This design comes from an exercise in tuning for small area, a short achievable clock period and few clock cycles on the open sky130 flow, not from production work. The RTL was checked by simulation tests, not by an equivalence proof against the original design. The series may have gaps, and a smaller design here may also do less where the tests do not look. Power figures rest on the tool's default switching activity, not on a simulated workload.

==> flow/design.v <==
module RegFile(
    input  logic        clk,
    input  logic [4:0]  ra1_i, ra2_i,
    output logic [31:0] rd1_o, rd2_o,
    input  logic        we_i,
    input  logic [4:0]  wa_i,
    input  logic [31:0] wd_i
);
    logic [31:0] rf [1:31];
    genvar k;
    generate
        for (k = 1; k < 32; k++) begin : g_row
            always_ff @(posedge clk) begin
                if (we_i && wa_i == k) rf[k] <= wd_i;
            end
        end
    endgenerate
    always_comb begin
        rd1_o = 32'h0;
        rd2_o = 32'h0;
        for (int i = 1; i < 32; i++) begin
            rd1_o = rd1_o | ({32{ra1_i == i}} & rf[i]);
            rd2_o = rd2_o | ({32{ra2_i == i}} & rf[i]);
        end
    end
endmodule
module ALU(
    input  logic [31:0] a_i, b_i,
    input  logic [2:0]  f3_i,
    input  logic        sub_i,
    input  logic        sra_i,
    output logic [31:0] res_o
);
    logic [32:0] sum;
    logic        lt, ltu;
    logic [31:0] shin, shr, shl;
    logic        left;
    assign sum = {1'b0, a_i} + {1'b0, b_i ^ {32{sub_i}}} + {32'h0, sub_i};
    assign ltu = ~sum[32];
    assign lt  = (a_i[31] ^ b_i[31]) ? a_i[31] : sum[31];
    assign left = ~f3_i[2];
    always_comb begin
        for (int i = 0; i < 32; i++) shin[i] = left ? a_i[31 - i] : a_i[i];
    end
    logic [32:0] shr33;
    assign shr33 = $signed({sra_i & a_i[31] & ~left, shin}) >>> b_i[4:0];
    assign shr   = shr33[31:0];
    always_comb begin
        for (int i = 0; i < 32; i++) shl[i] = shr[31 - i];
    end
    always_comb begin
        case (f3_i)
            3'b000: res_o = sum[31:0];
            3'b001: res_o = shl;
            3'b010: res_o = {31'h0, lt};
            3'b011: res_o = {31'h0, ltu};
            3'b100: res_o = a_i ^ b_i;
            3'b101: res_o = shr;
            3'b110: res_o = a_i | b_i;
            default: res_o = a_i & b_i;
        endcase
    end
endmodule
module akarin_riscv(
   input  logic        clk, rst,
   output logic [31:2] ibus_addr,
   output logic [31:0] ibus_dataD,
   input  logic [31:0] ibus_dataQ,
   output logic        ibus_read, ibus_write,
   input  logic        ibus_ready,
   output logic [3:0]  ibus_byteSel,
   output logic        wb_valid,
   output logic [31:2] wb_pc,
   output logic [4:0]  wb_rd,
   output logic [31:0] wb_data
 );
   logic [31:2] fa;
   logic        outst;
   assign ibus_read    = ibus_ready | ~outst;
   assign ibus_addr    = fa;
   assign ibus_write   = 1'b0;
   assign ibus_dataD   = 32'h0;
   assign ibus_byteSel = 4'b1111;
   always_ff @(posedge clk) begin
      if (!rst) begin
         fa    <= 30'h0;
         outst <= 1'b0;
      end else begin
         outst <= 1'b1;
         if (ibus_read) fa <= fa + 30'h1;
      end
   end
   logic [31:0] q;
   logic        isOp, isImm, okOp, okImm, f7ok;
   assign q     = ibus_dataQ;
   assign isOp  = q[6:0] == 7'b0110011;
   assign isImm = q[6:0] == 7'b0010011;
   assign f7ok  = q[31:25] == 7'h00 || q[31:25] == 7'h20;
   assign okOp  = isOp  && (f7ok || (q[14:12] != 3'b000 && q[14:12] != 3'b101));
   assign okImm = isImm && (f7ok || q[14:12] != 3'b101);
   logic        v1, w1, imm1;    
   logic [4:0]  rd1, rs1_1;
   logic [2:0]  f3_1;
   logic [11:0] hi1;             
   always_ff @(posedge clk) begin
      v1    <= rst & ibus_ready;
      w1    <= rst & ibus_ready & (okOp | okImm) & (q[11:7] != 5'h0);
      imm1  <= ~q[5];
      rd1   <= q[11:7];
      rs1_1 <= q[19:15];
      f3_1  <= q[14:12];
      hi1   <= q[31:20];
   end
   logic [31:0] rfa, rfb;
   logic        v2, w2, fwa2, fwb2, sub2, sra2;
   logic [4:0]  rd2;
   logic [2:0]  f3_2;
   logic [31:0] a2, b2, res;
   RegFile rfu (
      .clk,
      .ra1_i (rs1_1),
      .ra2_i (hi1[4:0]),
      .rd1_o (rfa),
      .rd2_o (rfb),
      .we_i  (w2),
      .wa_i  (rd2),
      .wd_i  (res)
   );
   always_ff @(posedge clk) begin
      v2   <= rst & v1;
      w2   <= rst & w1;
      rd2  <= rd1;
      f3_2 <= f3_1;
      sub2 <= (f3_1 == 3'b000) ? (~imm1 & hi1[10]) : (f3_1[2:1] == 2'b01);
      sra2 <= hi1[10];
      fwa2 <= w2 && rd2 == rs1_1;
      fwb2 <= ~imm1 && w2 && rd2 == hi1[4:0];
      a2   <= rfa;
      b2   <= imm1 ? {{20{hi1[11]}}, hi1} : rfb;
   end
   logic [31:0] opa, opb;
   assign opa = fwa2 ? wb_data : a2;
   assign opb = fwb2 ? wb_data : b2;
   ALU exu (
      .a_i   (opa),
      .b_i   (opb),
      .f3_i  (f3_2),
      .sub_i (sub2),
      .sra_i (sra2),
      .res_o (res)
   );
   always_ff @(posedge clk) begin
      wb_valid <= rst & w2;
      wb_rd    <= rd2;
      wb_data  <= res;
   end
   assign wb_pc = fa - 30'd2 - {29'h0, v1} - {29'h0, v2};
 endmodule
==> flow/run.sh <==
#!/bin/bash
# synth_recipe.tcl (not shown) runs the flow's synth.tcl, then flattens the netlist and writes it again
# the make line also repeats each setting of config.mk as NAME=value (left out here)
make -C /OpenROAD-flow-scripts/flow DESIGN_CONFIG=/design/flow/config.mk WORK_HOME=/design/flow/orfs CLKGATE_MAP_FILE= SYNTH_SCRIPT=/design/flow/synth_recipe.tcl finish
==> flow/config.mk <==
export PLATFORM = sky130hd
export DESIGN_NAME = akarin_riscv
export DESIGN_NICKNAME = akarin_riscv
export VERILOG_FILES = /design/flow/design.v
export SDC_FILE = /design/flow/constraint.sdc
export NUM_CORES = 4
export LEC_CHECK = 0
export CAP_MARGIN = 20
export CORE_MARGIN = 2
export CORE_UTILIZATION = 40
export PLACE_DENSITY = 0.6
export SLEW_MARGIN = 20
==> flow/constraint.sdc <==
create_clock -name core_clock -period 9.0 [get_ports {clk}]
set_input_delay 1.8000 -clock core_clock [delete_from_list [all_inputs] [get_ports {clk}]]
set_output_delay 1.8000 -clock core_clock [all_outputs]
set_load 0.01 [all_outputs]
**Run 1: I/O pins on the die edge**

The bar under the picture is 100 µm long. Pins as bars across the die edge, other pins in grey.
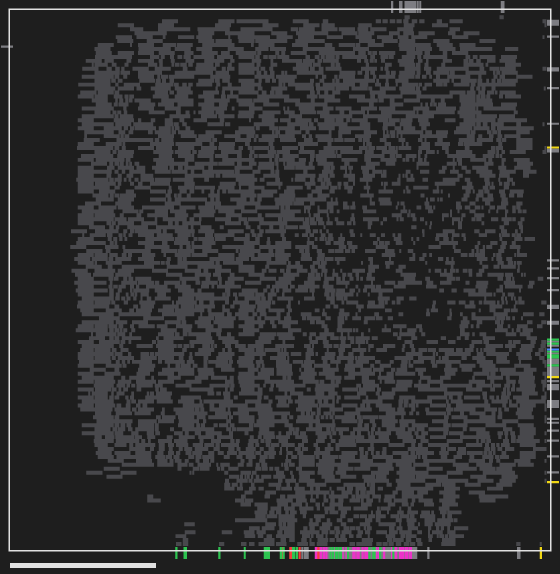
ibus_write -> blue  # pins 1, direction output, edge east
ibus_dataQ -> green  # pins 32, direction input, edge 26 south, 6 east
wb_rd -> red  # pins 5, direction output, edge south
ibus_byteSel -> yellow  # pins 4, direction output, edge 3 east, 1 south
wb_pc -> magenta  # pins 30, direction output, edge south

**Run 1: layout detail**

The bar under the picture is 5 µm long. Region (175, 250) to (195, 270) µm. Cells in grey, sequential cells in the stronger grey; small squares are vias.
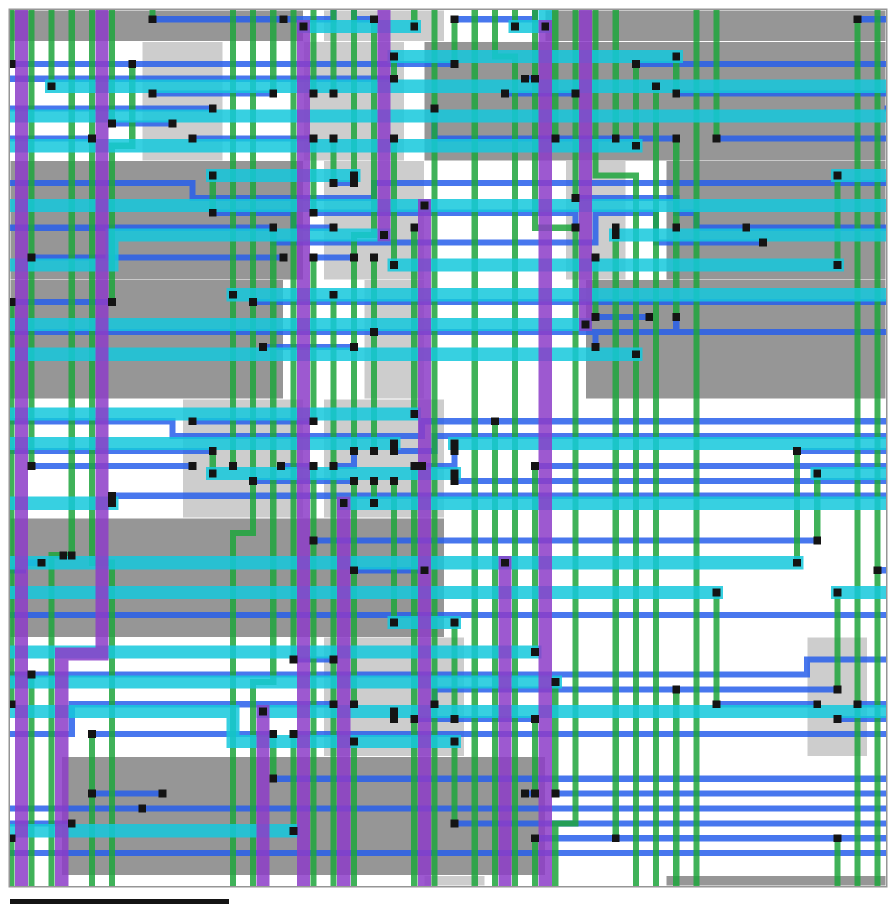
met1 -> blue
met4 -> purple
met3 -> cyan
met2 -> green
most frequent = edfxtp_1 (5), a22oi_1 (2), nor2_1 (2)
cells with their middle in the window = 15
netlist names of flops here include = rfu.rf (5), b2 (1)
sequential cells in the window = 6

==> results.sh, run 1 <==
export IMPL_holdPathEnd="rd2[1]$_DFF_P_"
export IMPL_crit_type="reg -> out"
export IMPL_fin_crit_ns=6.396
export IMPL_outcome="no timing/DRC/antenna violations"
export IMPL_cts_resized=0
export IMPL_max_slew_margin_rel=0.1511
export IMPL_grt_max_degree=44
export IMPL_setup_viol=0
export IMPL_fillCellCount=11833
export IMPL_m1WireLength_mm=92.69
export IMPL_finalHoldViolCount=0
export IMPL_synth_cell_types=87
export IMPL_cts_setup_buffers=0
export IMPL_synthArstFlopShare=0
export IMPL_die_area_mm2=0.1375
export IMPL_wl_met3_mm=44.92
export IMPL_crit_fanout=4
export IMPL_clock_path_buffers=3
export IMPL_p_sw_mw=3.749
export IMPL_netlist_area_mm2=0.05384
export IMPL_regArea_mm2=0.03330
export IMPL_startpoint_type="register"
export IMPL_synth_top_area_share=0.5533
export IMPL_pwr_share_seq=0.474
export IMPL_core_mm2=0.1335
export IMPL_grtUsageTotal=0.3701
export IMPL_layout_drive_gt1_share=0.1273
export IMPL_antenna_found_initial=15
export IMPL_setup_tns_ns=0
export IMPL_buf_share=0.03814
export IMPL_hold_class="reg -> reg"
export IMPL_drt_pass1_iterations=10
export IMPL_endpoint_kind="output port"
export IMPL_power_combinational_mw=2.06
export IMPL_drv_cap=0
export IMPL_fin_nets=4334
export IMPL_row_count=134
export IMPL_synth_adder_area_share=0.02352
export IMPL_multi_input_area_share=0.3197
export IMPL_die_height_um=370.9
export IMPL_holdWs_ns=0.3276
export IMPL_power_top_group="sequential cells"
export IMPL_netSwitchingFraction=0.2801
export IMPL_grt_ovfl_total=0
export IMPL_cts_sinks=1167
export IMPL_yosysWarnings=4
Testbench counts for the RTL of run 1, summed over its fixed seeds: cycles 42,063.
**Run 1: routing congestion**

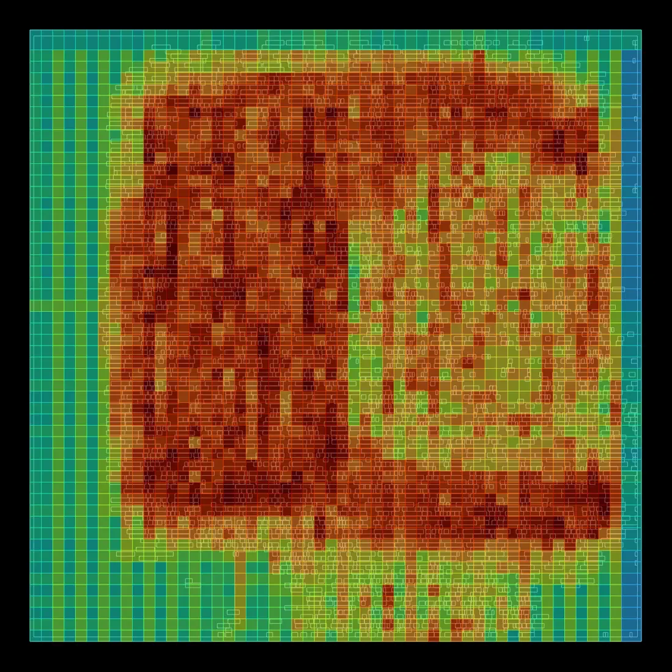
most crowded layer after global routing: met2
post-DR wirelength/cell: 43.12 µm
GRT met2 Usage: 0.5128

**Run 1: clock wiring as the flow saved it**

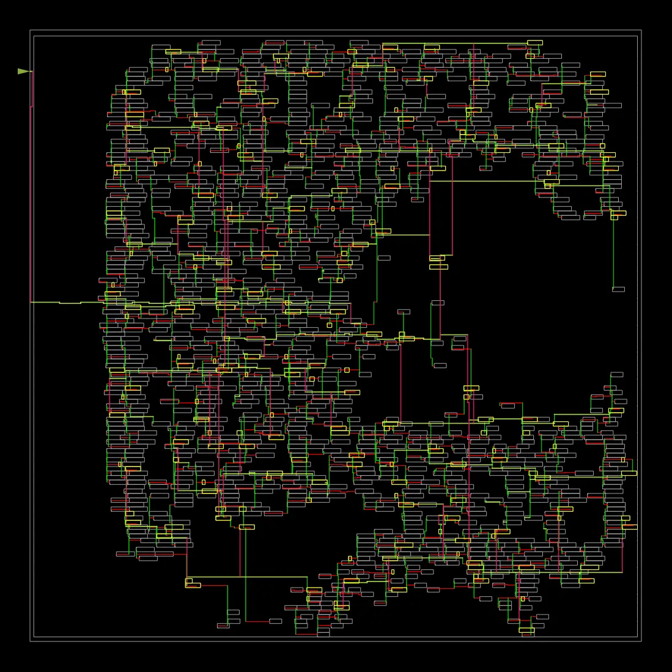
seq_cells: 1167
clk pwr: 4.97 mW
TritonCTS Buffers: 113

## run 1: per-stage QoR
| step | utilization | instance area [µm²] | setup WS [ns] | instances | power, mW |
|---|---|---|---|---|---|
| after floorplan | - | 53970 | 2.966 | 4141 | 7.548 |
| after global placement | 0.4343 | 57960 | 3.089 | 5850 | 8.443 |
| after detailed placement | 0.4345 | 57980 | 3.028 | 5851 | 8.435 |
| after CTS | 0.4632 | 61820 | 2.575 | 6065 | 13.30 |
| after global routing | 0.4636 | 61870 | 2.222 | 6066 | 13.69 |
| final | 0.4638 | 61900 | 2.604 | 6078 | 13.38 |
## run 1: logic make-up after synthesis
logic type      Yosys count
buf+inv                 423
compound gates         1297
other cells               2
xor+xnor                116
simple gates            816
flops                  1167
fa+ha+maj               100
mux                     185
## run 1: critical path, cell delays in order (launching register included)
cell and delay (ns):
dfxtp_1 0.33, inv_1 0.13, fa_1 0.20, inv_1 0.04, ha_1 0.19, inv_1 0.06, ha_1 0.17, nand2b_1 0.08
nor4_1 0.45, nand2_1 0.22, or3_1 0.40, nor4_2 0.35, nand2_1 0.20, nor4_1 0.31, xor2_1 0.18, clkdlybuf4s50_1 0.55
**Run 1: met3 routing**

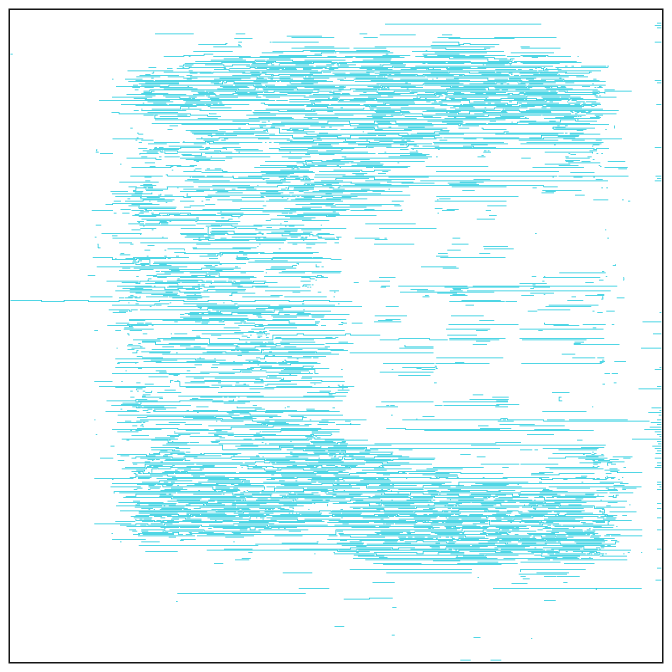

## Run 2: what changed since run 1
--- a/flow/design.v
+++ b/flow/design.v
@@ -99,17 +99,4 @@
    assign okOp  = isOp  && (f7ok || (q[14:12] != 3'b000 && q[14:12] != 3'b101));
    assign okImm = isImm && (f7ok || q[14:12] != 3'b101);
-   logic        v1, w1, imm1;    
-   logic [4:0]  rd1, rs1_1;
-   logic [2:0]  f3_1;
-   logic [11:0] hi1;             
-   always_ff @(posedge clk) begin
-      v1    <= rst & ibus_ready;
-      w1    <= rst & ibus_ready & (okOp | okImm) & (q[11:7] != 5'h0);
-      imm1  <= ~q[5];
-      rd1   <= q[11:7];
-      rs1_1 <= q[19:15];
-      f3_1  <= q[14:12];
-      hi1   <= q[31:20];
-   end
    logic [31:0] rfa, rfb;
    logic        v2, w2, fwa2, fwb2, sub2, sra2;
@@ -119,6 +106,6 @@
    RegFile rfu (
       .clk,
-      .ra1_i (rs1_1),
-      .ra2_i (hi1[4:0]),
+      .ra1_i (q[19:15]),
+      .ra2_i (q[24:20]),
       .rd1_o (rfa),
       .rd2_o (rfb),
@@ -128,14 +115,14 @@
    );
    always_ff @(posedge clk) begin
-      v2   <= rst & v1;
-      w2   <= rst & w1;
-      rd2  <= rd1;
-      f3_2 <= f3_1;
-      sub2 <= (f3_1 == 3'b000) ? (~imm1 & hi1[10]) : (f3_1[2:1] == 2'b01);
-      sra2 <= hi1[10];
-      fwa2 <= w2 && rd2 == rs1_1;
-      fwb2 <= ~imm1 && w2 && rd2 == hi1[4:0];
+      v2   <= rst & ibus_ready;
+      w2   <= rst & ibus_ready & (okOp | okImm) & (q[11:7] != 5'h0);
+      rd2  <= q[11:7];
+      f3_2 <= q[14:12];
+      sub2 <= (q[14:12] == 3'b000) ? (q[5] & q[30]) : (q[14:13] == 2'b01);
+      sra2 <= q[30];
+      fwa2 <= w2 && rd2 == q[19:15];
+      fwb2 <= q[5] && w2 && rd2 == q[24:20];
       a2   <= rfa;
-      b2   <= imm1 ? {{20{hi1[11]}}, hi1} : rfb;
+      b2   <= q[5] ? rfb : {{20{q[31]}}, q[31:20]};
    end
    logic [31:0] opa, opb;
@@ -155,4 +142,4 @@
       wb_data  <= res;
    end
-   assign wb_pc = fa - 30'd2 - {29'h0, v1} - {29'h0, v2};
+   assign wb_pc = fa - 30'd2 - {29'h0, v2};
  endmodule
**Run 2: met3 routing**

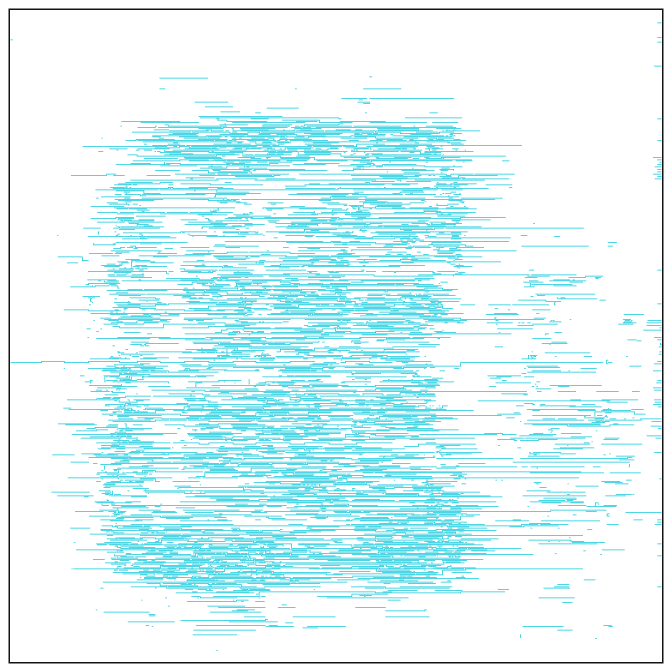
longest straight run = 189 µm
wire length on this layer = 44.7 mm
nets with wire on the layer = 926
main direction = horizontal
share of all routed wire = 17%

**Run 2: routing congestion**

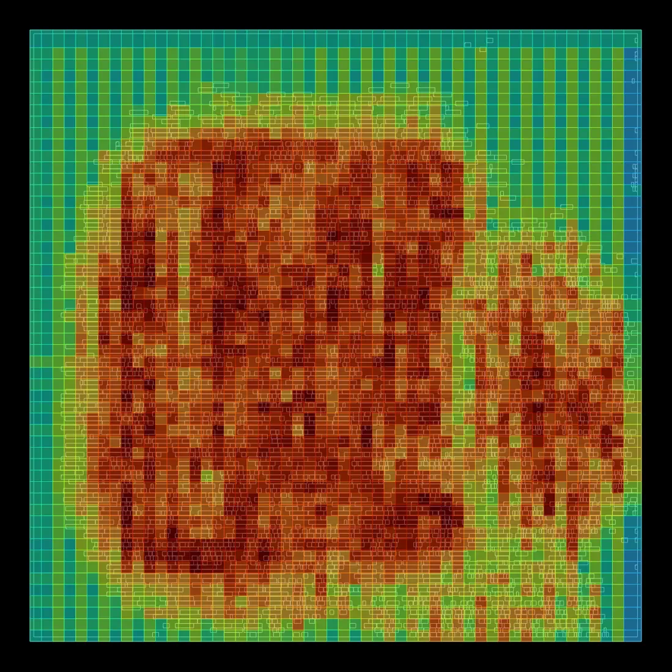
final core occ: 0.4618
met1 usage: 0.4542
Tot GR Track Use: 0.3646
GRT met2 Usage: 0.5159

**Run 2: metal 2**

Cells faint in the background.
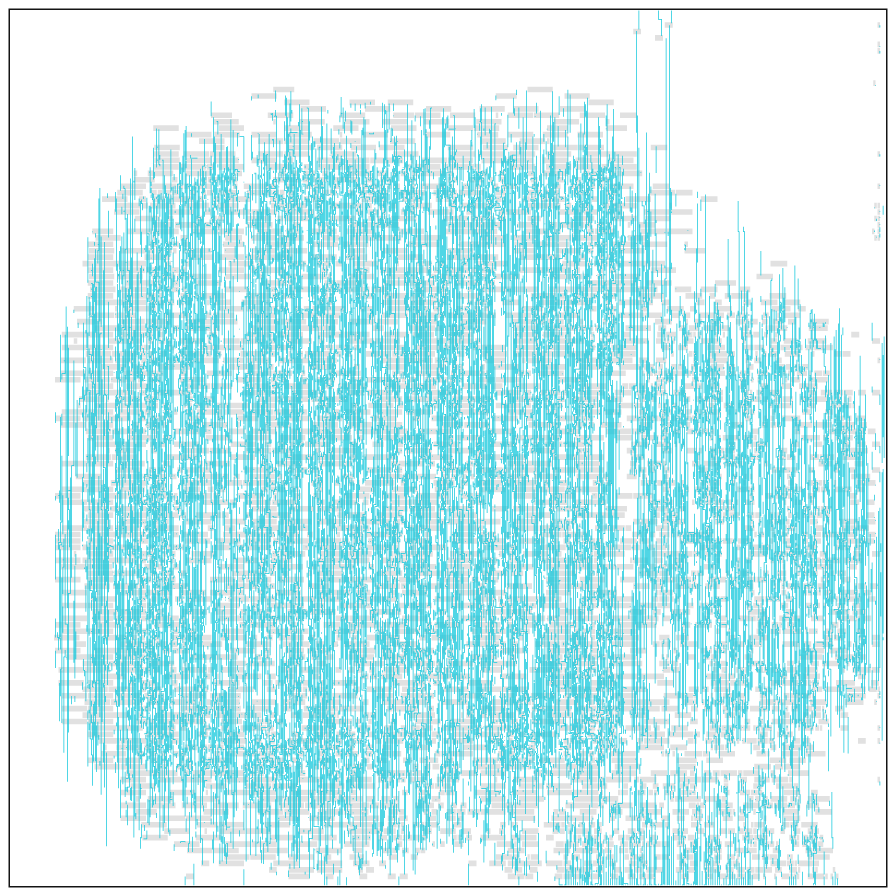
main direction = vertical
share of all routed wire = 40%
nets with wire on the layer = 3682

**Run 2: layout detail**

The bar under the picture is 5 µm long. Region (175, 249) to (195, 269) µm. Cells in grey, sequential cells in the stronger grey; small squares are vias.
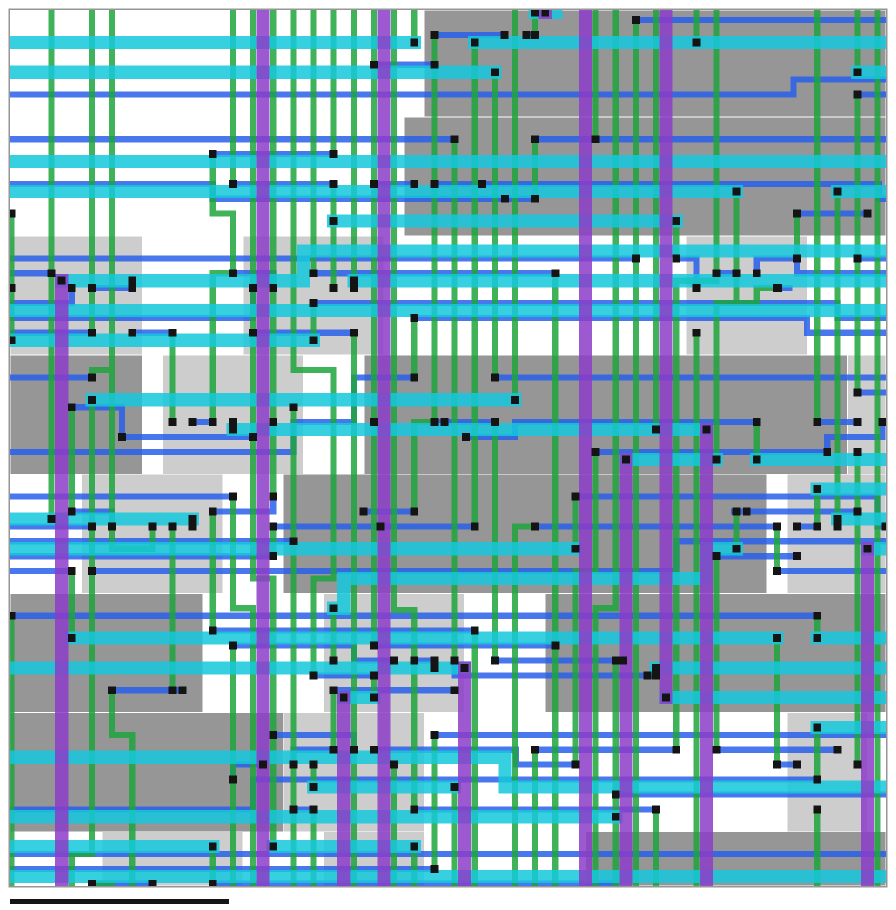
met3 -> cyan
met4 -> purple
met2 -> green
met1 -> blue
netlist names of flops here include = rfu.rf (6)
cells with their middle in the window = 15
sequential cells in the window = 6
most frequent = edfxtp_1 (6), a221oi_1 (4)

==> run 2 against run 1 <==
- still clean
- final cell count down 0.90%
- worst hold slack improved by 0.19 ns
- flip-flop and latch count down 28
- die area is 0.76% lower
- utilization shrank 0.20 points
- total power is 0.96% lower
- sequential power fell by 2%
- via count down 1.0%
- count of clock-buffer cells in the layout up 17
- maximum frequency rose by 7.8%
- critical path type unchanged
- highest routed layer unchanged
==> results.sh, run 2 <==
export IMPL_pwr_share_seq=0.471
export IMPL_startpoint_type="register"
export IMPL_buf_share=0.03872
export IMPL_netSwitchingFraction=0.2816
export IMPL_regArea_mm2=0.03274
export IMPL_fin_crit_ns=5.931
export IMPL_drt_pass1_iterations=11
export IMPL_nFlopsAndLatches=1139
export IMPL_p_sw_mw=3.732
export IMPL_total_power_mw=13.25
export IMPL_crit_fanout=9
export IMPL_layout_drive_gt1_share=0.1273
export IMPL_cts_setup_buffers=0
export IMPL_setup_viol=0
export IMPL_grt_max_degree=62
export IMPL_power_top_group="sequential cells"
export IMPL_max_stage_delay_ns=0.65
export IMPL_clkTransAtPathRegs_ns=0.06
export IMPL_max_slew_margin_rel=0.1427
export IMPL_setup_tns_ns=0
export IMPL_post_drt_wl_per_cell_um=42.70
export IMPL_cp_cell_sequence="or4_1, nor4_1, or3b_2, nor3_1, nand3b_1, xnor2_1, clkdlybuf4s50_1"
export IMPL_via_per_inst=7.558
export IMPL_synth_cell_types=83
export IMPL_cts_sinks=1139
export IMPL_synth_top_area_share=0.5576
export IMPL_pg_clk_mw=4.95
export IMPL_power_combinational_mw=2.06
export IMPL_fin_nets=4283
export IMPL_antenna_found_initial=10
export IMPL_clock_path_buffers=3
export IMPL_hold_class="reg -> reg"
export IMPL_power_density_mw_per_mm2=215.9
export IMPL_crit_type="reg -> out"
export IMPL_synth_adder_area_share=0.02356
export IMPL_core_mm2=0.1330
export IMPL_cts_buffers=115
export IMPL_synthArstFlopShare=0
export IMPL_die_height_um=369.5
export IMPL_outcome="no timing/DRC/antenna violations"
export IMPL_yosysWarnings=4
export IMPL_drv_cap=0
export IMPL_row_count=134
export IMPL_drc=0
export IMPL_netlist_area_mm2=0.05342
export IMPL_cts_resized=0
export IMPL_reg2reg_to="rfu.rf[16][21]$_DFFE_PP_"
export IMPL_multi_input_area_share=0.3238
export IMPL_cp_depth=7
export IMPL_finalHoldViolCount=0
export IMPL_fillCellCount=11677
Testbench counts for the RTL of run 2, summed over its fixed seeds: cycles 42,055.
==> run 2: changes by cell type in the layout (fill, tap and decap cells not counted), moves of 13 or more <==
| cell | delta |
|---|---|
| a22oi_1 | -79 |
| a22o_1 | +36 |
| a221oi_1 | +41 |
| clkbuf_1 | +14 |
| nand2_1 | +32 |
| dfxtp_1 | -26 |
| a21oi_1 | -52 |
| o21ai_0 | +13 |
==> run 2: per-stage QoR <==
| stage | setup WS (ns) | hold WS [ns] | cells | cell area (µm²) |
|---|---|---|---|---|
| after floorplan | 3.669 | 0.3290 | 4089 | 53550 |
| after global placement | 3.095 | 0.4847 | 5799 | 57510 |
| after detailed placement | 3.117 | 0.4868 | 5799 | 57510 |
| final | 3.069 | 0.5127 | 6023 | 61400 |
| after global routing | 2.794 | 0.5107 | 6018 | 61390 |
| after CTS | 3.078 | 0.4957 | 6018 | 61370 |
==> run 2: layer usage <==
metal	vias up	global-route usage	routed length, µm
met1	21916	0.4542	86280
met4	12	0.2399	22760
met3	1522	0.1522	44670
met5	-	0.006054	227
li1	16805	-	-
met2	5266	0.5159	103200
**Run 2: clock wiring as the flow saved it**

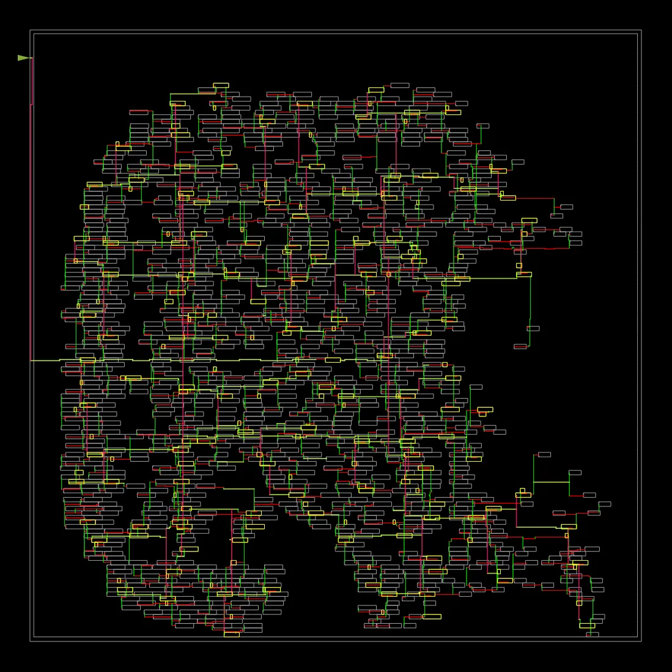

## Run 3: what changed since run 2
--- a/flow/config.mk
+++ b/flow/config.mk
@@ -9,4 +9,6 @@
 export CORE_MARGIN = 2
 export CORE_UTILIZATION = 40
+export CTS_BUF_LIST = sky130_fd_sc_hd__clkbuf_8
 export PLACE_DENSITY = 0.6
+export SETUP_SLACK_MARGIN = 4.7
 export SLEW_MARGIN = 20
**Run 3: clock wiring as the flow saved it**

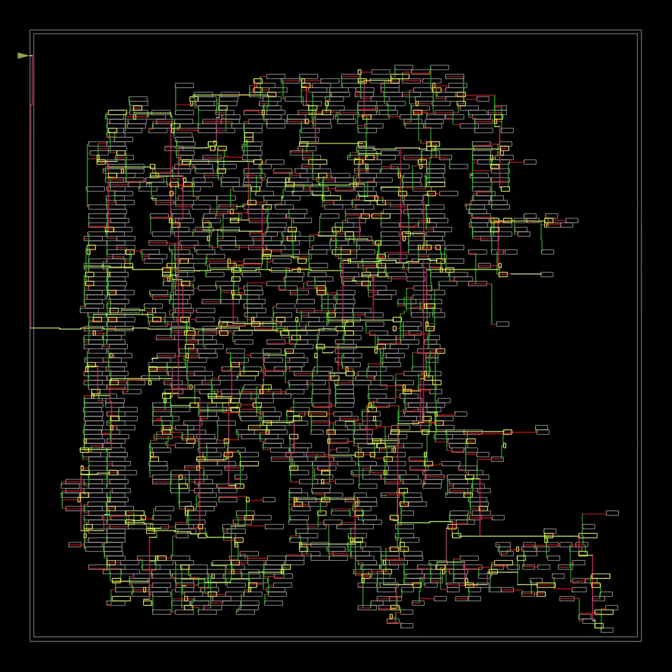
TritonCTS Buffers: 182
Sink Count: 1139

**Run 3: met3 routing**

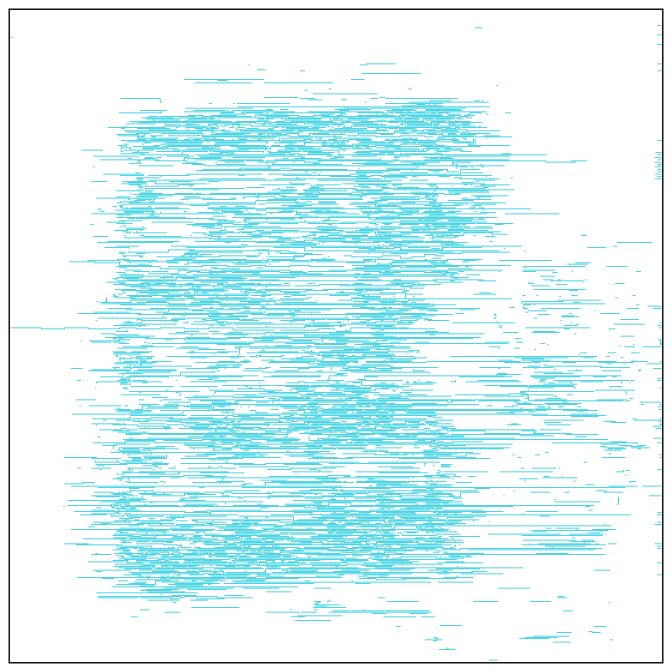
share of all routed wire = 19%
wire length on this layer = 49.8 mm
main direction = horizontal

**Run 3: metal 2**

Cells faint in the background.
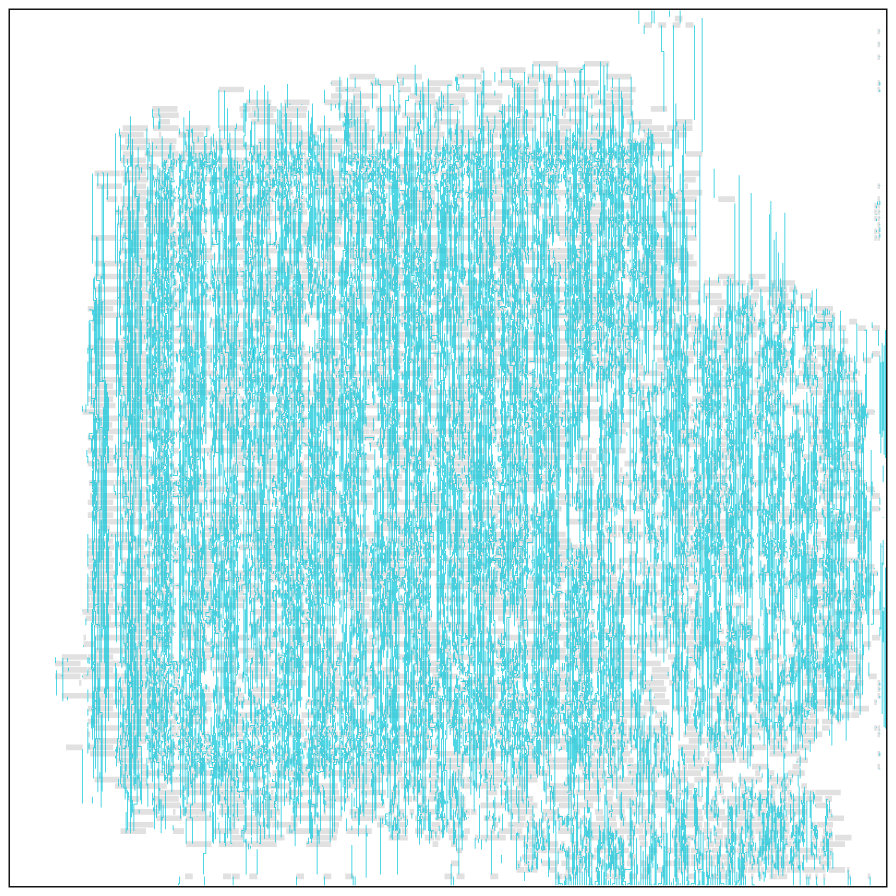
longest straight run = 121 µm
main direction = vertical

**Run 3: routing congestion**

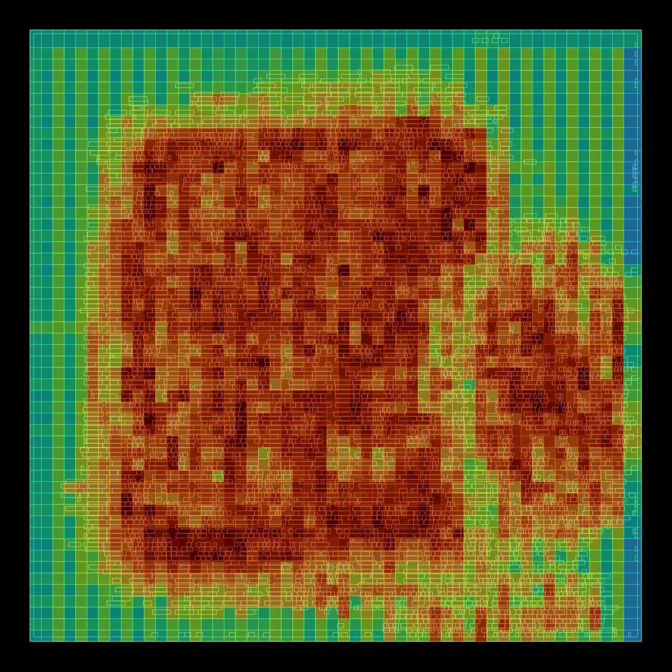
GRT met2 Usage: 0.5243
global routing usage on met3: 0.1877

==> run 3 against run 2 <==
- clock skew fell by 0.014 ns
- still clean on timing, DRC and antenna
- count of clock-buffer cells in the layout grew 55
- area after synthesis unchanged
- sequential power is essentially flat
- clock power is 2% lower
- wire length increased by 4.7%
- largest cell class unchanged
- via count up 4.0%
==> results.sh, run 3 <==
export IMPL_clock_path_buffers=3
export IMPL_finalHoldViolCount=0
export IMPL_max_slew_margin_rel=0.2046
export IMPL_cp_top_family="simple AND/OR/NAND/NOR gates"
export IMPL_yosysWarnings=4
export IMPL_crit_top_cell="nor4_4"
export IMPL_holdPathEnd="fa[31]$_SDFFE_PN0P_"
export IMPL_synth_top_area_share=0.5576
export IMPL_pg_clk_mw=4.86
export IMPL_slowest_stage="or4_4"
export IMPL_utilization=0.4802
export IMPL_netlist_area_mm2=0.05342
export IMPL_dp_cells=5791
export IMPL_pwr_share_seq=0.462
export IMPL_cp_cell_sequence="or4_4, nor4_4, or3b_4, buf_4, buf_6, nor4_4, xor2_1, buf_2"
export IMPL_power_top_group="sequential cells"
export IMPL_antenna_found_initial=18
export IMPL_hold_class="reg -> reg"
export IMPL_synth_cell_types=83
export IMPL_grt_ovfl_total=0
export IMPL_post_drt_wl_per_cell_um=42.99
export IMPL_outcome="no timing/DRC/antenna violations"
export IMPL_max_stage_delay_ns=0.55
export IMPL_synth_adder_area_share=0.02356
export IMPL_fin_crit_ns=5.009
export IMPL_die_area_mm2=0.1365
## run 3: cell counts after synthesis
No cell type changed its count.
## run 3: cell families (layout without fill, tap and decap cells)
| group | after synthesis | after routing |
|---|---|---|
| AOI/OAI and AO/OA | 1280 | 1289 |
| xor gates and xnor gates | 116 | 116 |
| adders and majority gates | 100 | 100 |
| buffers and inverters | 415 | 799 |
| DFF | 1139 | 1139 |
| muxes | 187 | 187 |
| other | 2 | 49 |
| and+or+nand+nor | 815 | 815 |
## run 3: per-layer routing
layer,vias up,global-route usage,part of all wire
li1,17231,-,-
met1,22740,0.4603,0.33
met2,5579,0.5243,0.40
met3,1751,0.1877,0.19
met4,24,0.2448,0.090
met5,-,0.01674,0.0022
## run 3: repair_timing
item                       4_1_cts  5_1_grt
gates resized for setup        297       72
setup endpoints to repair     1053      774
gates cloned                    10        4
setup buffers                   58       46
pin swaps                       36       43
## run 3: cell type report
type / instances / area, µm²
Antenna cell: 12 / 30.03
Inverter: 84 / 324.1
Tap cell: 1768 / 2212
Sequential cell: 1139 / 32760
Fill cell: 11617 / 69110
Clock buffer: 211 / 2904
Clock inverter: 130 / 1061
Timing Repair Buffer: 374 / 3553
Multi-Input combinational cell: 2544 / 21010
**Run 3: I/O pins on the die edge**

The bar under the picture is 100 µm long. Pins as bars across the die edge, other pins in grey.
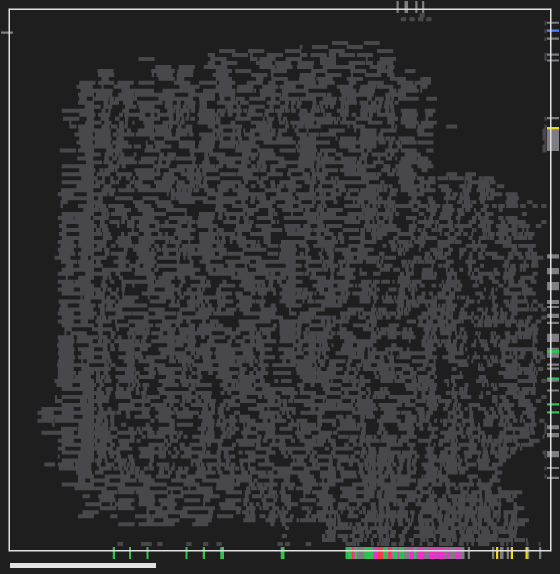

## Run 4: what changed since run 3
--- a/flow/design.v
+++ b/flow/design.v
@@ -99,9 +99,9 @@
    assign okOp  = isOp  && (f7ok || (q[14:12] != 3'b000 && q[14:12] != 3'b101));
    assign okImm = isImm && (f7ok || q[14:12] != 3'b101);
-   logic [31:0] rfa, rfb;
-   logic        v2, w2, fwa2, fwb2, sub2, sra2;
+   logic [31:0] rfa, rfb, res;
+   logic        v2, w2, sub2, sra2, fwa, fwb;
    logic [4:0]  rd2;
    logic [2:0]  f3_2;
-   logic [31:0] a2, b2, res;
+   logic [31:0] a2, b2;
    RegFile rfu (
       .clk,
@@ -114,4 +114,6 @@
       .wd_i  (res)
    );
+   assign fwa = w2 && rd2 == q[19:15];
+   assign fwb = q[5] && w2 && rd2 == q[24:20];
    always_ff @(posedge clk) begin
       v2   <= rst & ibus_ready;
@@ -121,15 +123,10 @@
       sub2 <= (q[14:12] == 3'b000) ? (q[5] & q[30]) : (q[14:13] == 2'b01);
       sra2 <= q[30];
-      fwa2 <= w2 && rd2 == q[19:15];
-      fwb2 <= q[5] && w2 && rd2 == q[24:20];
-      a2   <= rfa;
-      b2   <= q[5] ? rfb : {{20{q[31]}}, q[31:20]};
+      a2   <= fwa ? res : rfa;
+      b2   <= fwb ? res : q[5] ? rfb : {{20{q[31]}}, q[31:20]};
    end
-   logic [31:0] opa, opb;
-   assign opa = fwa2 ? wb_data : a2;
-   assign opb = fwb2 ? wb_data : b2;
    ALU exu (
-      .a_i   (opa),
-      .b_i   (opb),
+      .a_i   (a2),
+      .b_i   (b2),
       .f3_i  (f3_2),
       .sub_i (sub2),
@@ -141,5 +138,5 @@
       wb_rd    <= rd2;
       wb_data  <= res;
+      wb_pc    <= fa - 30'd2;
    end
-   assign wb_pc = fa - 30'd2 - {29'h0, v2};
  endmodule
**Run 4: I/O pins on the die edge**

The bar under the picture is 100 µm long. Pins as bars across the die edge, other pins in grey.
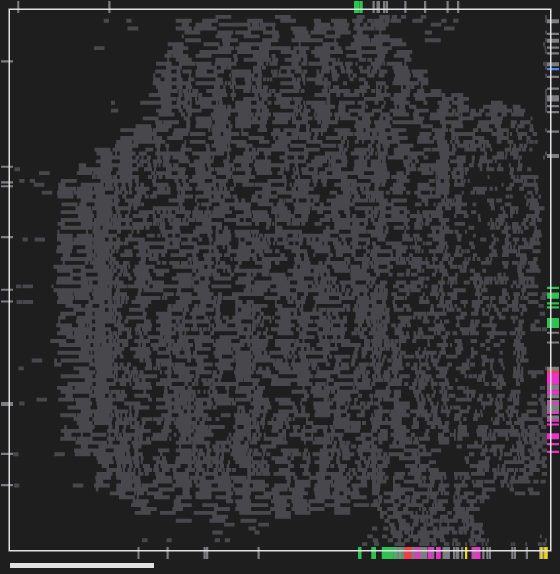
wb_pc -> magenta  # pins 30, direction output, edge 17 east, 13 south
ibus_dataQ -> green  # pins 32, direction input, edge 16 south, 11 east, 5 north
ibus_byteSel -> yellow  # pins 4, direction output, edge south
wb_rd -> red  # pins 5, direction output, edge 4 south, 1 east
ibus_write -> blue  # pins 1, direction output, edge east
all pins by edge = 79 south, 65 east, 16 north, 11 west

**Run 4: clock wiring as the flow saved it**

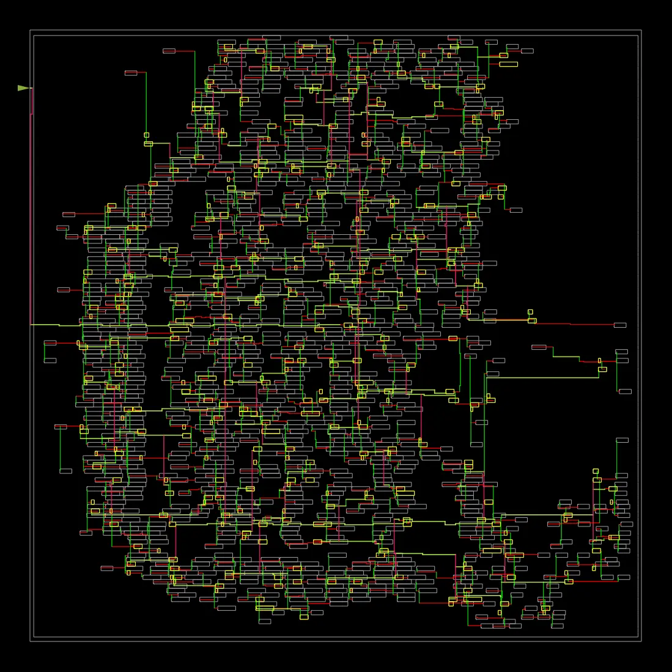
seq_cells: 1166
clkbuf count: 207
setup skew after layout: 0.06547 ns
clk latency of the worst-skew pair: 0.99 ns

==> run 4 against run 3 <==
- sequential power up 2%
- still clean on timing, DRC and antenna
- first-iteration DRC count down 4.7%
- final cell count up 8.3%
- non-clock buffer count up 4
- global-route usage up 0.54 points
- worst setup slack better by 0.39 ns
- via count up 5.4%
- clock power up 0.8%
- wire length up 4.0%
- critical path depth up 2
- synthesized cell count up 12%
==> results.sh, run 4 <==
export IMPL_outcome="no timing/DRC/antenna violations"
export IMPL_core_mm2=0.1375
export IMPL_cp_top_family="simple AND/OR/NAND/NOR gates"
export IMPL_pg_clk_mw=4.90
export IMPL_m1WireLength_mm=90.97
export IMPL_drc=0
export IMPL_grt_max_degree=50
export IMPL_fin_crit_ns=4.618
export IMPL_clock_path_buffers=3
export IMPL_cp_cell_sequence="clkdlybuf4s50_1, or2_2, nor2_4, buf_4, a22oi_1, nand2_1, nor3_1, a21oi_1, nand2_1, o21ai_0"
export IMPL_topRoutingLayerUsed="met5"
export IMPL_power_density_mw_per_mm2=212.4
export IMPL_slowest_stage="buf_4"
export IMPL_crit_type="in -> reg"
export IMPL_cts_sinks=1166
export IMPL_synth_adder_area_share=0.02251
export IMPL_power_top_group="sequential cells"
export IMPL_yosysWarnings=4
export IMPL_netlist_area_mm2=0.05537
export IMPL_setup_viol=0
export IMPL_wl_met3_mm=50.60
export IMPL_netSwitchingFraction=0.3015
export IMPL_die_height_um=376.1
export IMPL_endpoint_kind="register"
export IMPL_fin_nets=4952
export IMPL_cts_resized=59
export IMPL_crit_fanout=23
export IMPL_p_sw_mw=4.139
export IMPL_clkTransAtPathRegs_ns=0.07
export IMPL_die_area_mm2=0.1414
export IMPL_pwr_share_seq=0.466
export IMPL_power_combinational_mw=2.43
export IMPL_use_met2=0.5405
export IMPL_post_drt_wl_per_cell_um=41.29
export IMPL_cts_buffers=190
export IMPL_finalHoldViolCount=0
export IMPL_synth_top_area_share=0.5380
export IMPL_drv_cap=0
export IMPL_use_met3=0.1993
export IMPL_antenna_found_initial=15
export IMPL_holdWs_ns=0.4580
export IMPL_total_power_mw=13.73
export IMPL_hold_class="reg -> reg"
export IMPL_cts_setup_buffers=29
export IMPL_startpoint_type="primary input"
export IMPL_max_slew_margin_rel=0.2006
export IMPL_max_stage_delay_ns=0.71
export IMPL_synthArstFlopShare=0
export IMPL_crit_buf_inv=2
export IMPL_utilization=0.4700
export IMPL_row_count=136
export IMPL_wl_met2_mm=112.7
Testbench counts for the RTL of run 4, summed over its fixed seeds: cycles 42,055.
**Run 4: routing congestion**

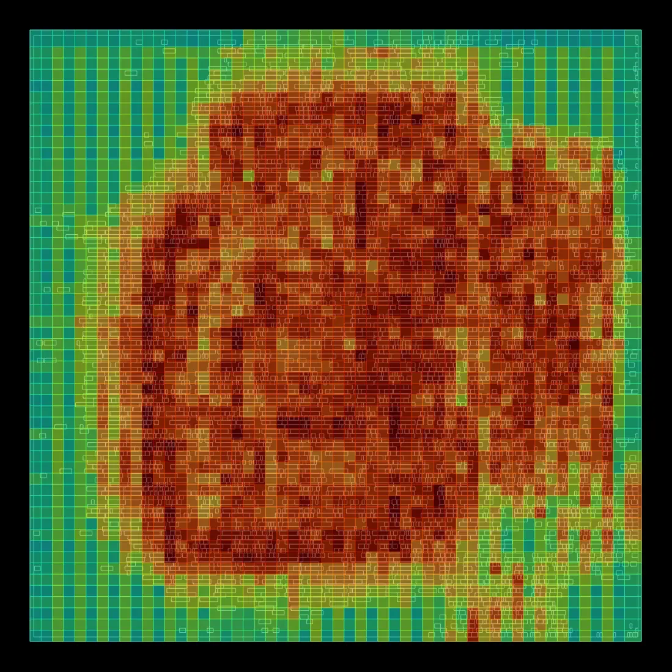
Tot GR Track Use: 0.3831
met1 usage: 0.4524

**Run 4: metal 2**

Cells faint in the background.
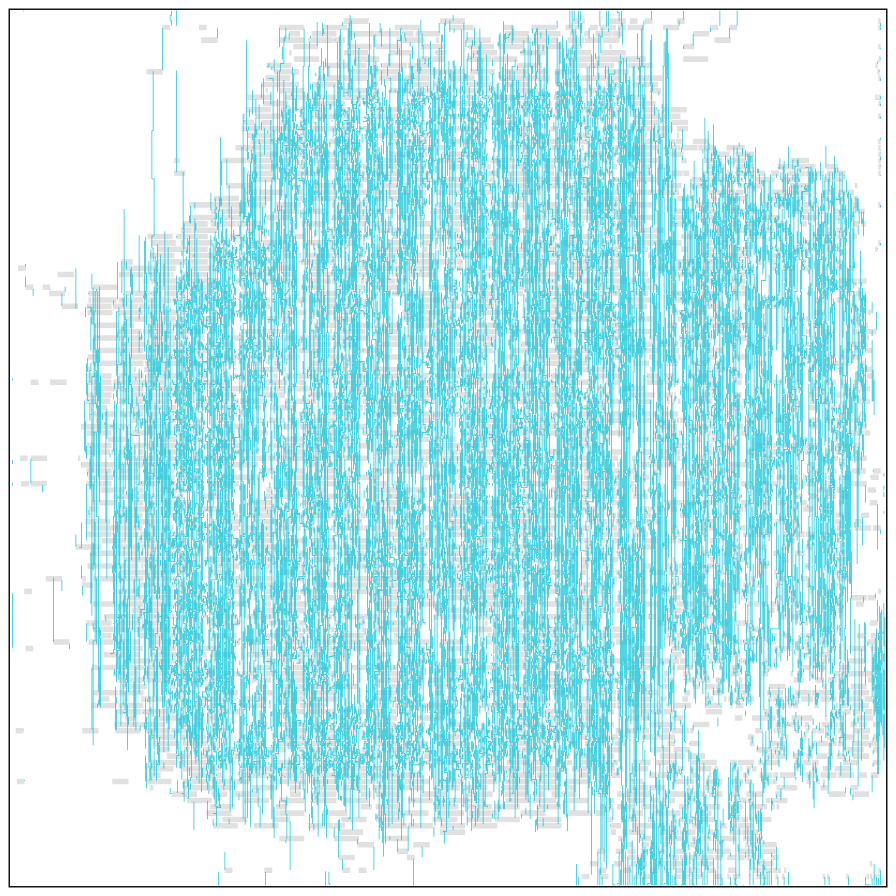
longest straight run = 122 µm
main direction = vertical
share of all routed wire = 40%

run 4: per-stage QoR:
stage,worst slack [ns],instances,cell area [µm²]
after floorplan,4.700,4591,55520
after global placement,3.608,6356,59830
after detailed placement,3.590,6356,59830
after CTS,4.705,6744,64250
after global routing,4.511,6773,64600
final,4.382,6781,64620
run 4: cell type report:
class	instances	area (µm²)
diodes	10	25.02
clock buffers	207	2849
clock inverters	144	1101
fillers	12270	72870
inverters	101	427.9
multi-input cells	2966	21260
flip-flops and latches	1166	33290
well taps	1794	2245
repair buffers	378	3311
repair inverters	15	112.6
run 4: path summary, 6_finish.rpt:
kind / to / slack, ns / startpoint
setup reg to reg: rfu.rf[12][25]$_DFFE_PP_ / 4.72 / a2[11]$_DFF_P_
hold reg to reg: wb_pc[2]$_DFF_P_ / 0.46 / fa[2]$_SDFFE_PN0P_
hold / removal: wb_pc[2]$_DFF_P_ / 0.46 / fa[2]$_SDFFE_PN0P_
setup / recovery: b2[30]$_DFF_P_ / 4.38 / ibus_dataQ[21]
**Run 4: met3 routing**

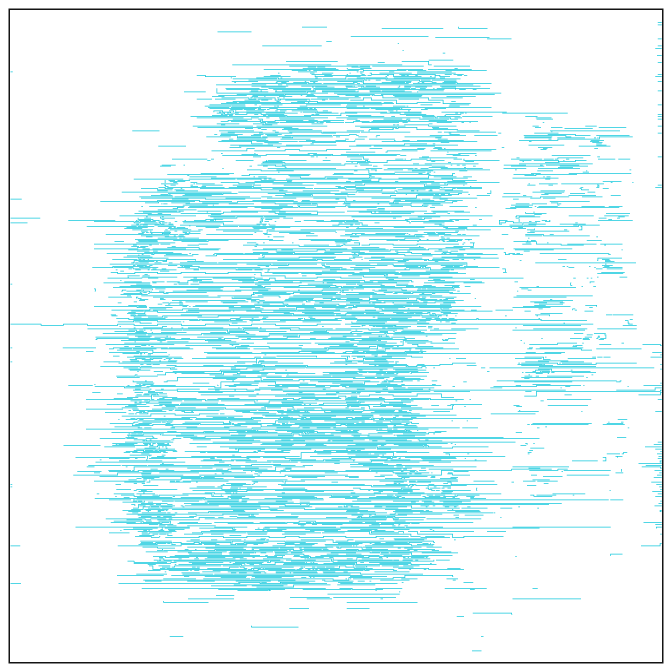

## Run 5: what changed since run 4
--- a/flow/design.v
+++ b/flow/design.v
@@ -32,10 +32,16 @@
     output logic [31:0] res_o
 );
-    logic [32:0] sum;
-    logic        lt, ltu;
+    logic [31:0] bx, p, g, sum;
+    logic [32:0] s33;
+    logic        lt, ltu, left;
     logic [31:0] shin, shr, shl;
-    logic        left;
-    assign sum = {1'b0, a_i} + {1'b0, b_i ^ {32{sub_i}}} + {32'h0, sub_i};
-    assign ltu = ~sum[32];
+    logic [32:0] shr33;
+    logic        selP, selG, selS, selL, selR, selLt, selLtu;
+    assign bx  = b_i ^ {32{sub_i}};
+    assign p   = a_i ^ bx;
+    assign g   = a_i & bx;
+    assign s33 = {1'b0, a_i} + {1'b0, bx} + {32'h0, sub_i};
+    assign sum = s33[31:0];
+    assign ltu = ~s33[32];
     assign lt  = (a_i[31] ^ b_i[31]) ? a_i[31] : sum[31];
     assign left = ~f3_i[2];
@@ -43,5 +49,4 @@
         for (int i = 0; i < 32; i++) shin[i] = left ? a_i[31 - i] : a_i[i];
     end
-    logic [32:0] shr33;
     assign shr33 = $signed({sra_i & a_i[31] & ~left, shin}) >>> b_i[4:0];
     assign shr   = shr33[31:0];
@@ -49,16 +54,17 @@
         for (int i = 0; i < 32; i++) shl[i] = shr[31 - i];
     end
-    always_comb begin
-        case (f3_i)
-            3'b000: res_o = sum[31:0];
-            3'b001: res_o = shl;
-            3'b010: res_o = {31'h0, lt};
-            3'b011: res_o = {31'h0, ltu};
-            3'b100: res_o = a_i ^ b_i;
-            3'b101: res_o = shr;
-            3'b110: res_o = a_i | b_i;
-            default: res_o = a_i & b_i;
-        endcase
-    end
+    assign selP   = f3_i == 3'b100 || f3_i == 3'b110;
+    assign selG   = f3_i == 3'b111 || f3_i == 3'b110;
+    assign selS   = f3_i == 3'b000;
+    assign selL   = f3_i == 3'b001;
+    assign selR   = f3_i == 3'b101;
+    assign selLt  = f3_i == 3'b010;
+    assign selLtu = f3_i == 3'b011;
+    assign res_o = ({32{selP}} & p)
+                 | ({32{selG}} & g)
+                 | ({32{selS}} & sum)
+                 | ({32{selL}} & shl)
+                 | ({32{selR}} & shr)
+                 | {31'h0, (selLt & lt) | (selLtu & ltu)};
 endmodule
 module akarin_riscv(
==> flow/flow/run.sh (new file) <==
#!/bin/bash
# Standard ORFS flow (standard.sh, unchanged synthesis) with two
# resizer settings changed:
#  - ports are buffered with buf_2 instead of the default pick (a delay cell)
#  - the resizer may swap cells of different widths
set -euo pipefail
bash standard.sh MATCH_CELL_FOOTPRINT=0 "BUFFER_PORTS_ARGS=-buffer_cell sky130_fd_sc_hd__buf_2" finish > flow.log 2>&1
==> flow/standard.sh (new file) <==
#!/bin/bash
# synth_recipe.tcl (not shown) runs the flow's synth.tcl, then flattens the netlist and writes it again
# the make line also repeats each setting of config.mk as NAME=value (left out here)
make -C /OpenROAD-flow-scripts/flow DESIGN_CONFIG=/design/flow/config.mk WORK_HOME=/design/flow/orfs CLKGATE_MAP_FILE= SYNTH_SCRIPT=/design/flow/synth_recipe.tcl "${@:-finish}"
--- a/flow/config.mk
+++ b/flow/config.mk
@@ -9,6 +9,7 @@
 export CORE_MARGIN = 2
 export CORE_UTILIZATION = 40
-export CTS_BUF_LIST = sky130_fd_sc_hd__clkbuf_8
+export CTS_CLUSTER_DIAMETER = 120
+export CTS_CLUSTER_SIZE = 24
 export PLACE_DENSITY = 0.6
-export SETUP_SLACK_MARGIN = 4.7
+export SETUP_SLACK_MARGIN = 5
 export SLEW_MARGIN = 20
removed: flow/run.sh
**Run 5: met3 routing**

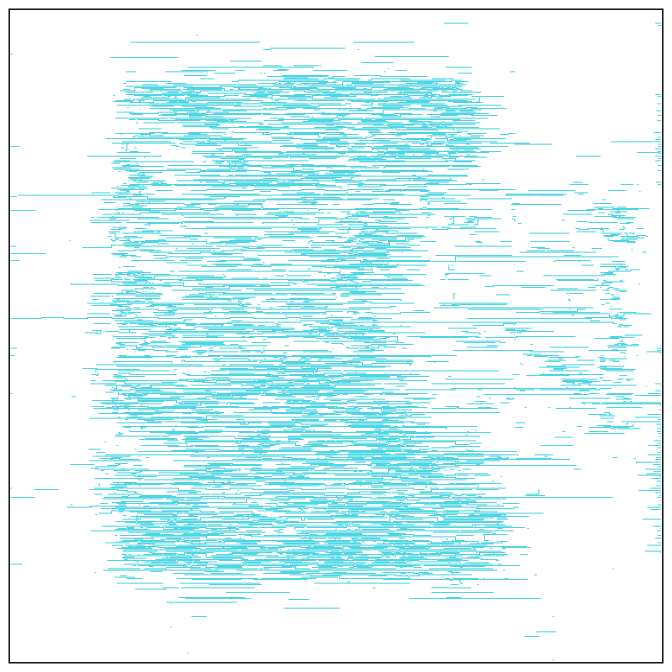
longest straight run = 237 µm
wire length on this layer = 49.1 mm
nets with wire on the layer = 926

**Run 5: layout detail**

The bar under the picture is 5 µm long. Region (177, 252) to (197, 272) µm. Cells in grey, sequential cells in the stronger grey; small squares are vias.
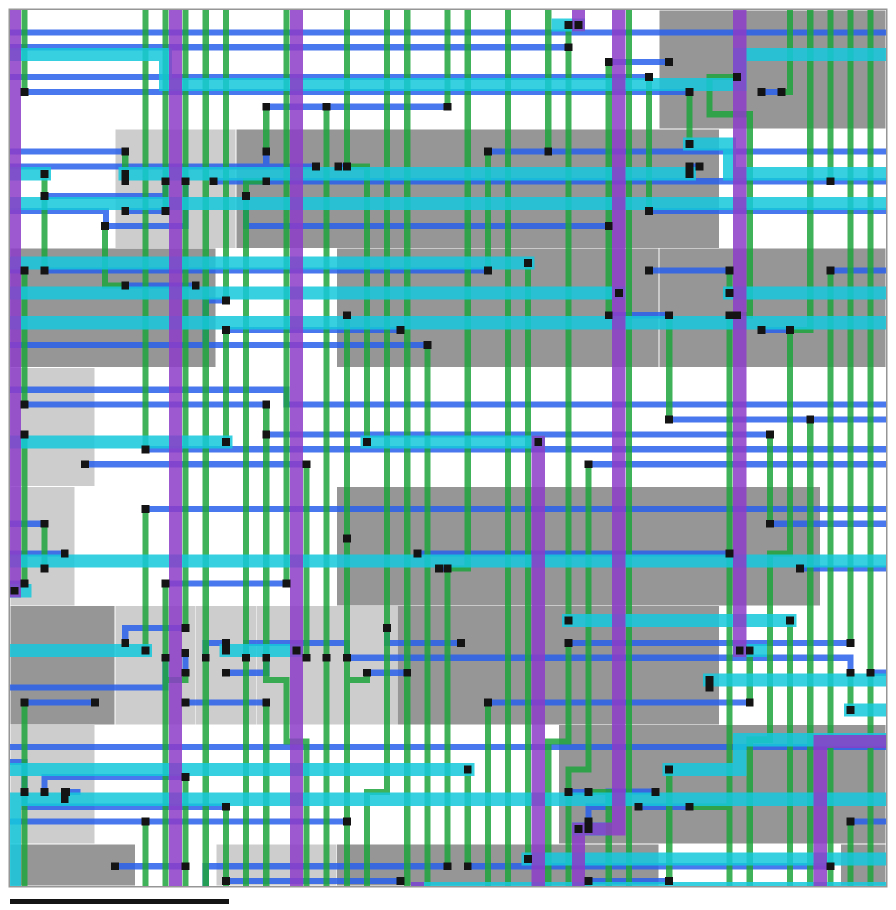
met4 -> purple
met2 -> green
met3 -> cyan
met1 -> blue
cells with their middle in the window = 12
sequential cells in the window = 5
most frequent = edfxtp_1 (3), a22oi_1 (2), dfxtp_1 (2)
netlist names of flops here include = rfu.rf (3)

==> run 5 against run 4 <==
- still clean on timing, DRC and antenna
- clock skew fell by 0.0058 ns
- utilization fell by 2.3 points
- final area fell by 6.3%
- global-route usage fell by 0.67 points
- register-to-register slack improved by 0.32 ns
- die area fell by 1.2%
- clock power fell by 38%
- synthesized cell count fell by 3.2%
- area after synthesis fell by 1.2%
- maximum frequency rose by 10%
- final cell count fell by 7.0%
==> results.sh, run 5 <==
export IMPL_clock_path_buffers=3
export IMPL_m1WireLength_mm=93.01
export IMPL_dp_cells=6147
export IMPL_total_power_mw=11.93
export IMPL_crit_top_cell="buf_4"
export IMPL_holdPathEnd="wb_pc[2]$_DFF_P_"
export IMPL_setup_viol=0
export IMPL_power_density_mw_per_mm2=197.0
export IMPL_pg_clk_mw=3.04
export IMPL_hold_start="fa[2]$_SDFFE_PN0P_"
export IMPL_power_combinational_mw=2.44
export IMPL_yosysWarnings=4
export IMPL_max_slew_margin_rel=0.1976
export IMPL_r2r_start="a2[27]$_DFF_P_"
export IMPL_fin_ws_ns=4.817
export IMPL_outcome="no timing/DRC/antenna violations"
export IMPL_power_top_group="sequential cells"
export IMPL_layout_drive_gt1_share=0.1572
export IMPL_die_area_mm2=0.1397
export IMPL_drt_pass1_iterations=12
export IMPL_cts_buffers=56
export IMPL_r2r_setup_slack_ns=5.04
export IMPL_finalHoldViolCount=0
export IMPL_netlist_area_mm2=0.05468
export IMPL_max_stage_delay_ns=0.63
export IMPL_dpl_cell_area_mm2=0.05795
export IMPL_grt_ovfl_total=0
export IMPL_reg2reg_to="rfu.rf[19][9]$_DFFE_PP_"
export IMPL_hold_class="reg -> reg"
Testbench counts for the RTL of run 5, summed over its fixed seeds: cycles 42,055.
**Run 5: routing congestion**

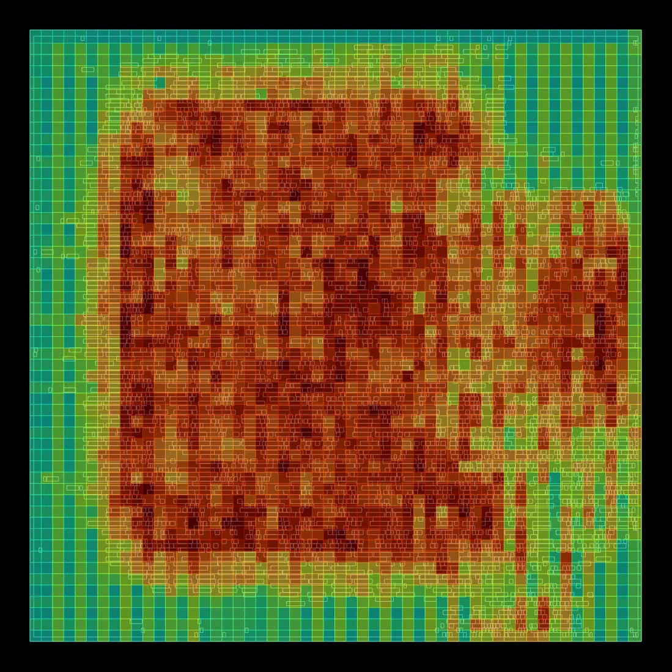
met1 usage: 0.4732
Tot GR Track Use: 0.3764
GRT met2 Usage: 0.5198
global routing usage on met3: 0.1706

**Run 5: clock wiring as the flow saved it**

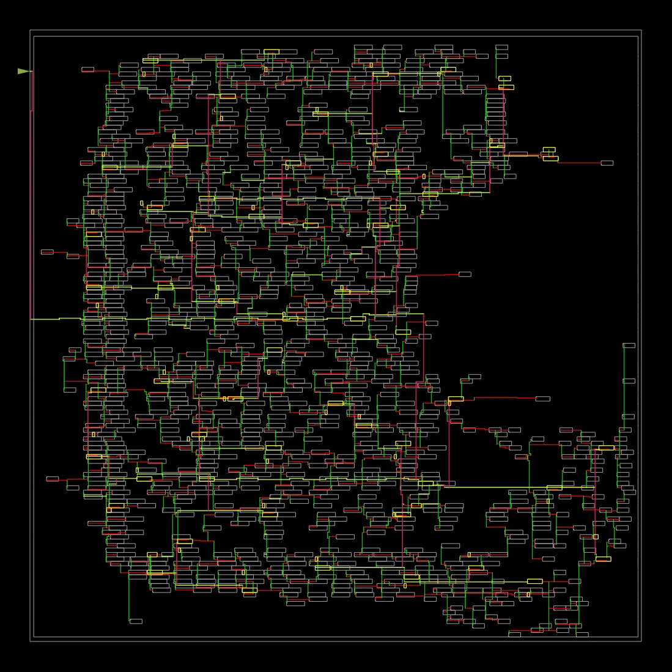
setup skew after layout: 0.05966 ns
clk latency of the worst-skew pair: 0.76 ns

run 5: cell type report:
| type | instances | share of cell area |
|---|---|---|
| inverter | 37 | 0.002789 |
| timing repair buffer | 335 | 0.03941 |
| antenna | 3 | 0.0001239 |
| tap | 1781 | 0.03679 |
| timing repair inverter | 9 | 0.001115 |
| clock buffer | 98 | 0.02574 |
| multi-input combinational | 2870 | 0.3426 |
| clock inverter | 8 | 0.001921 |
| sequential | 1166 | 0.5495 |
run 5: repair_timing:
item / CTS / global route
buffers inserted: 16 / 25
gates cloned: 6 / 3
endpoints found under the setup margin: 790 / 593
resized for setup: 81 / 59
pin swaps: 3 / 11
run 5: kinds of logic (layout without fill, tap and decap cells):
kind of cell | count (synthesis) | in the layout | share of synthesized area
AOI/OAI and AO/OA | 1350 | 1350 | 0.1834
and+or+nand+nor | 1196 | 1196 | 0.1084
DFF | 1166 | 1166 | 0.6084
buffers and inverters | 410 | 487 | 0.03169
muxes | 151 | 151 | 0.04361
xor gates and xnor gates | 99 | 99 | 0.01586
adders and majority gates | 37 | 37 | 0.008557
other | 2 | 40 | 0.0001373
**Run 5: metal 2**

Cells faint in the background.
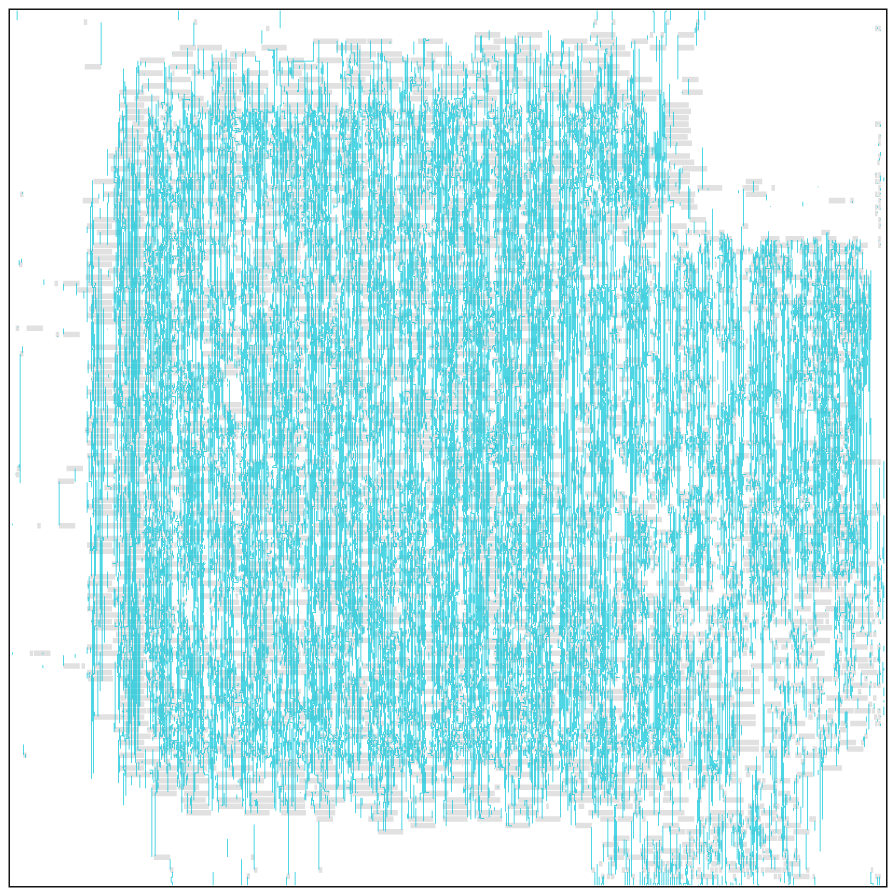

## Run 6: what changed since run 5
--- a/flow/design.v
+++ b/flow/design.v
@@ -105,4 +105,17 @@
    assign okOp  = isOp  && (f7ok || (q[14:12] != 3'b000 && q[14:12] != 3'b101));
    assign okImm = isImm && (f7ok || q[14:12] != 3'b101);
+   logic        v1, w1, op1;     
+   logic [4:0]  rd1, rs1_1;
+   logic [2:0]  f3_1;
+   logic [11:0] hi1;             
+   always_ff @(posedge clk) begin
+      v1    <= rst & ibus_ready;
+      w1    <= rst & ibus_ready & (okOp | okImm) & (q[11:7] != 5'h0);
+      op1   <= q[5];
+      rd1   <= q[11:7];
+      rs1_1 <= q[19:15];
+      f3_1  <= q[14:12];
+      hi1   <= q[31:20];
+   end
    logic [31:0] rfa, rfb, res;
    logic        v2, w2, sub2, sra2, fwa, fwb;
@@ -112,6 +125,6 @@
    RegFile rfu (
       .clk,
-      .ra1_i (q[19:15]),
-      .ra2_i (q[24:20]),
+      .ra1_i (rs1_1),
+      .ra2_i (hi1[4:0]),
       .rd1_o (rfa),
       .rd2_o (rfb),
@@ -120,15 +133,15 @@
       .wd_i  (res)
    );
-   assign fwa = w2 && rd2 == q[19:15];
-   assign fwb = q[5] && w2 && rd2 == q[24:20];
+   assign fwa = w2 && rd2 == rs1_1;
+   assign fwb = op1 && w2 && rd2 == hi1[4:0];
    always_ff @(posedge clk) begin
-      v2   <= rst & ibus_ready;
-      w2   <= rst & ibus_ready & (okOp | okImm) & (q[11:7] != 5'h0);
-      rd2  <= q[11:7];
-      f3_2 <= q[14:12];
-      sub2 <= (q[14:12] == 3'b000) ? (q[5] & q[30]) : (q[14:13] == 2'b01);
-      sra2 <= q[30];
+      v2   <= rst & v1;
+      w2   <= rst & w1;
+      rd2  <= rd1;
+      f3_2 <= f3_1;
+      sub2 <= (f3_1 == 3'b000) ? (op1 & hi1[10]) : (f3_1[2:1] == 2'b01);
+      sra2 <= hi1[10];
       a2   <= fwa ? res : rfa;
-      b2   <= fwb ? res : q[5] ? rfb : {{20{q[31]}}, q[31:20]};
+      b2   <= fwb ? res : op1 ? rfb : {{20{hi1[11]}}, hi1};
    end
    ALU exu (
@@ -144,5 +157,5 @@
       wb_rd    <= rd2;
       wb_data  <= res;
-      wb_pc    <= fa - 30'd2;
+      wb_pc    <= fa - 30'd2 - {29'h0, v1};
    end
  endmodule
==> flow/flow/run.sh (replaced) <==
#!/bin/bash
# Standard ORFS flow (standard.sh, unchanged synthesis) with some
# tool settings changed:
#  - ports are buffered with buf_2 instead of the default pick (a delay cell)
#  - the resizer may swap cells of different widths
#  - clock tree: larger sink clusters, no dummy loads
set -euo pipefail
bash standard.sh MATCH_CELL_FOOTPRINT=0 \
  "BUFFER_PORTS_ARGS=-buffer_cell sky130_fd_sc_hd__buf_2" \
  "CTS_ARGS=-sink_clustering_enable -repair_clock_nets -sink_clustering_size 20 -sink_clustering_max_diameter 100 -dont_use_dummy_load" \
  finish > flow.log 2>&1
--- a/flow/config.mk
+++ b/flow/config.mk
@@ -9,6 +9,4 @@
 export CORE_MARGIN = 2
 export CORE_UTILIZATION = 40
-export CTS_CLUSTER_DIAMETER = 120
-export CTS_CLUSTER_SIZE = 24
 export PLACE_DENSITY = 0.6
 export SETUP_SLACK_MARGIN = 5
**Run 6: metal 2**

Cells faint in the background.
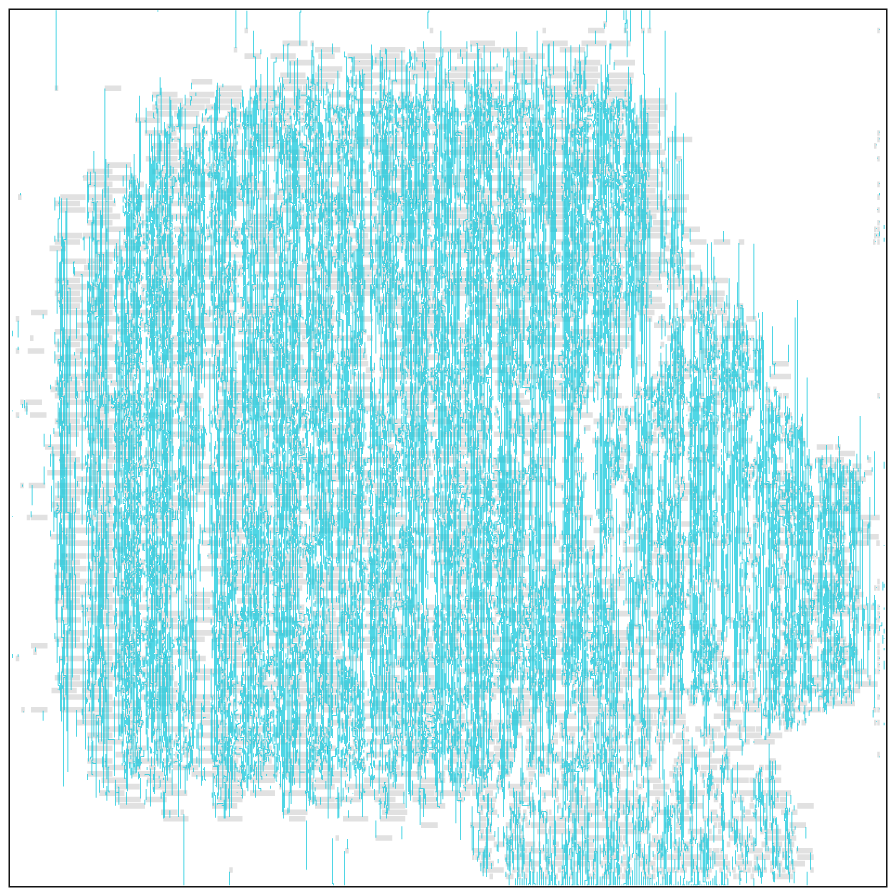
longest straight run = 133 µm
nets with wire on the layer = 3759
wire length on this layer = 108 mm
main direction = vertical
share of all routed wire = 40%

**Run 6: I/O pins on the die edge**

The bar under the picture is 100 µm long. Pins as bars across the die edge, other pins in grey.
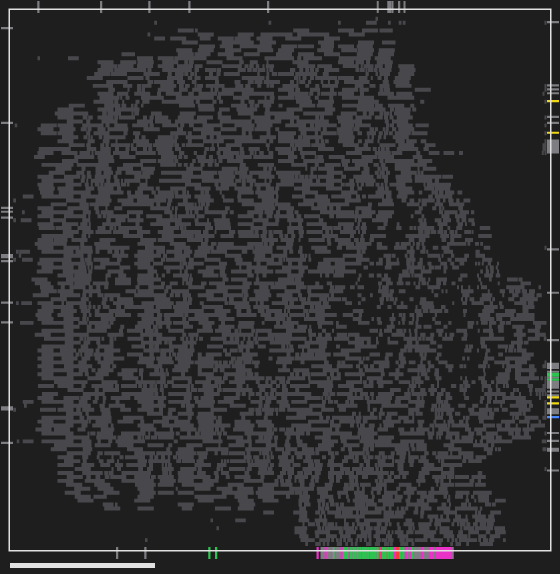
ibus_byteSel -> yellow  # pins 4, direction output, edge east
ibus_dataQ -> green  # pins 32, direction input, edge 29 south, 3 east
wb_rd -> red  # pins 5, direction output, edge south
ibus_write -> blue  # pins 1, direction output, edge east
wb_pc -> magenta  # pins 30, direction output, edge south

==> run 6 against run 5 <==
- non-clock buffer count shrank 2
- maximum frequency down 2.0%
- largest power group unchanged
- utilization grew 0.50 points
- combinational power is essentially flat
- area after synthesis shrank 1.0%
- largest cell class unchanged
- register-to-register slack worse by 0.31 ns
- final area is 0.25% lower
- sequential share of layout area grew 1.1 points
- critical path type is now reg -> reg
- critical path depth is 1 lower
- still clean
- highest routed layer unchanged
==> results.sh, run 6 <==
export IMPL_p_sw_mw=3.690
export IMPL_drt_pass1_iterations=10
export IMPL_outcome="no timing/DRC/antenna violations"
export IMPL_row_count=134
export IMPL_n_all_inverters=65
export IMPL_multi_input_cells=2711
export IMPL_power_density_mw_per_mm2=203.5
export IMPL_synth_cell_types=89
export IMPL_dp_cells=6010
export IMPL_grt_max_degree=55
export IMPL_setup_viol=0
export IMPL_max_slew_margin_rel=0.1360
export IMPL_slowest_stage="nor2_4"
export IMPL_cp_top_family="simple AND/OR/NAND/NOR gates"
export IMPL_drc=0
export IMPL_post_drt_wl_per_cell_um=43.75
export IMPL_total_power_mw=12.30
export IMPL_cts_buffers=72
export IMPL_synth_compound_area_share=0.1843
export IMPL_clock_area_frac=0.02982
export IMPL_crit_type="reg -> reg"
export IMPL_multi_input_area_share=0.3276
export IMPL_fin_crit_ns=4.266
export IMPL_die_height_um=371.8
export IMPL_drv_cap=0
export IMPL_synth_top_family_by_area="compound AO/OA/AOI/OAI gates"
export IMPL_grtUsageTotal=0.3787
export IMPL_endpoint_kind="register"
export IMPL_clkTransAtPathRegs_ns=0.08
export IMPL_n_antenna_cell=14
export IMPL_pwr_share_seq=0.537
export IMPL_cp_depth=9
export IMPL_setup_tns_ns=0
export IMPL_hold_class="reg -> reg"
Testbench counts for the RTL of run 6, summed over its fixed seeds: cycles 42,063.
**Run 6: met3 routing**

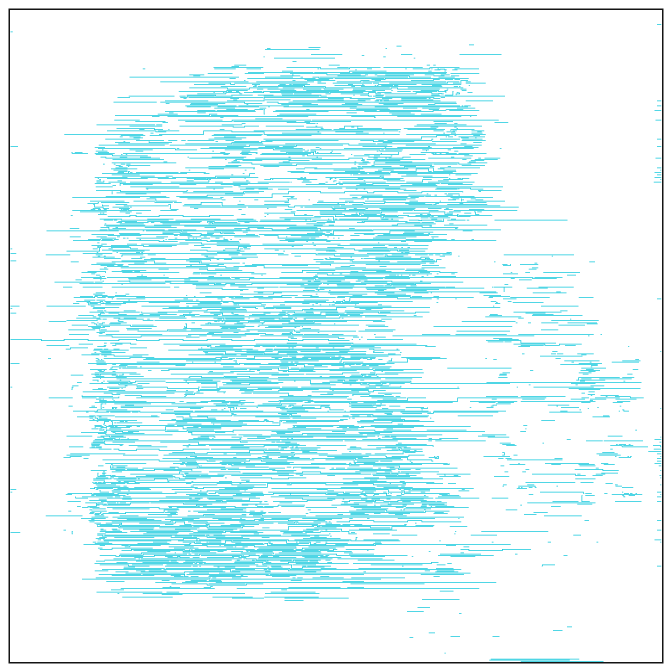
main direction = horizontal
longest straight run = 200 µm
nets with wire on the layer = 951
wire length on this layer = 47.2 mm
share of all routed wire = 18%

**Run 6: clock wiring as the flow saved it**

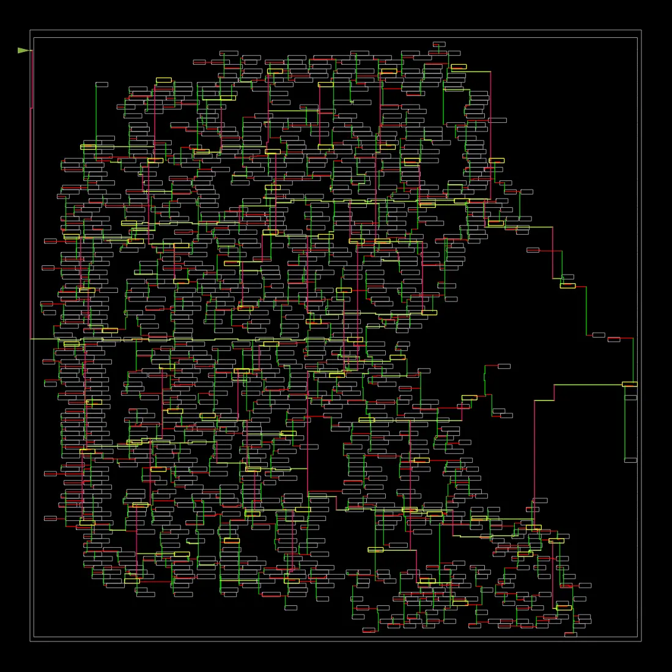
clkbuf count: 72
clk latency of the worst-skew pair: 0.75 ns
setup skew after layout: 0.1293 ns
seq_cells: 1194
Sink Count: 1194

[run 6: changes by cell type after synthesis, sizes merged, moves of 28 or more]
cell / change
a22oi: -145
a221oi: +97
a22o: +88
and3: -80
and2: -30
nand3: -30
clkbuf: -29
nor2: +29
dfxtp: +28
[run 6: routing by layer]
metal  up-vias  GRT usage  routed length, µm
li1      17232          -                  -
met1     22523     0.4676              88830
met2      5426     0.5302             107600
met3      1634     0.1682              47220
met4        24     0.2579              25370
met5         -          0                358
[run 6: through the flow]
step | cell area, µm² | setup slack (ns)
2_1_floorplan | 54280 | 5.003
3_3_place_gp | 57650 | 3.773
3_5_place_dp | 57660 | 3.726
4_1_cts | 60050 | 4.978
5_1_grt | 60390 | 5.003
6_report | 60420 | 4.734
[run 6: path summary, 6_finish.rpt]
path,startpoint,to,slack [ns]
worst min-delay path,rd1[0]$_DFF_P_,rd2[0]$_DFF_P_,0.33
worst min register to register,rd1[0]$_DFF_P_,rd2[0]$_DFF_P_,0.33
worst max-delay path,hi1[2]$_DFF_P_,b2[2]$_DFF_P_,4.73
worst max register to register,hi1[2]$_DFF_P_,b2[2]$_DFF_P_,4.73
**Run 6: layout detail**

The bar under the picture is 5 µm long. Region (176, 250) to (196, 270) µm. Cells in grey, sequential cells in the stronger grey; small squares are vias.
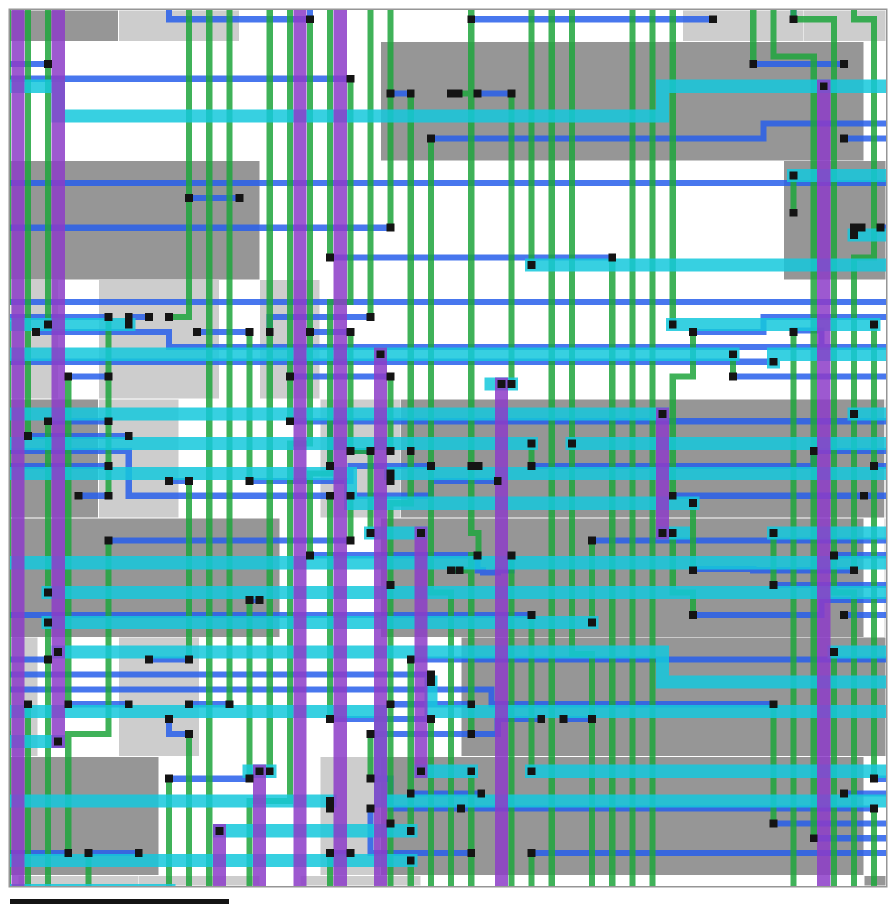

## Run 7: what changed since run 6
--- a/flow/design.v
+++ b/flow/design.v
@@ -3,5 +3,5 @@
     input  logic [4:0]  ra1_i, ra2_i,
     output logic [31:0] rd1_o, rd2_o,
-    input  logic        we_i,
+    input  logic        we_i, wen_i,
     input  logic [4:0]  wa_i,
     input  logic [31:0] wd_i
@@ -11,6 +11,9 @@
     generate
         for (k = 1; k < 32; k++) begin : g_row
+            logic wr, hold;
+            assign wr   = we_i && wa_i == k;
+            assign hold = wen_i || wa_i != k;
             always_ff @(posedge clk) begin
-                if (we_i && wa_i == k) rf[k] <= wd_i;
+                rf[k] <= (rf[k] & {32{hold}}) | (wd_i & {32{wr}});
             end
         end
@@ -119,5 +122,5 @@
    end
    logic [31:0] rfa, rfb, res;
-   logic        v2, w2, sub2, sra2, fwa, fwb;
+   logic        w2, wn2, sub2, sra2, fwa, fwb;
    logic [4:0]  rd2;
    logic [2:0]  f3_2;
@@ -130,4 +133,5 @@
       .rd2_o (rfb),
       .we_i  (w2),
+      .wen_i (wn2),
       .wa_i  (rd2),
       .wd_i  (res)
@@ -136,6 +140,6 @@
    assign fwb = op1 && w2 && rd2 == hi1[4:0];
    always_ff @(posedge clk) begin
-      v2   <= rst & v1;
       w2   <= rst & w1;
+      wn2  <= ~(rst & w1);
       rd2  <= rd1;
       f3_2 <= f3_1;
==> flow/flow/run.sh (replaced) <==
#!/bin/bash
# Standard ORFS flow (standard.sh, unchanged synthesis) with some
# tool settings changed:
#  - ports are buffered with buf_1 instead of the default pick (a delay cell)
#  - the resizer may swap cells of different widths
#  - clock tree: larger sink clusters, no dummy loads
set -euo pipefail
bash standard.sh MATCH_CELL_FOOTPRINT=0 \
  "BUFFER_PORTS_ARGS=-buffer_cell sky130_fd_sc_hd__buf_1" \
  "CTS_ARGS=-sink_clustering_enable -repair_clock_nets -sink_clustering_size 20 -sink_clustering_max_diameter 100 -dont_use_dummy_load" \
  finish > flow.log 2>&1
**Run 7: layout detail**

The bar under the picture is 5 µm long. Region (177, 252) to (197, 272) µm. Cells in grey, sequential cells in the stronger grey; small squares are vias.
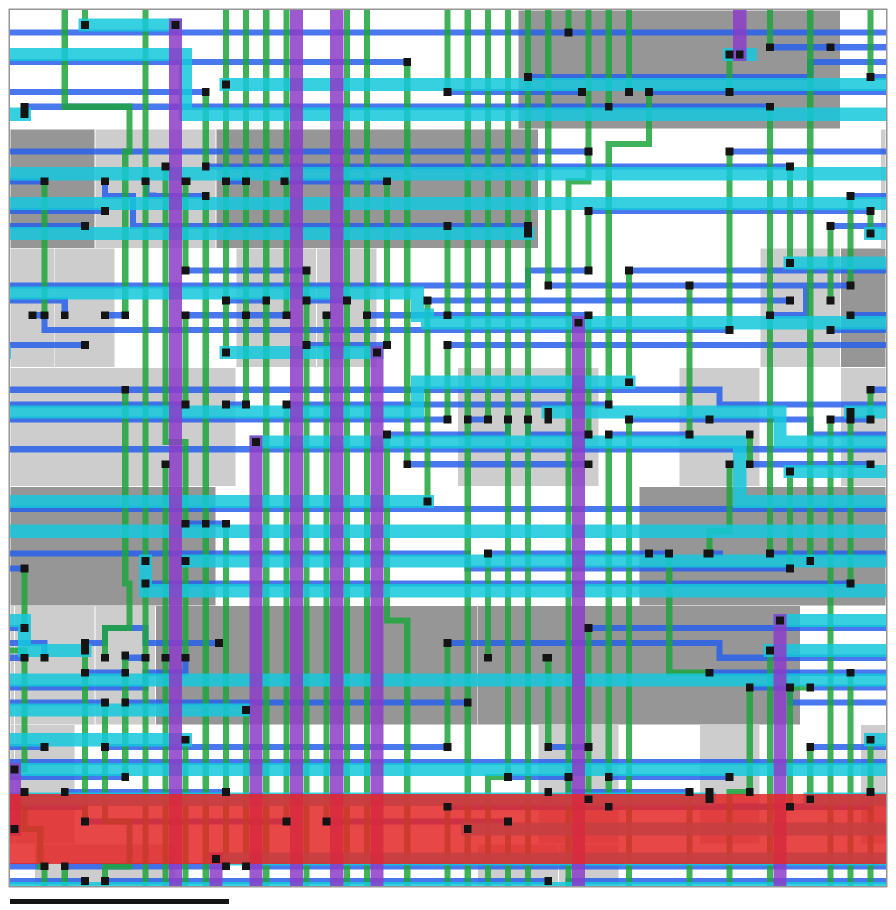
met3 -> cyan
met2 -> green
met4 -> purple
met5 -> red
met1 -> blue
netlist names of flops here include = rfu.rf (6)
cells with their middle in the window = 20
sequential cells in the window = 6
most frequent = nand2_1 (6), dfxtp_1 (6), o21ai_0 (5)

**Run 7: I/O pins on the die edge**

The bar under the picture is 100 µm long. Pins as bars across the die edge, other pins in grey.
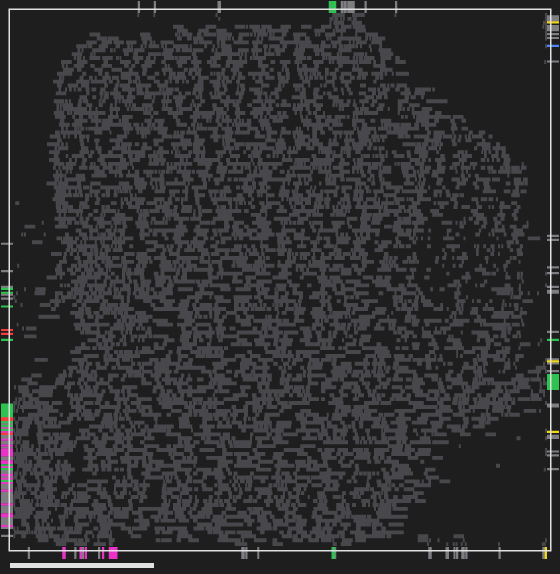
ibus_write -> blue  # pins 1, direction output, edge east
ibus_dataQ -> green  # pins 32, direction input, edge 17 west, 9 east, 4 north, 2 south
ibus_byteSel -> yellow  # pins 4, direction output, edge 3 east, 1 south
wb_pc -> magenta  # pins 30, direction output, edge 19 west, 11 south
wb_rd -> red  # pins 5, direction output, edge west

**Run 7: routing congestion**

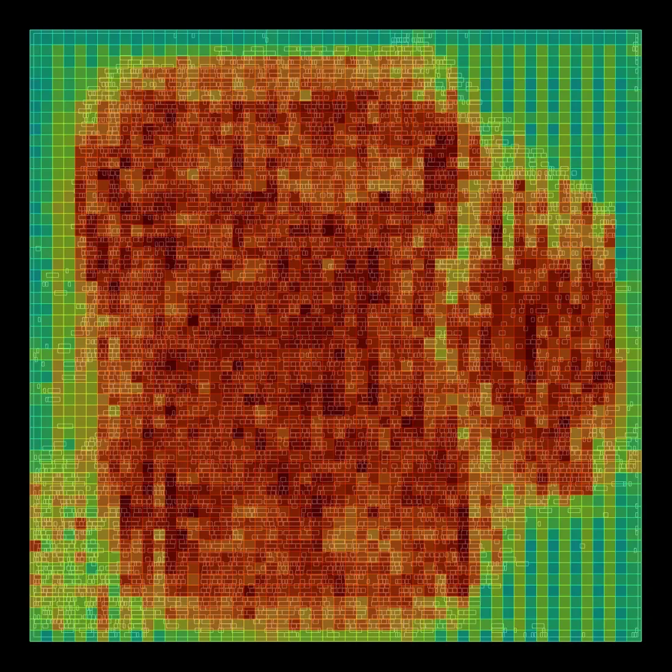
met1 usage: 0.5620
global routing usage on met3: 0.2586
Tot GR Track Use: 0.4641
GRT met2 Usage: 0.6191
post-DR wirelength/cell: 43.93 µm

**Run 7: met3 routing**

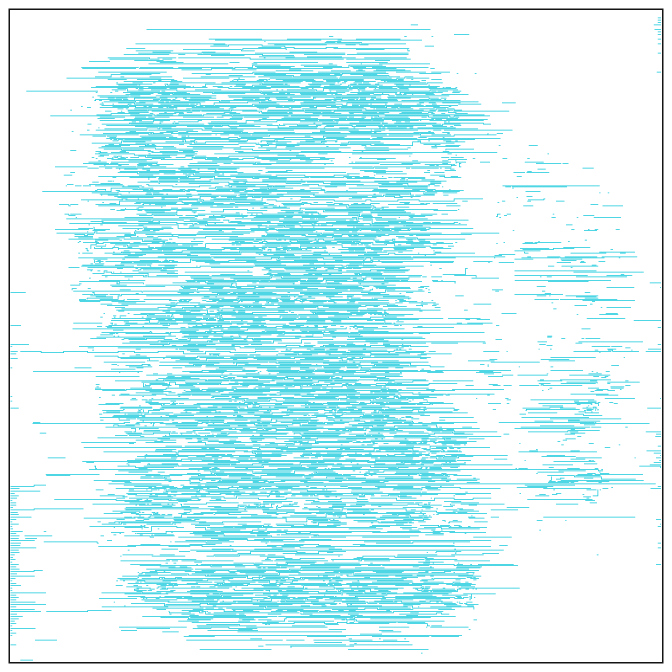
wire length on this layer = 64.1 mm
nets with wire on the layer = 1124

==> run 7 against run 6 <==
- clock power is 4% higher
- flip-flop and latch count grew 1
- maximum frequency is 1.3% higher
- first-iteration DRC count rose by 43%
- non-clock buffer count grew 5
- critical endpoint is now b2[12]$_DFF_P_
- count of clock-buffer cells in the layout up 1
- die area rose by 1.6%
- register-to-register slack improved by 0.05 ns
- still clean
- via count is 32% higher
- critical path depth did not move
- final area decreased by 0.93%
==> results.sh, run 7 <==
export IMPL_setup_viol=0
export IMPL_die_height_um=374.7
export IMPL_multi_input_area_mm2=0.02935
export IMPL_clock_latency_ns=0.75
export IMPL_crit_type="reg -> reg"
export IMPL_pre_cts_slack_ns=4.389
export IMPL_synth_compound_area_share=0.3213
export IMPL_busiest_layer="met2"
export IMPL_grt_max_degree=64
export IMPL_row_count=136
export IMPL_drt_pass1_iterations=16
export IMPL_n_all_inverters=53
export IMPL_synth_cell_types=90
export IMPL_nFlopsAndLatches=1195
export IMPL_antenna_found_initial=35
export IMPL_via_per_inst=7.885
export IMPL_power_top_group="sequential cells"
export IMPL_p_sw_mw=2.722
export IMPL_fin_crit_ns=4.213
export IMPL_buf_share=0.03691
export IMPL_outcome="no timing/DRC/antenna violations"
export IMPL_stdcell_area_mm2=0.05986
export IMPL_synth_xor_area_share=0.01593
export IMPL_skew_ns=0.1368
export IMPL_fin_ws_ns=4.787
export IMPL_netlist_area_mm2=0.05497
export IMPL_clkbuf_count=73
export IMPL_non_clock_buffer_count=338
export IMPL_cts_buffers=73
Testbench counts for the RTL of run 7, summed over its fixed seeds: cycles 42,063.
-- run 7: cell count changes in the layout (fill, tap and decap cells not counted), sizes merged, moves of 47 or more --
cell | previous run | this run
dfxtp | 202 | 1195
edfxtp | 992 | 0
a22o | 129 | 643
nand2 | 398 | 892
o21ai | 69 | 517
a22oi | 690 | 825
a221oi | 134 | 87
-- run 7: final timing paths --
path                            cells after the start              to  slack [ns]
worst max-delay path                                9  b2[12]$_DFF_P_        4.79
worst min-delay path                                0  rd2[2]$_DFF_P_        0.33
worst max register to register                      9  b2[12]$_DFF_P_        4.79
worst min register to register                      0  rd2[2]$_DFF_P_        0.33
-- run 7: worst register-to-register path: stages (launching register included) --
cell	delay [ns]
dfxtp_1	0.77
or3b_2	0.65
nor2_4	0.69
buf_4	0.79
a22oi_1	0.19
nand2_1	0.12
nor4_1	0.07
a21oi_1	0.62
nor2_1	0.10
nor2_1	0.11
-- run 7: layer usage --
layer | wire [µm] | vias up
met5 | 851 | -
met4 | 34020 | 34
met3 | 64150 | 2401
met2 | 126700 | 7239
met1 | 117900 | 29146
li1 | - | 22868
**Run 7: clock wiring as the flow saved it**

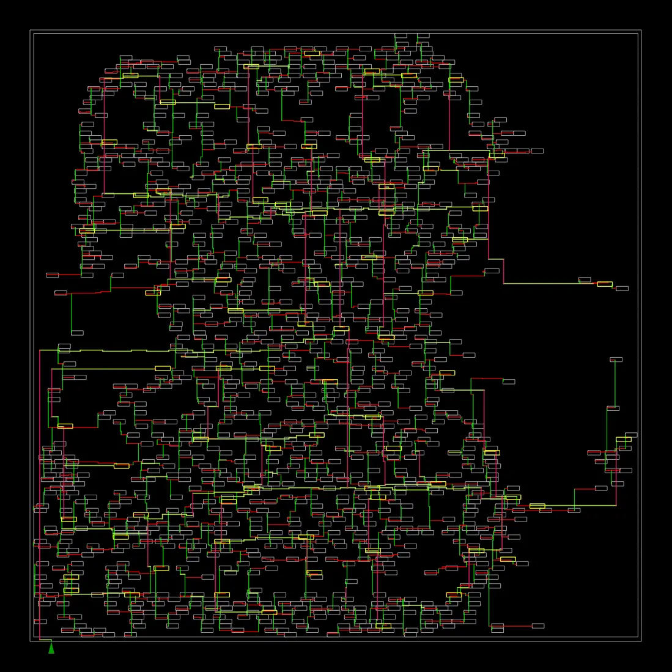

## Run 8: what changed since run 7
--- a/flow/design.v
+++ b/flow/design.v
@@ -1,6 +1,7 @@
 module RegFile(
     input  logic        clk,
-    input  logic [4:0]  ra1_i, ra2_i,
-    output logic [31:0] rd1_o, rd2_o,
+    input  logic [3:0]  ralo_i, rblo_i,    
+    input  logic [7:0]  rahi_i, rbhi_i,    
+    output logic [31:0] rda_o, rdb_o,
     input  logic        we_i, wen_i,
     input  logic [4:0]  wa_i,
@@ -20,9 +21,9 @@
     endgenerate
     always_comb begin
-        rd1_o = 32'h0;
-        rd2_o = 32'h0;
+        rda_o = 32'h0;
+        rdb_o = 32'h0;
         for (int i = 1; i < 32; i++) begin
-            rd1_o = rd1_o | ({32{ra1_i == i}} & rf[i]);
-            rd2_o = rd2_o | ({32{ra2_i == i}} & rf[i]);
+            rda_o = rda_o | ({32{ralo_i[i % 4] & rahi_i[i / 4]}} & rf[i]);
+            rdb_o = rdb_o | ({32{rblo_i[i % 4] & rbhi_i[i / 4]}} & rf[i]);
         end
     end
@@ -109,7 +110,10 @@
    assign okImm = isImm && (f7ok || q[14:12] != 3'b101);
    logic        v1, w1, op1;     
-   logic [4:0]  rd1, rs1_1;
+   logic [4:0]  rd1;
    logic [2:0]  f3_1;
    logic [11:0] hi1;             
+   logic [3:0]  ralo1, rblo1;    
+   logic [7:0]  rahi1, rbhi1;    
+   logic        fwa1, fwb1;      
    always_ff @(posedge clk) begin
       v1    <= rst & ibus_ready;
@@ -117,10 +121,19 @@
       op1   <= q[5];
       rd1   <= q[11:7];
-      rs1_1 <= q[19:15];
       f3_1  <= q[14:12];
       hi1   <= q[31:20];
+      for (int i = 0; i < 4; i++) begin
+         ralo1[i] <= q[16:15] == i;
+         rblo1[i] <= q[21:20] == i;
+      end
+      for (int i = 0; i < 8; i++) begin
+         rahi1[i] <= q[19:17] == i;
+         rbhi1[i] <= q[24:22] == i;
+      end
+      fwa1  <= w1 && rd1 == q[19:15];
+      fwb1  <= q[5] && w1 && rd1 == q[24:20];
    end
    logic [31:0] rfa, rfb, res;
-   logic        w2, wn2, sub2, sra2, fwa, fwb;
+   logic        w2, wn2, sub2, sra2;
    logic [4:0]  rd2;
    logic [2:0]  f3_2;
@@ -128,8 +141,10 @@
    RegFile rfu (
       .clk,
-      .ra1_i (rs1_1),
-      .ra2_i (hi1[4:0]),
-      .rd1_o (rfa),
-      .rd2_o (rfb),
+      .ralo_i (ralo1),
+      .rahi_i (rahi1),
+      .rblo_i (rblo1),
+      .rbhi_i (rbhi1),
+      .rda_o (rfa),
+      .rdb_o (rfb),
       .we_i  (w2),
       .wen_i (wn2),
@@ -137,6 +152,4 @@
       .wd_i  (res)
    );
-   assign fwa = w2 && rd2 == rs1_1;
-   assign fwb = op1 && w2 && rd2 == hi1[4:0];
    always_ff @(posedge clk) begin
       w2   <= rst & w1;
@@ -146,6 +159,6 @@
       sub2 <= (f3_1 == 3'b000) ? (op1 & hi1[10]) : (f3_1[2:1] == 2'b01);
       sra2 <= hi1[10];
-      a2   <= fwa ? res : rfa;
-      b2   <= fwb ? res : op1 ? rfb : {{20{hi1[11]}}, hi1};
+      a2   <= fwa1 ? res : rfa;
+      b2   <= fwb1 ? res : op1 ? rfb : {{20{hi1[11]}}, hi1};
    end
    ALU exu (
**Run 8: clock wiring as the flow saved it**

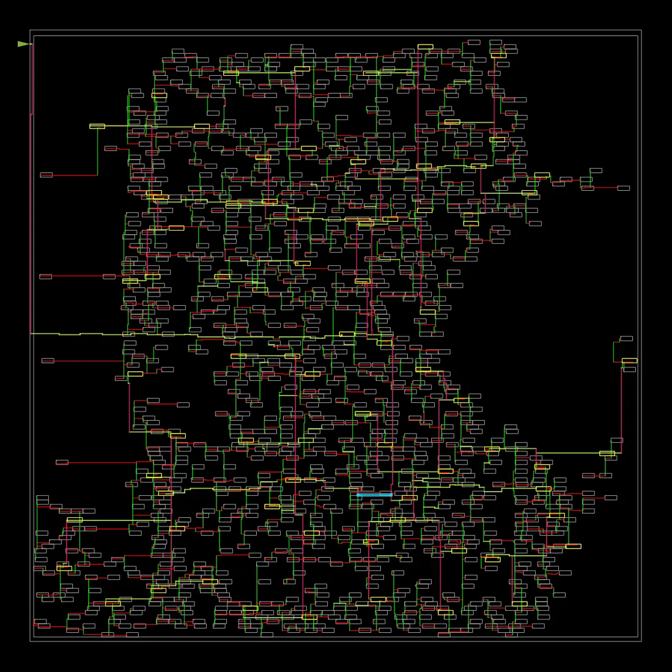
setup skew after layout: 0.1152 ns
TritonCTS Buffers: 76
seq_cells: 1216

**Run 8: metal 2**

Cells faint in the background.
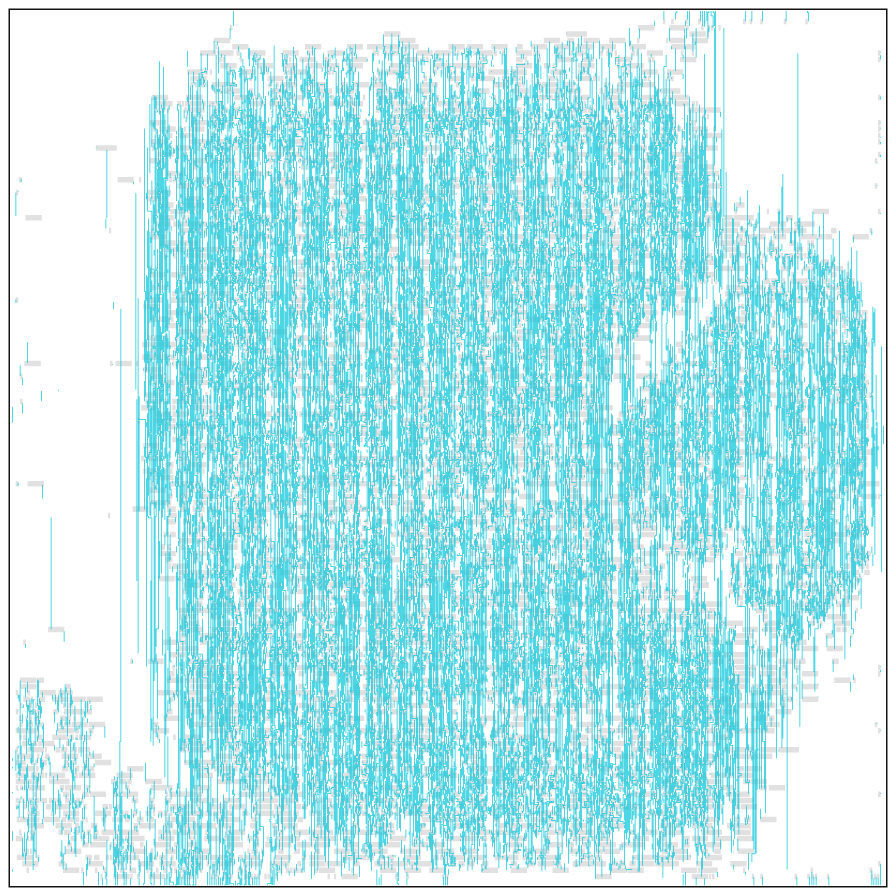
wire length on this layer = 120 mm
share of all routed wire = 36%
nets with wire on the layer = 4809
longest straight run = 186 µm

**Run 8: I/O pins on the die edge**

The bar under the picture is 100 µm long. Pins as bars across the die edge, other pins in grey.
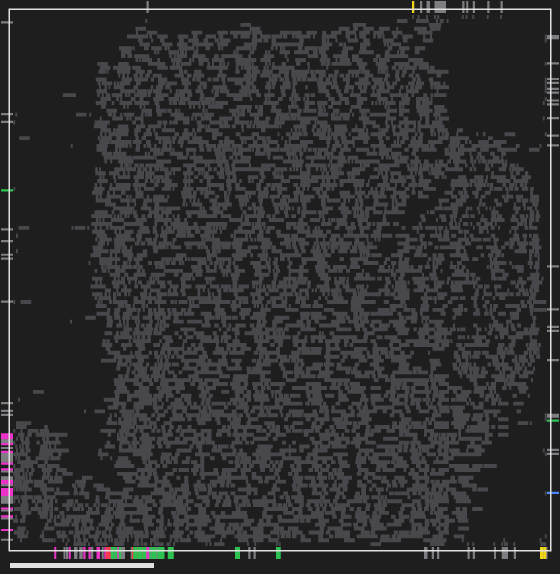
ibus_write -> blue  # pins 1, direction output, edge east
ibus_byteSel -> yellow  # pins 4, direction output, edge 3 south, 1 north
wb_pc -> magenta  # pins 30, direction output, edge 16 west, 14 south
ibus_dataQ -> green  # pins 32, direction input, edge 30 south, 1 west, 1 east
wb_rd -> red  # pins 5, direction output, edge south
all pins by edge = 83 south, 47 west, 23 east, 18 north

**Run 8: met3 routing**

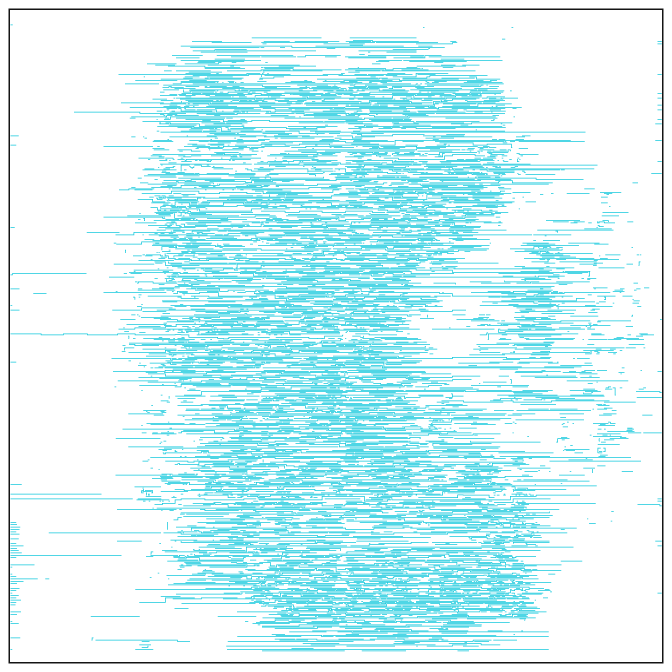
wire length on this layer = 63.7 mm
nets with wire on the layer = 1162

==> run 8 against run 7 <==
- still clean on timing, DRC and antenna
- first-iteration DRC count grew 1.2%
- wire length shrank 3.4%
- sequential share of layout area grew 0.76 points
- sequential power grew 2%
- final cell count shrank 0.64%
- register-to-register slack gained 0.11 ns
- critical endpoint is now a2[3]$_DFF_P_
- highest routed layer unchanged
==> results.sh, run 8 <==
export IMPL_utilization=0.4349
export IMPL_setup_viol=0
export IMPL_n_antenna_cell=68
export IMPL_grt_max_degree=61
export IMPL_cts_sinks=1216
export IMPL_drv_cap=0
export IMPL_antenna_found_initial=34
export IMPL_multi_input_area_share=0.4820
export IMPL_dominant_cells="multi-input combinational cells"
export IMPL_drc=0
export IMPL_row_count=136
export IMPL_synth_cell_types=93
export IMPL_multi_input_area_mm2=0.02882
export IMPL_stdcell_area_mm2=0.05979
export IMPL_outcome="no timing/DRC/antenna violations"
export IMPL_n_all_inverters=47
export IMPL_clkTransAtPathRegs_ns=0.09
export IMPL_power_density_mw_per_mm2=165.4
export IMPL_synth_xor_area_share=0.01691
export IMPL_post_drt_wl_per_cell_um=42.69
export IMPL_via_per_inst=7.968
export IMPL_cp_top_family="compound AO/OA/AOI/OAI gates"
export IMPL_die_height_um=376.2
export IMPL_pre_cts_slack_ns=4.215
export IMPL_drt_pass1_iterations=14
export IMPL_pwr_share_seq=0.556
export IMPL_pg_clk_mw=3.44
export IMPL_yosys_area_share_simple=0.1324
export IMPL_fin_nets=5985
export IMPL_synth_top_area_share=0.4393
export IMPL_setup_tns_ns=0
export IMPL_dpl_cell_area_mm2=0.05728
export IMPL_power_top_group="sequential cells"
export IMPL_layout_cells_non_filler=7773
export IMPL_clock_area_frac=0.03181
export IMPL_crit_type="reg -> reg"
export IMPL_synth_top_family_by_area="compound AO/OA/AOI/OAI gates"
export IMPL_max_stage_delay_ns=0.58
export IMPL_netlist_area_mm2=0.05541
export IMPL_slowest_stage="a21oi_1"
export IMPL_die_area_mm2=0.1415
Testbench counts for the RTL of run 8, summed over its fixed seeds: cycles 42,063.
==> run 8: changes by cell type after synthesis, sizes merged, moves of 21 or more <==
cell,change
a22oi,-443
a222oi,-34
a221oi,+227
o21ai,+112
and2,+74
xnor2,+22
nor4,-62
nor2,-65
nand4,+100
nor3,+27
a22o,+97
nand2,-91
dfxtp,+21
buf,+40
==> run 8: timing repair <==
action	4_1_cts	5_1_grt
gates resized for setup	25	27
pin swaps	4	3
cloned	2	1
endpoints found under the setup margin	881	569
buffers inserted	14	2
==> run 8: final timing paths <==
path                   startpoint         endpoint  slack, ns  depth (start not counted)
hold / removal    f3_1[0]$_DFF_P_  f3_2[0]$_DFF_P_       0.40                          0
setup reg to reg  f3_2[2]$_DFF_P_    a2[3]$_DFF_P_       4.89                         10
hold reg to reg   f3_1[0]$_DFF_P_  f3_2[0]$_DFF_P_       0.40                          0
setup / recovery  f3_2[2]$_DFF_P_    a2[3]$_DFF_P_       4.89                         10
==> run 8: metal layers <==
metal	up-vias	wire, µm	track usage	share of wire
met5	-	659	0.03396	0.0020
met4	20	35120	0.3371	0.11
met3	2621	63730	0.2745	0.19
met2	7610	120500	0.5691	0.36
met1	28956	111900	0.5279	0.34
li1	22730	-	-	-
**Run 8: layout detail**

The bar under the picture is 5 µm long. Region (178, 253) to (198, 273) µm. Cells in grey, sequential cells in the stronger grey; small squares are vias.
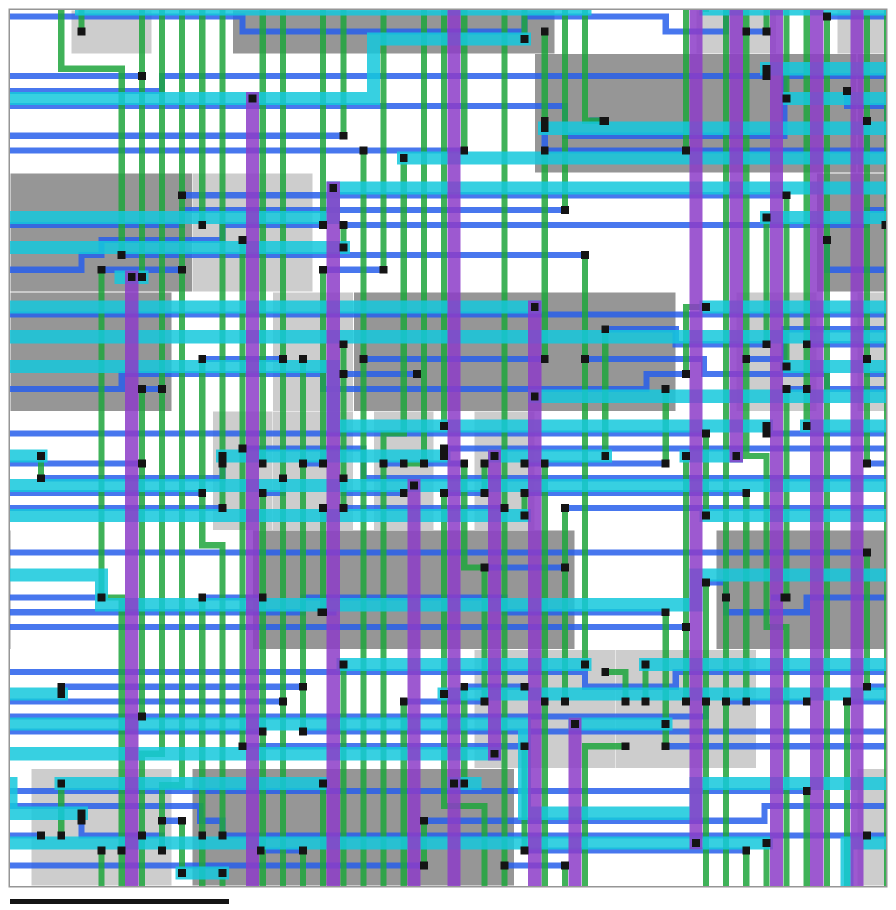

## Run 9: what changed since run 8
==> flow/flow/run.sh (replaced) <==
#!/bin/bash
# Standard ORFS flow (standard.sh, unchanged synthesis) with some
# tool settings changed:
#  - ports are buffered with buf_1 instead of the default pick (a delay cell)
#  - the resizer may swap cells of different widths
#  - clock tree: clkbuf_8 buffers, sink clusters of 16, no dummy loads
set -euo pipefail
bash standard.sh MATCH_CELL_FOOTPRINT=0 \
  "BUFFER_PORTS_ARGS=-buffer_cell sky130_fd_sc_hd__buf_1" \
  "CTS_ARGS=-sink_clustering_enable -repair_clock_nets -sink_clustering_size 16 -sink_clustering_max_diameter 80 -dont_use_dummy_load -buf_list sky130_fd_sc_hd__clkbuf_8" \
  finish > flow.log 2>&1
**Run 9: layout detail**

The bar under the picture is 5 µm long. Region (178, 253) to (198, 273) µm. Cells in grey, sequential cells in the stronger grey; small squares are vias.
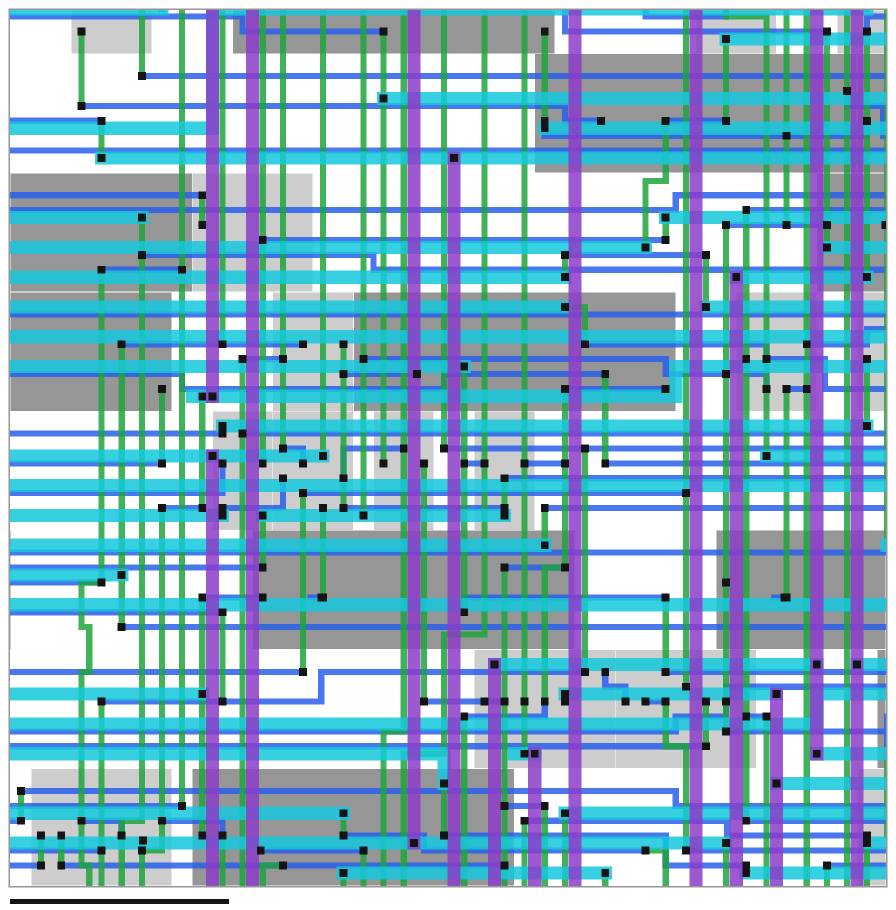
met2 -> green
met3 -> cyan
met1 -> blue
met4 -> purple
netlist names of flops here include = rfu.rf (6), a2 (1)
most frequent = dfxtp_1 (7), o21ai_0 (3)
sequential cells in the window = 7
cells with their middle in the window = 17

**Run 9: met3 routing**

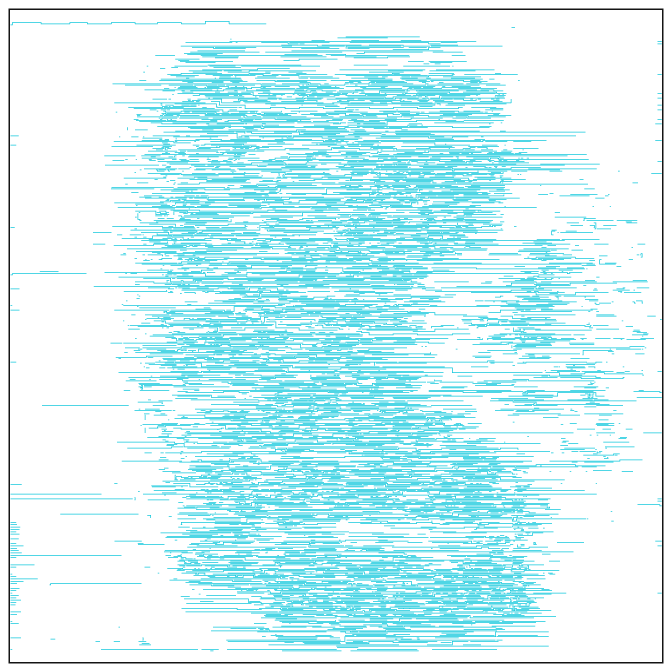
longest straight run = 182 µm
nets with wire on the layer = 1114
main direction = horizontal

==> run 9 against run 8 <==
- the layout now fails its checks (capacitance limit, slew limit)
- largest cell class unchanged
- final cell count fell by 0.13%
- first-iteration DRC count rose by 0.91%
- sequential power barely moved
==> results.sh, run 9 <==
export IMPL_use_met2=0.5691
export IMPL_clkTransAtPathRegs_ns=0.11
export IMPL_so_violations="capacitance limit, slew limit"
export IMPL_crit_buf_inv=2
export IMPL_hold_start="rd1[2]$_DFF_P_"
export IMPL_row_count=136
export IMPL_hold_class="reg -> reg"
export IMPL_core_mm2=0.1375
export IMPL_use_met3=0.2696
export IMPL_wl_met3_mm=65.38
export IMPL_cp_cell_sequence="buf_12, xor2_1, mux2_2, a211oi_2, mux2i_1, a221o_1, a211oi_4, buf_4, mux2i_1"
export IMPL_fin_crit_ns=3.999
export IMPL_cp_depth=9
export IMPL_m1WireLength_mm=112.4
export IMPL_setup_tns_ns=0
export IMPL_drt_pass1_iterations=14
export IMPL_cp_top_family="compound AO/OA/AOI/OAI gates"
export IMPL_outcome="finished with violations"
export IMPL_holdPathEnd="rd2[2]$_DFF_P_"
export IMPL_die_height_um=376.2
export IMPL_busiest_layer="met2"
export IMPL_netlist_area_mm2=0.05541
export IMPL_drc=0
export IMPL_crit_top_cell="mux2i_1"
export IMPL_yosysWarnings=4
export IMPL_n_all_inverters=47
export IMPL_regArea_mm2=0.02436
export IMPL_crit_type="reg -> reg"
export IMPL_multi_input_area_share=0.4879
export IMPL_synth_top_area_share=0.4393
export IMPL_setup_viol=0
export IMPL_post_drt_wl_per_cell_um=43.15
export IMPL_n_antenna_cell=36
export IMPL_drv_slew=3
export IMPL_fin_nets=6007
export IMPL_seq_share=0.4119
export IMPL_tap_cells=1794
export IMPL_buf_share=0.03631
export IMPL_antenna_found_initial=42
export IMPL_r2r_setup_slack_ns=5.00
export IMPL_slowest_stage="dfxtp_4"
export IMPL_synth_cell_types=93
export IMPL_cts_setup_buffers=13
export IMPL_topRoutingLayerUsed="met5"
export IMPL_crit_fanout=60
export IMPL_reg2reg_depth=9
export IMPL_nFlopsAndLatches=1216
export IMPL_pre_cts_slack_ns=4.215
export IMPL_multi_input_area_mm2=0.02886
export IMPL_non_clock_buffer_count=326
export IMPL_grt_ovfl_total=0
export IMPL_grt_use_met1=0.5304
export IMPL_layout_drive_gt1_share=0.09843
export IMPL_drv_cap=1
export IMPL_crit_path_end="b2[1]$_DFF_P_"
export IMPL_die_area_mm2=0.1415
export IMPL_endpoint_kind="register"
**Run 9: clock wiring as the flow saved it**

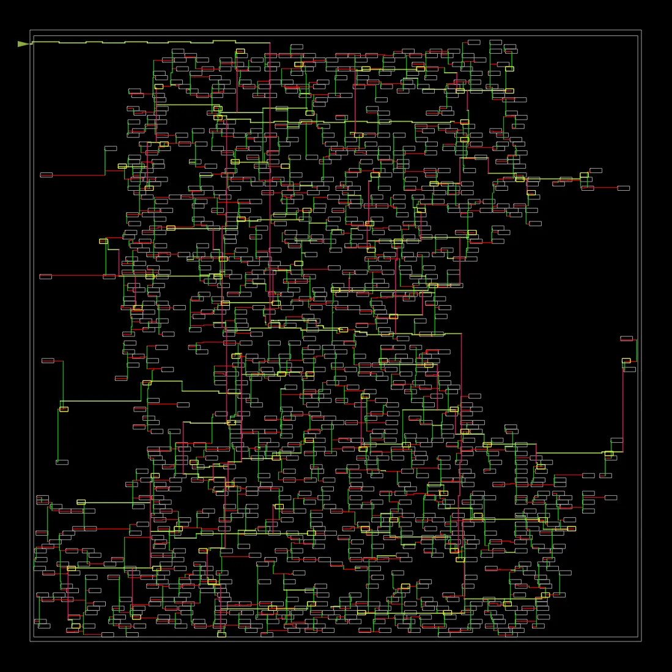
clk latency of the worst-skew pair: 0.94 ns
clk pwr: 2.82 mW
TritonCTS Buffers: 92
Sink Count: 1216
clkbuf count: 92

**Run 9: metal 2**

Cells faint in the background.
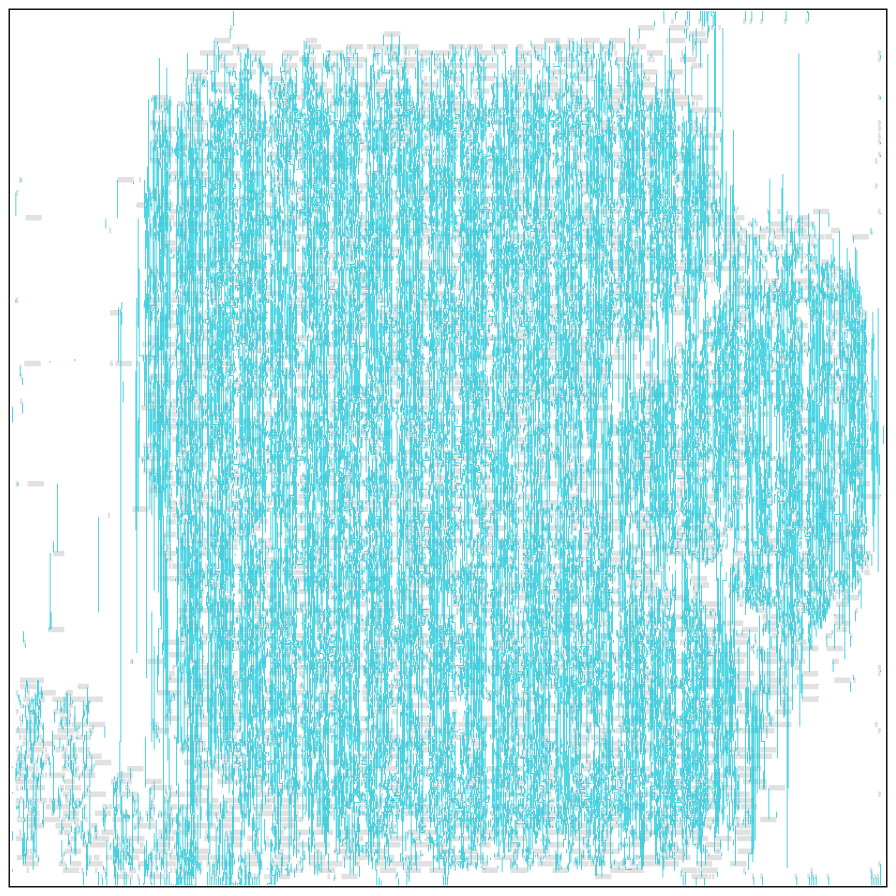
longest straight run = 186 µm
nets with wire on the layer = 4811
wire length on this layer = 121 mm

[run 9: cell count changes in the layout (fill, tap and decap cells not counted), sizes merged]
cell,before,now
and4bb,1,2
buf,320,325
clkbuf,77,93
diode,68,36
[run 9: stage by stage]
stage	hold slack [ns]	power [mW]	std cells	cell area, µm²
2_1_floorplan	0.3308	6.108	6180	55540
3_3_place_gp	0.3955	6.441	7606	57210
3_5_place_dp	0.3970	6.449	7610	57280
4_1_cts	0.4144	9.116	7717	58830
5_1_grt	0.4143	9.420	7733	59080
6_report	0.4032	9.292	7763	59160
[run 9: cell families (layout without fill, tap and decap cells)]
| group | after synthesis | after routing | share of synthesized area |
|---|---|---|---|
| simple gates | 1580 | 1581 | 0.1324 |
| xor+xnor | 107 | 107 | 0.01691 |
| other cells | 2 | 73 | 0.0001355 |
| buf+inv | 716 | 465 | 0.05472 |
| fa+ha+maj | 37 | 37 | 0.008491 |
| mux | 120 | 120 | 0.03240 |
| flops | 1216 | 1216 | 0.4393 |
| compound gates | 2367 | 2370 | 0.3156 |
[run 9: where the power goes]
group	leakage [nW]	internal, mW	switching, mW
Clock	0.662	0.912	1.91
Combinational	10.7	0.230	0.731
Sequential	9.84	5.45	0.0605

[afterwards: timing with drivers on the ports]
The results above use ideal ports. As a check the final layouts listed here were re-extracted and re-timed, cells and wires unchanged. Step 1 assumes that a clkbuf_16 drives the clock port and a buf_2 every other input. Step 2 times the ports against the registers' clock, not the clock port: input delays grow and output delays shrink by t, the midpoint of the rising clock arrivals with the driver on. a / b / c = ideal ports / drivers / drivers and shift; a / b = the first two.
run	shift t [ns]	setup slack, ns	hold WS [ns]	worst setup path after step 2	cell pins on the clock port's net
run 1	0.820	2.604 / 2.528 / 3.264	0.328 / 0.328 / 0.328	register to register	1
run 2	0.808	3.069 / 2.994 / 3.239	0.513 / 0.513 / 0.513	input to register	1
run 3	0.963	3.991 / 3.921 / 3.599	0.566 / 0.566 / 0.566	input to register	1
run 4	1.030	4.382 / 4.424 / 3.395	0.458 / 0.458 / 0.458	input to register	1
run 5	0.802	4.817 / 4.810 / 4.007	0.443 / 0.443 / 0.443	input to register	1
run 6	0.763	4.734 / 4.734 / 4.734	0.331 / 0.331 / 0.331	register to register	1
run 7	0.778	4.787 / 4.787 / 4.651	0.332 / 0.332 / 0.332	input to register	1
run 8	0.767	4.893 / 4.893 / 4.893	0.401 / 0.401 / 0.401	register to register	1
run 9	0.972	5.001 / 5.001 / 5.001	0.403 / 0.403 / 0.403	register to register	1
The setup slack of run 4, which loses most, moves by +0.042 ns with the drivers and by -0.987 ns with both steps.
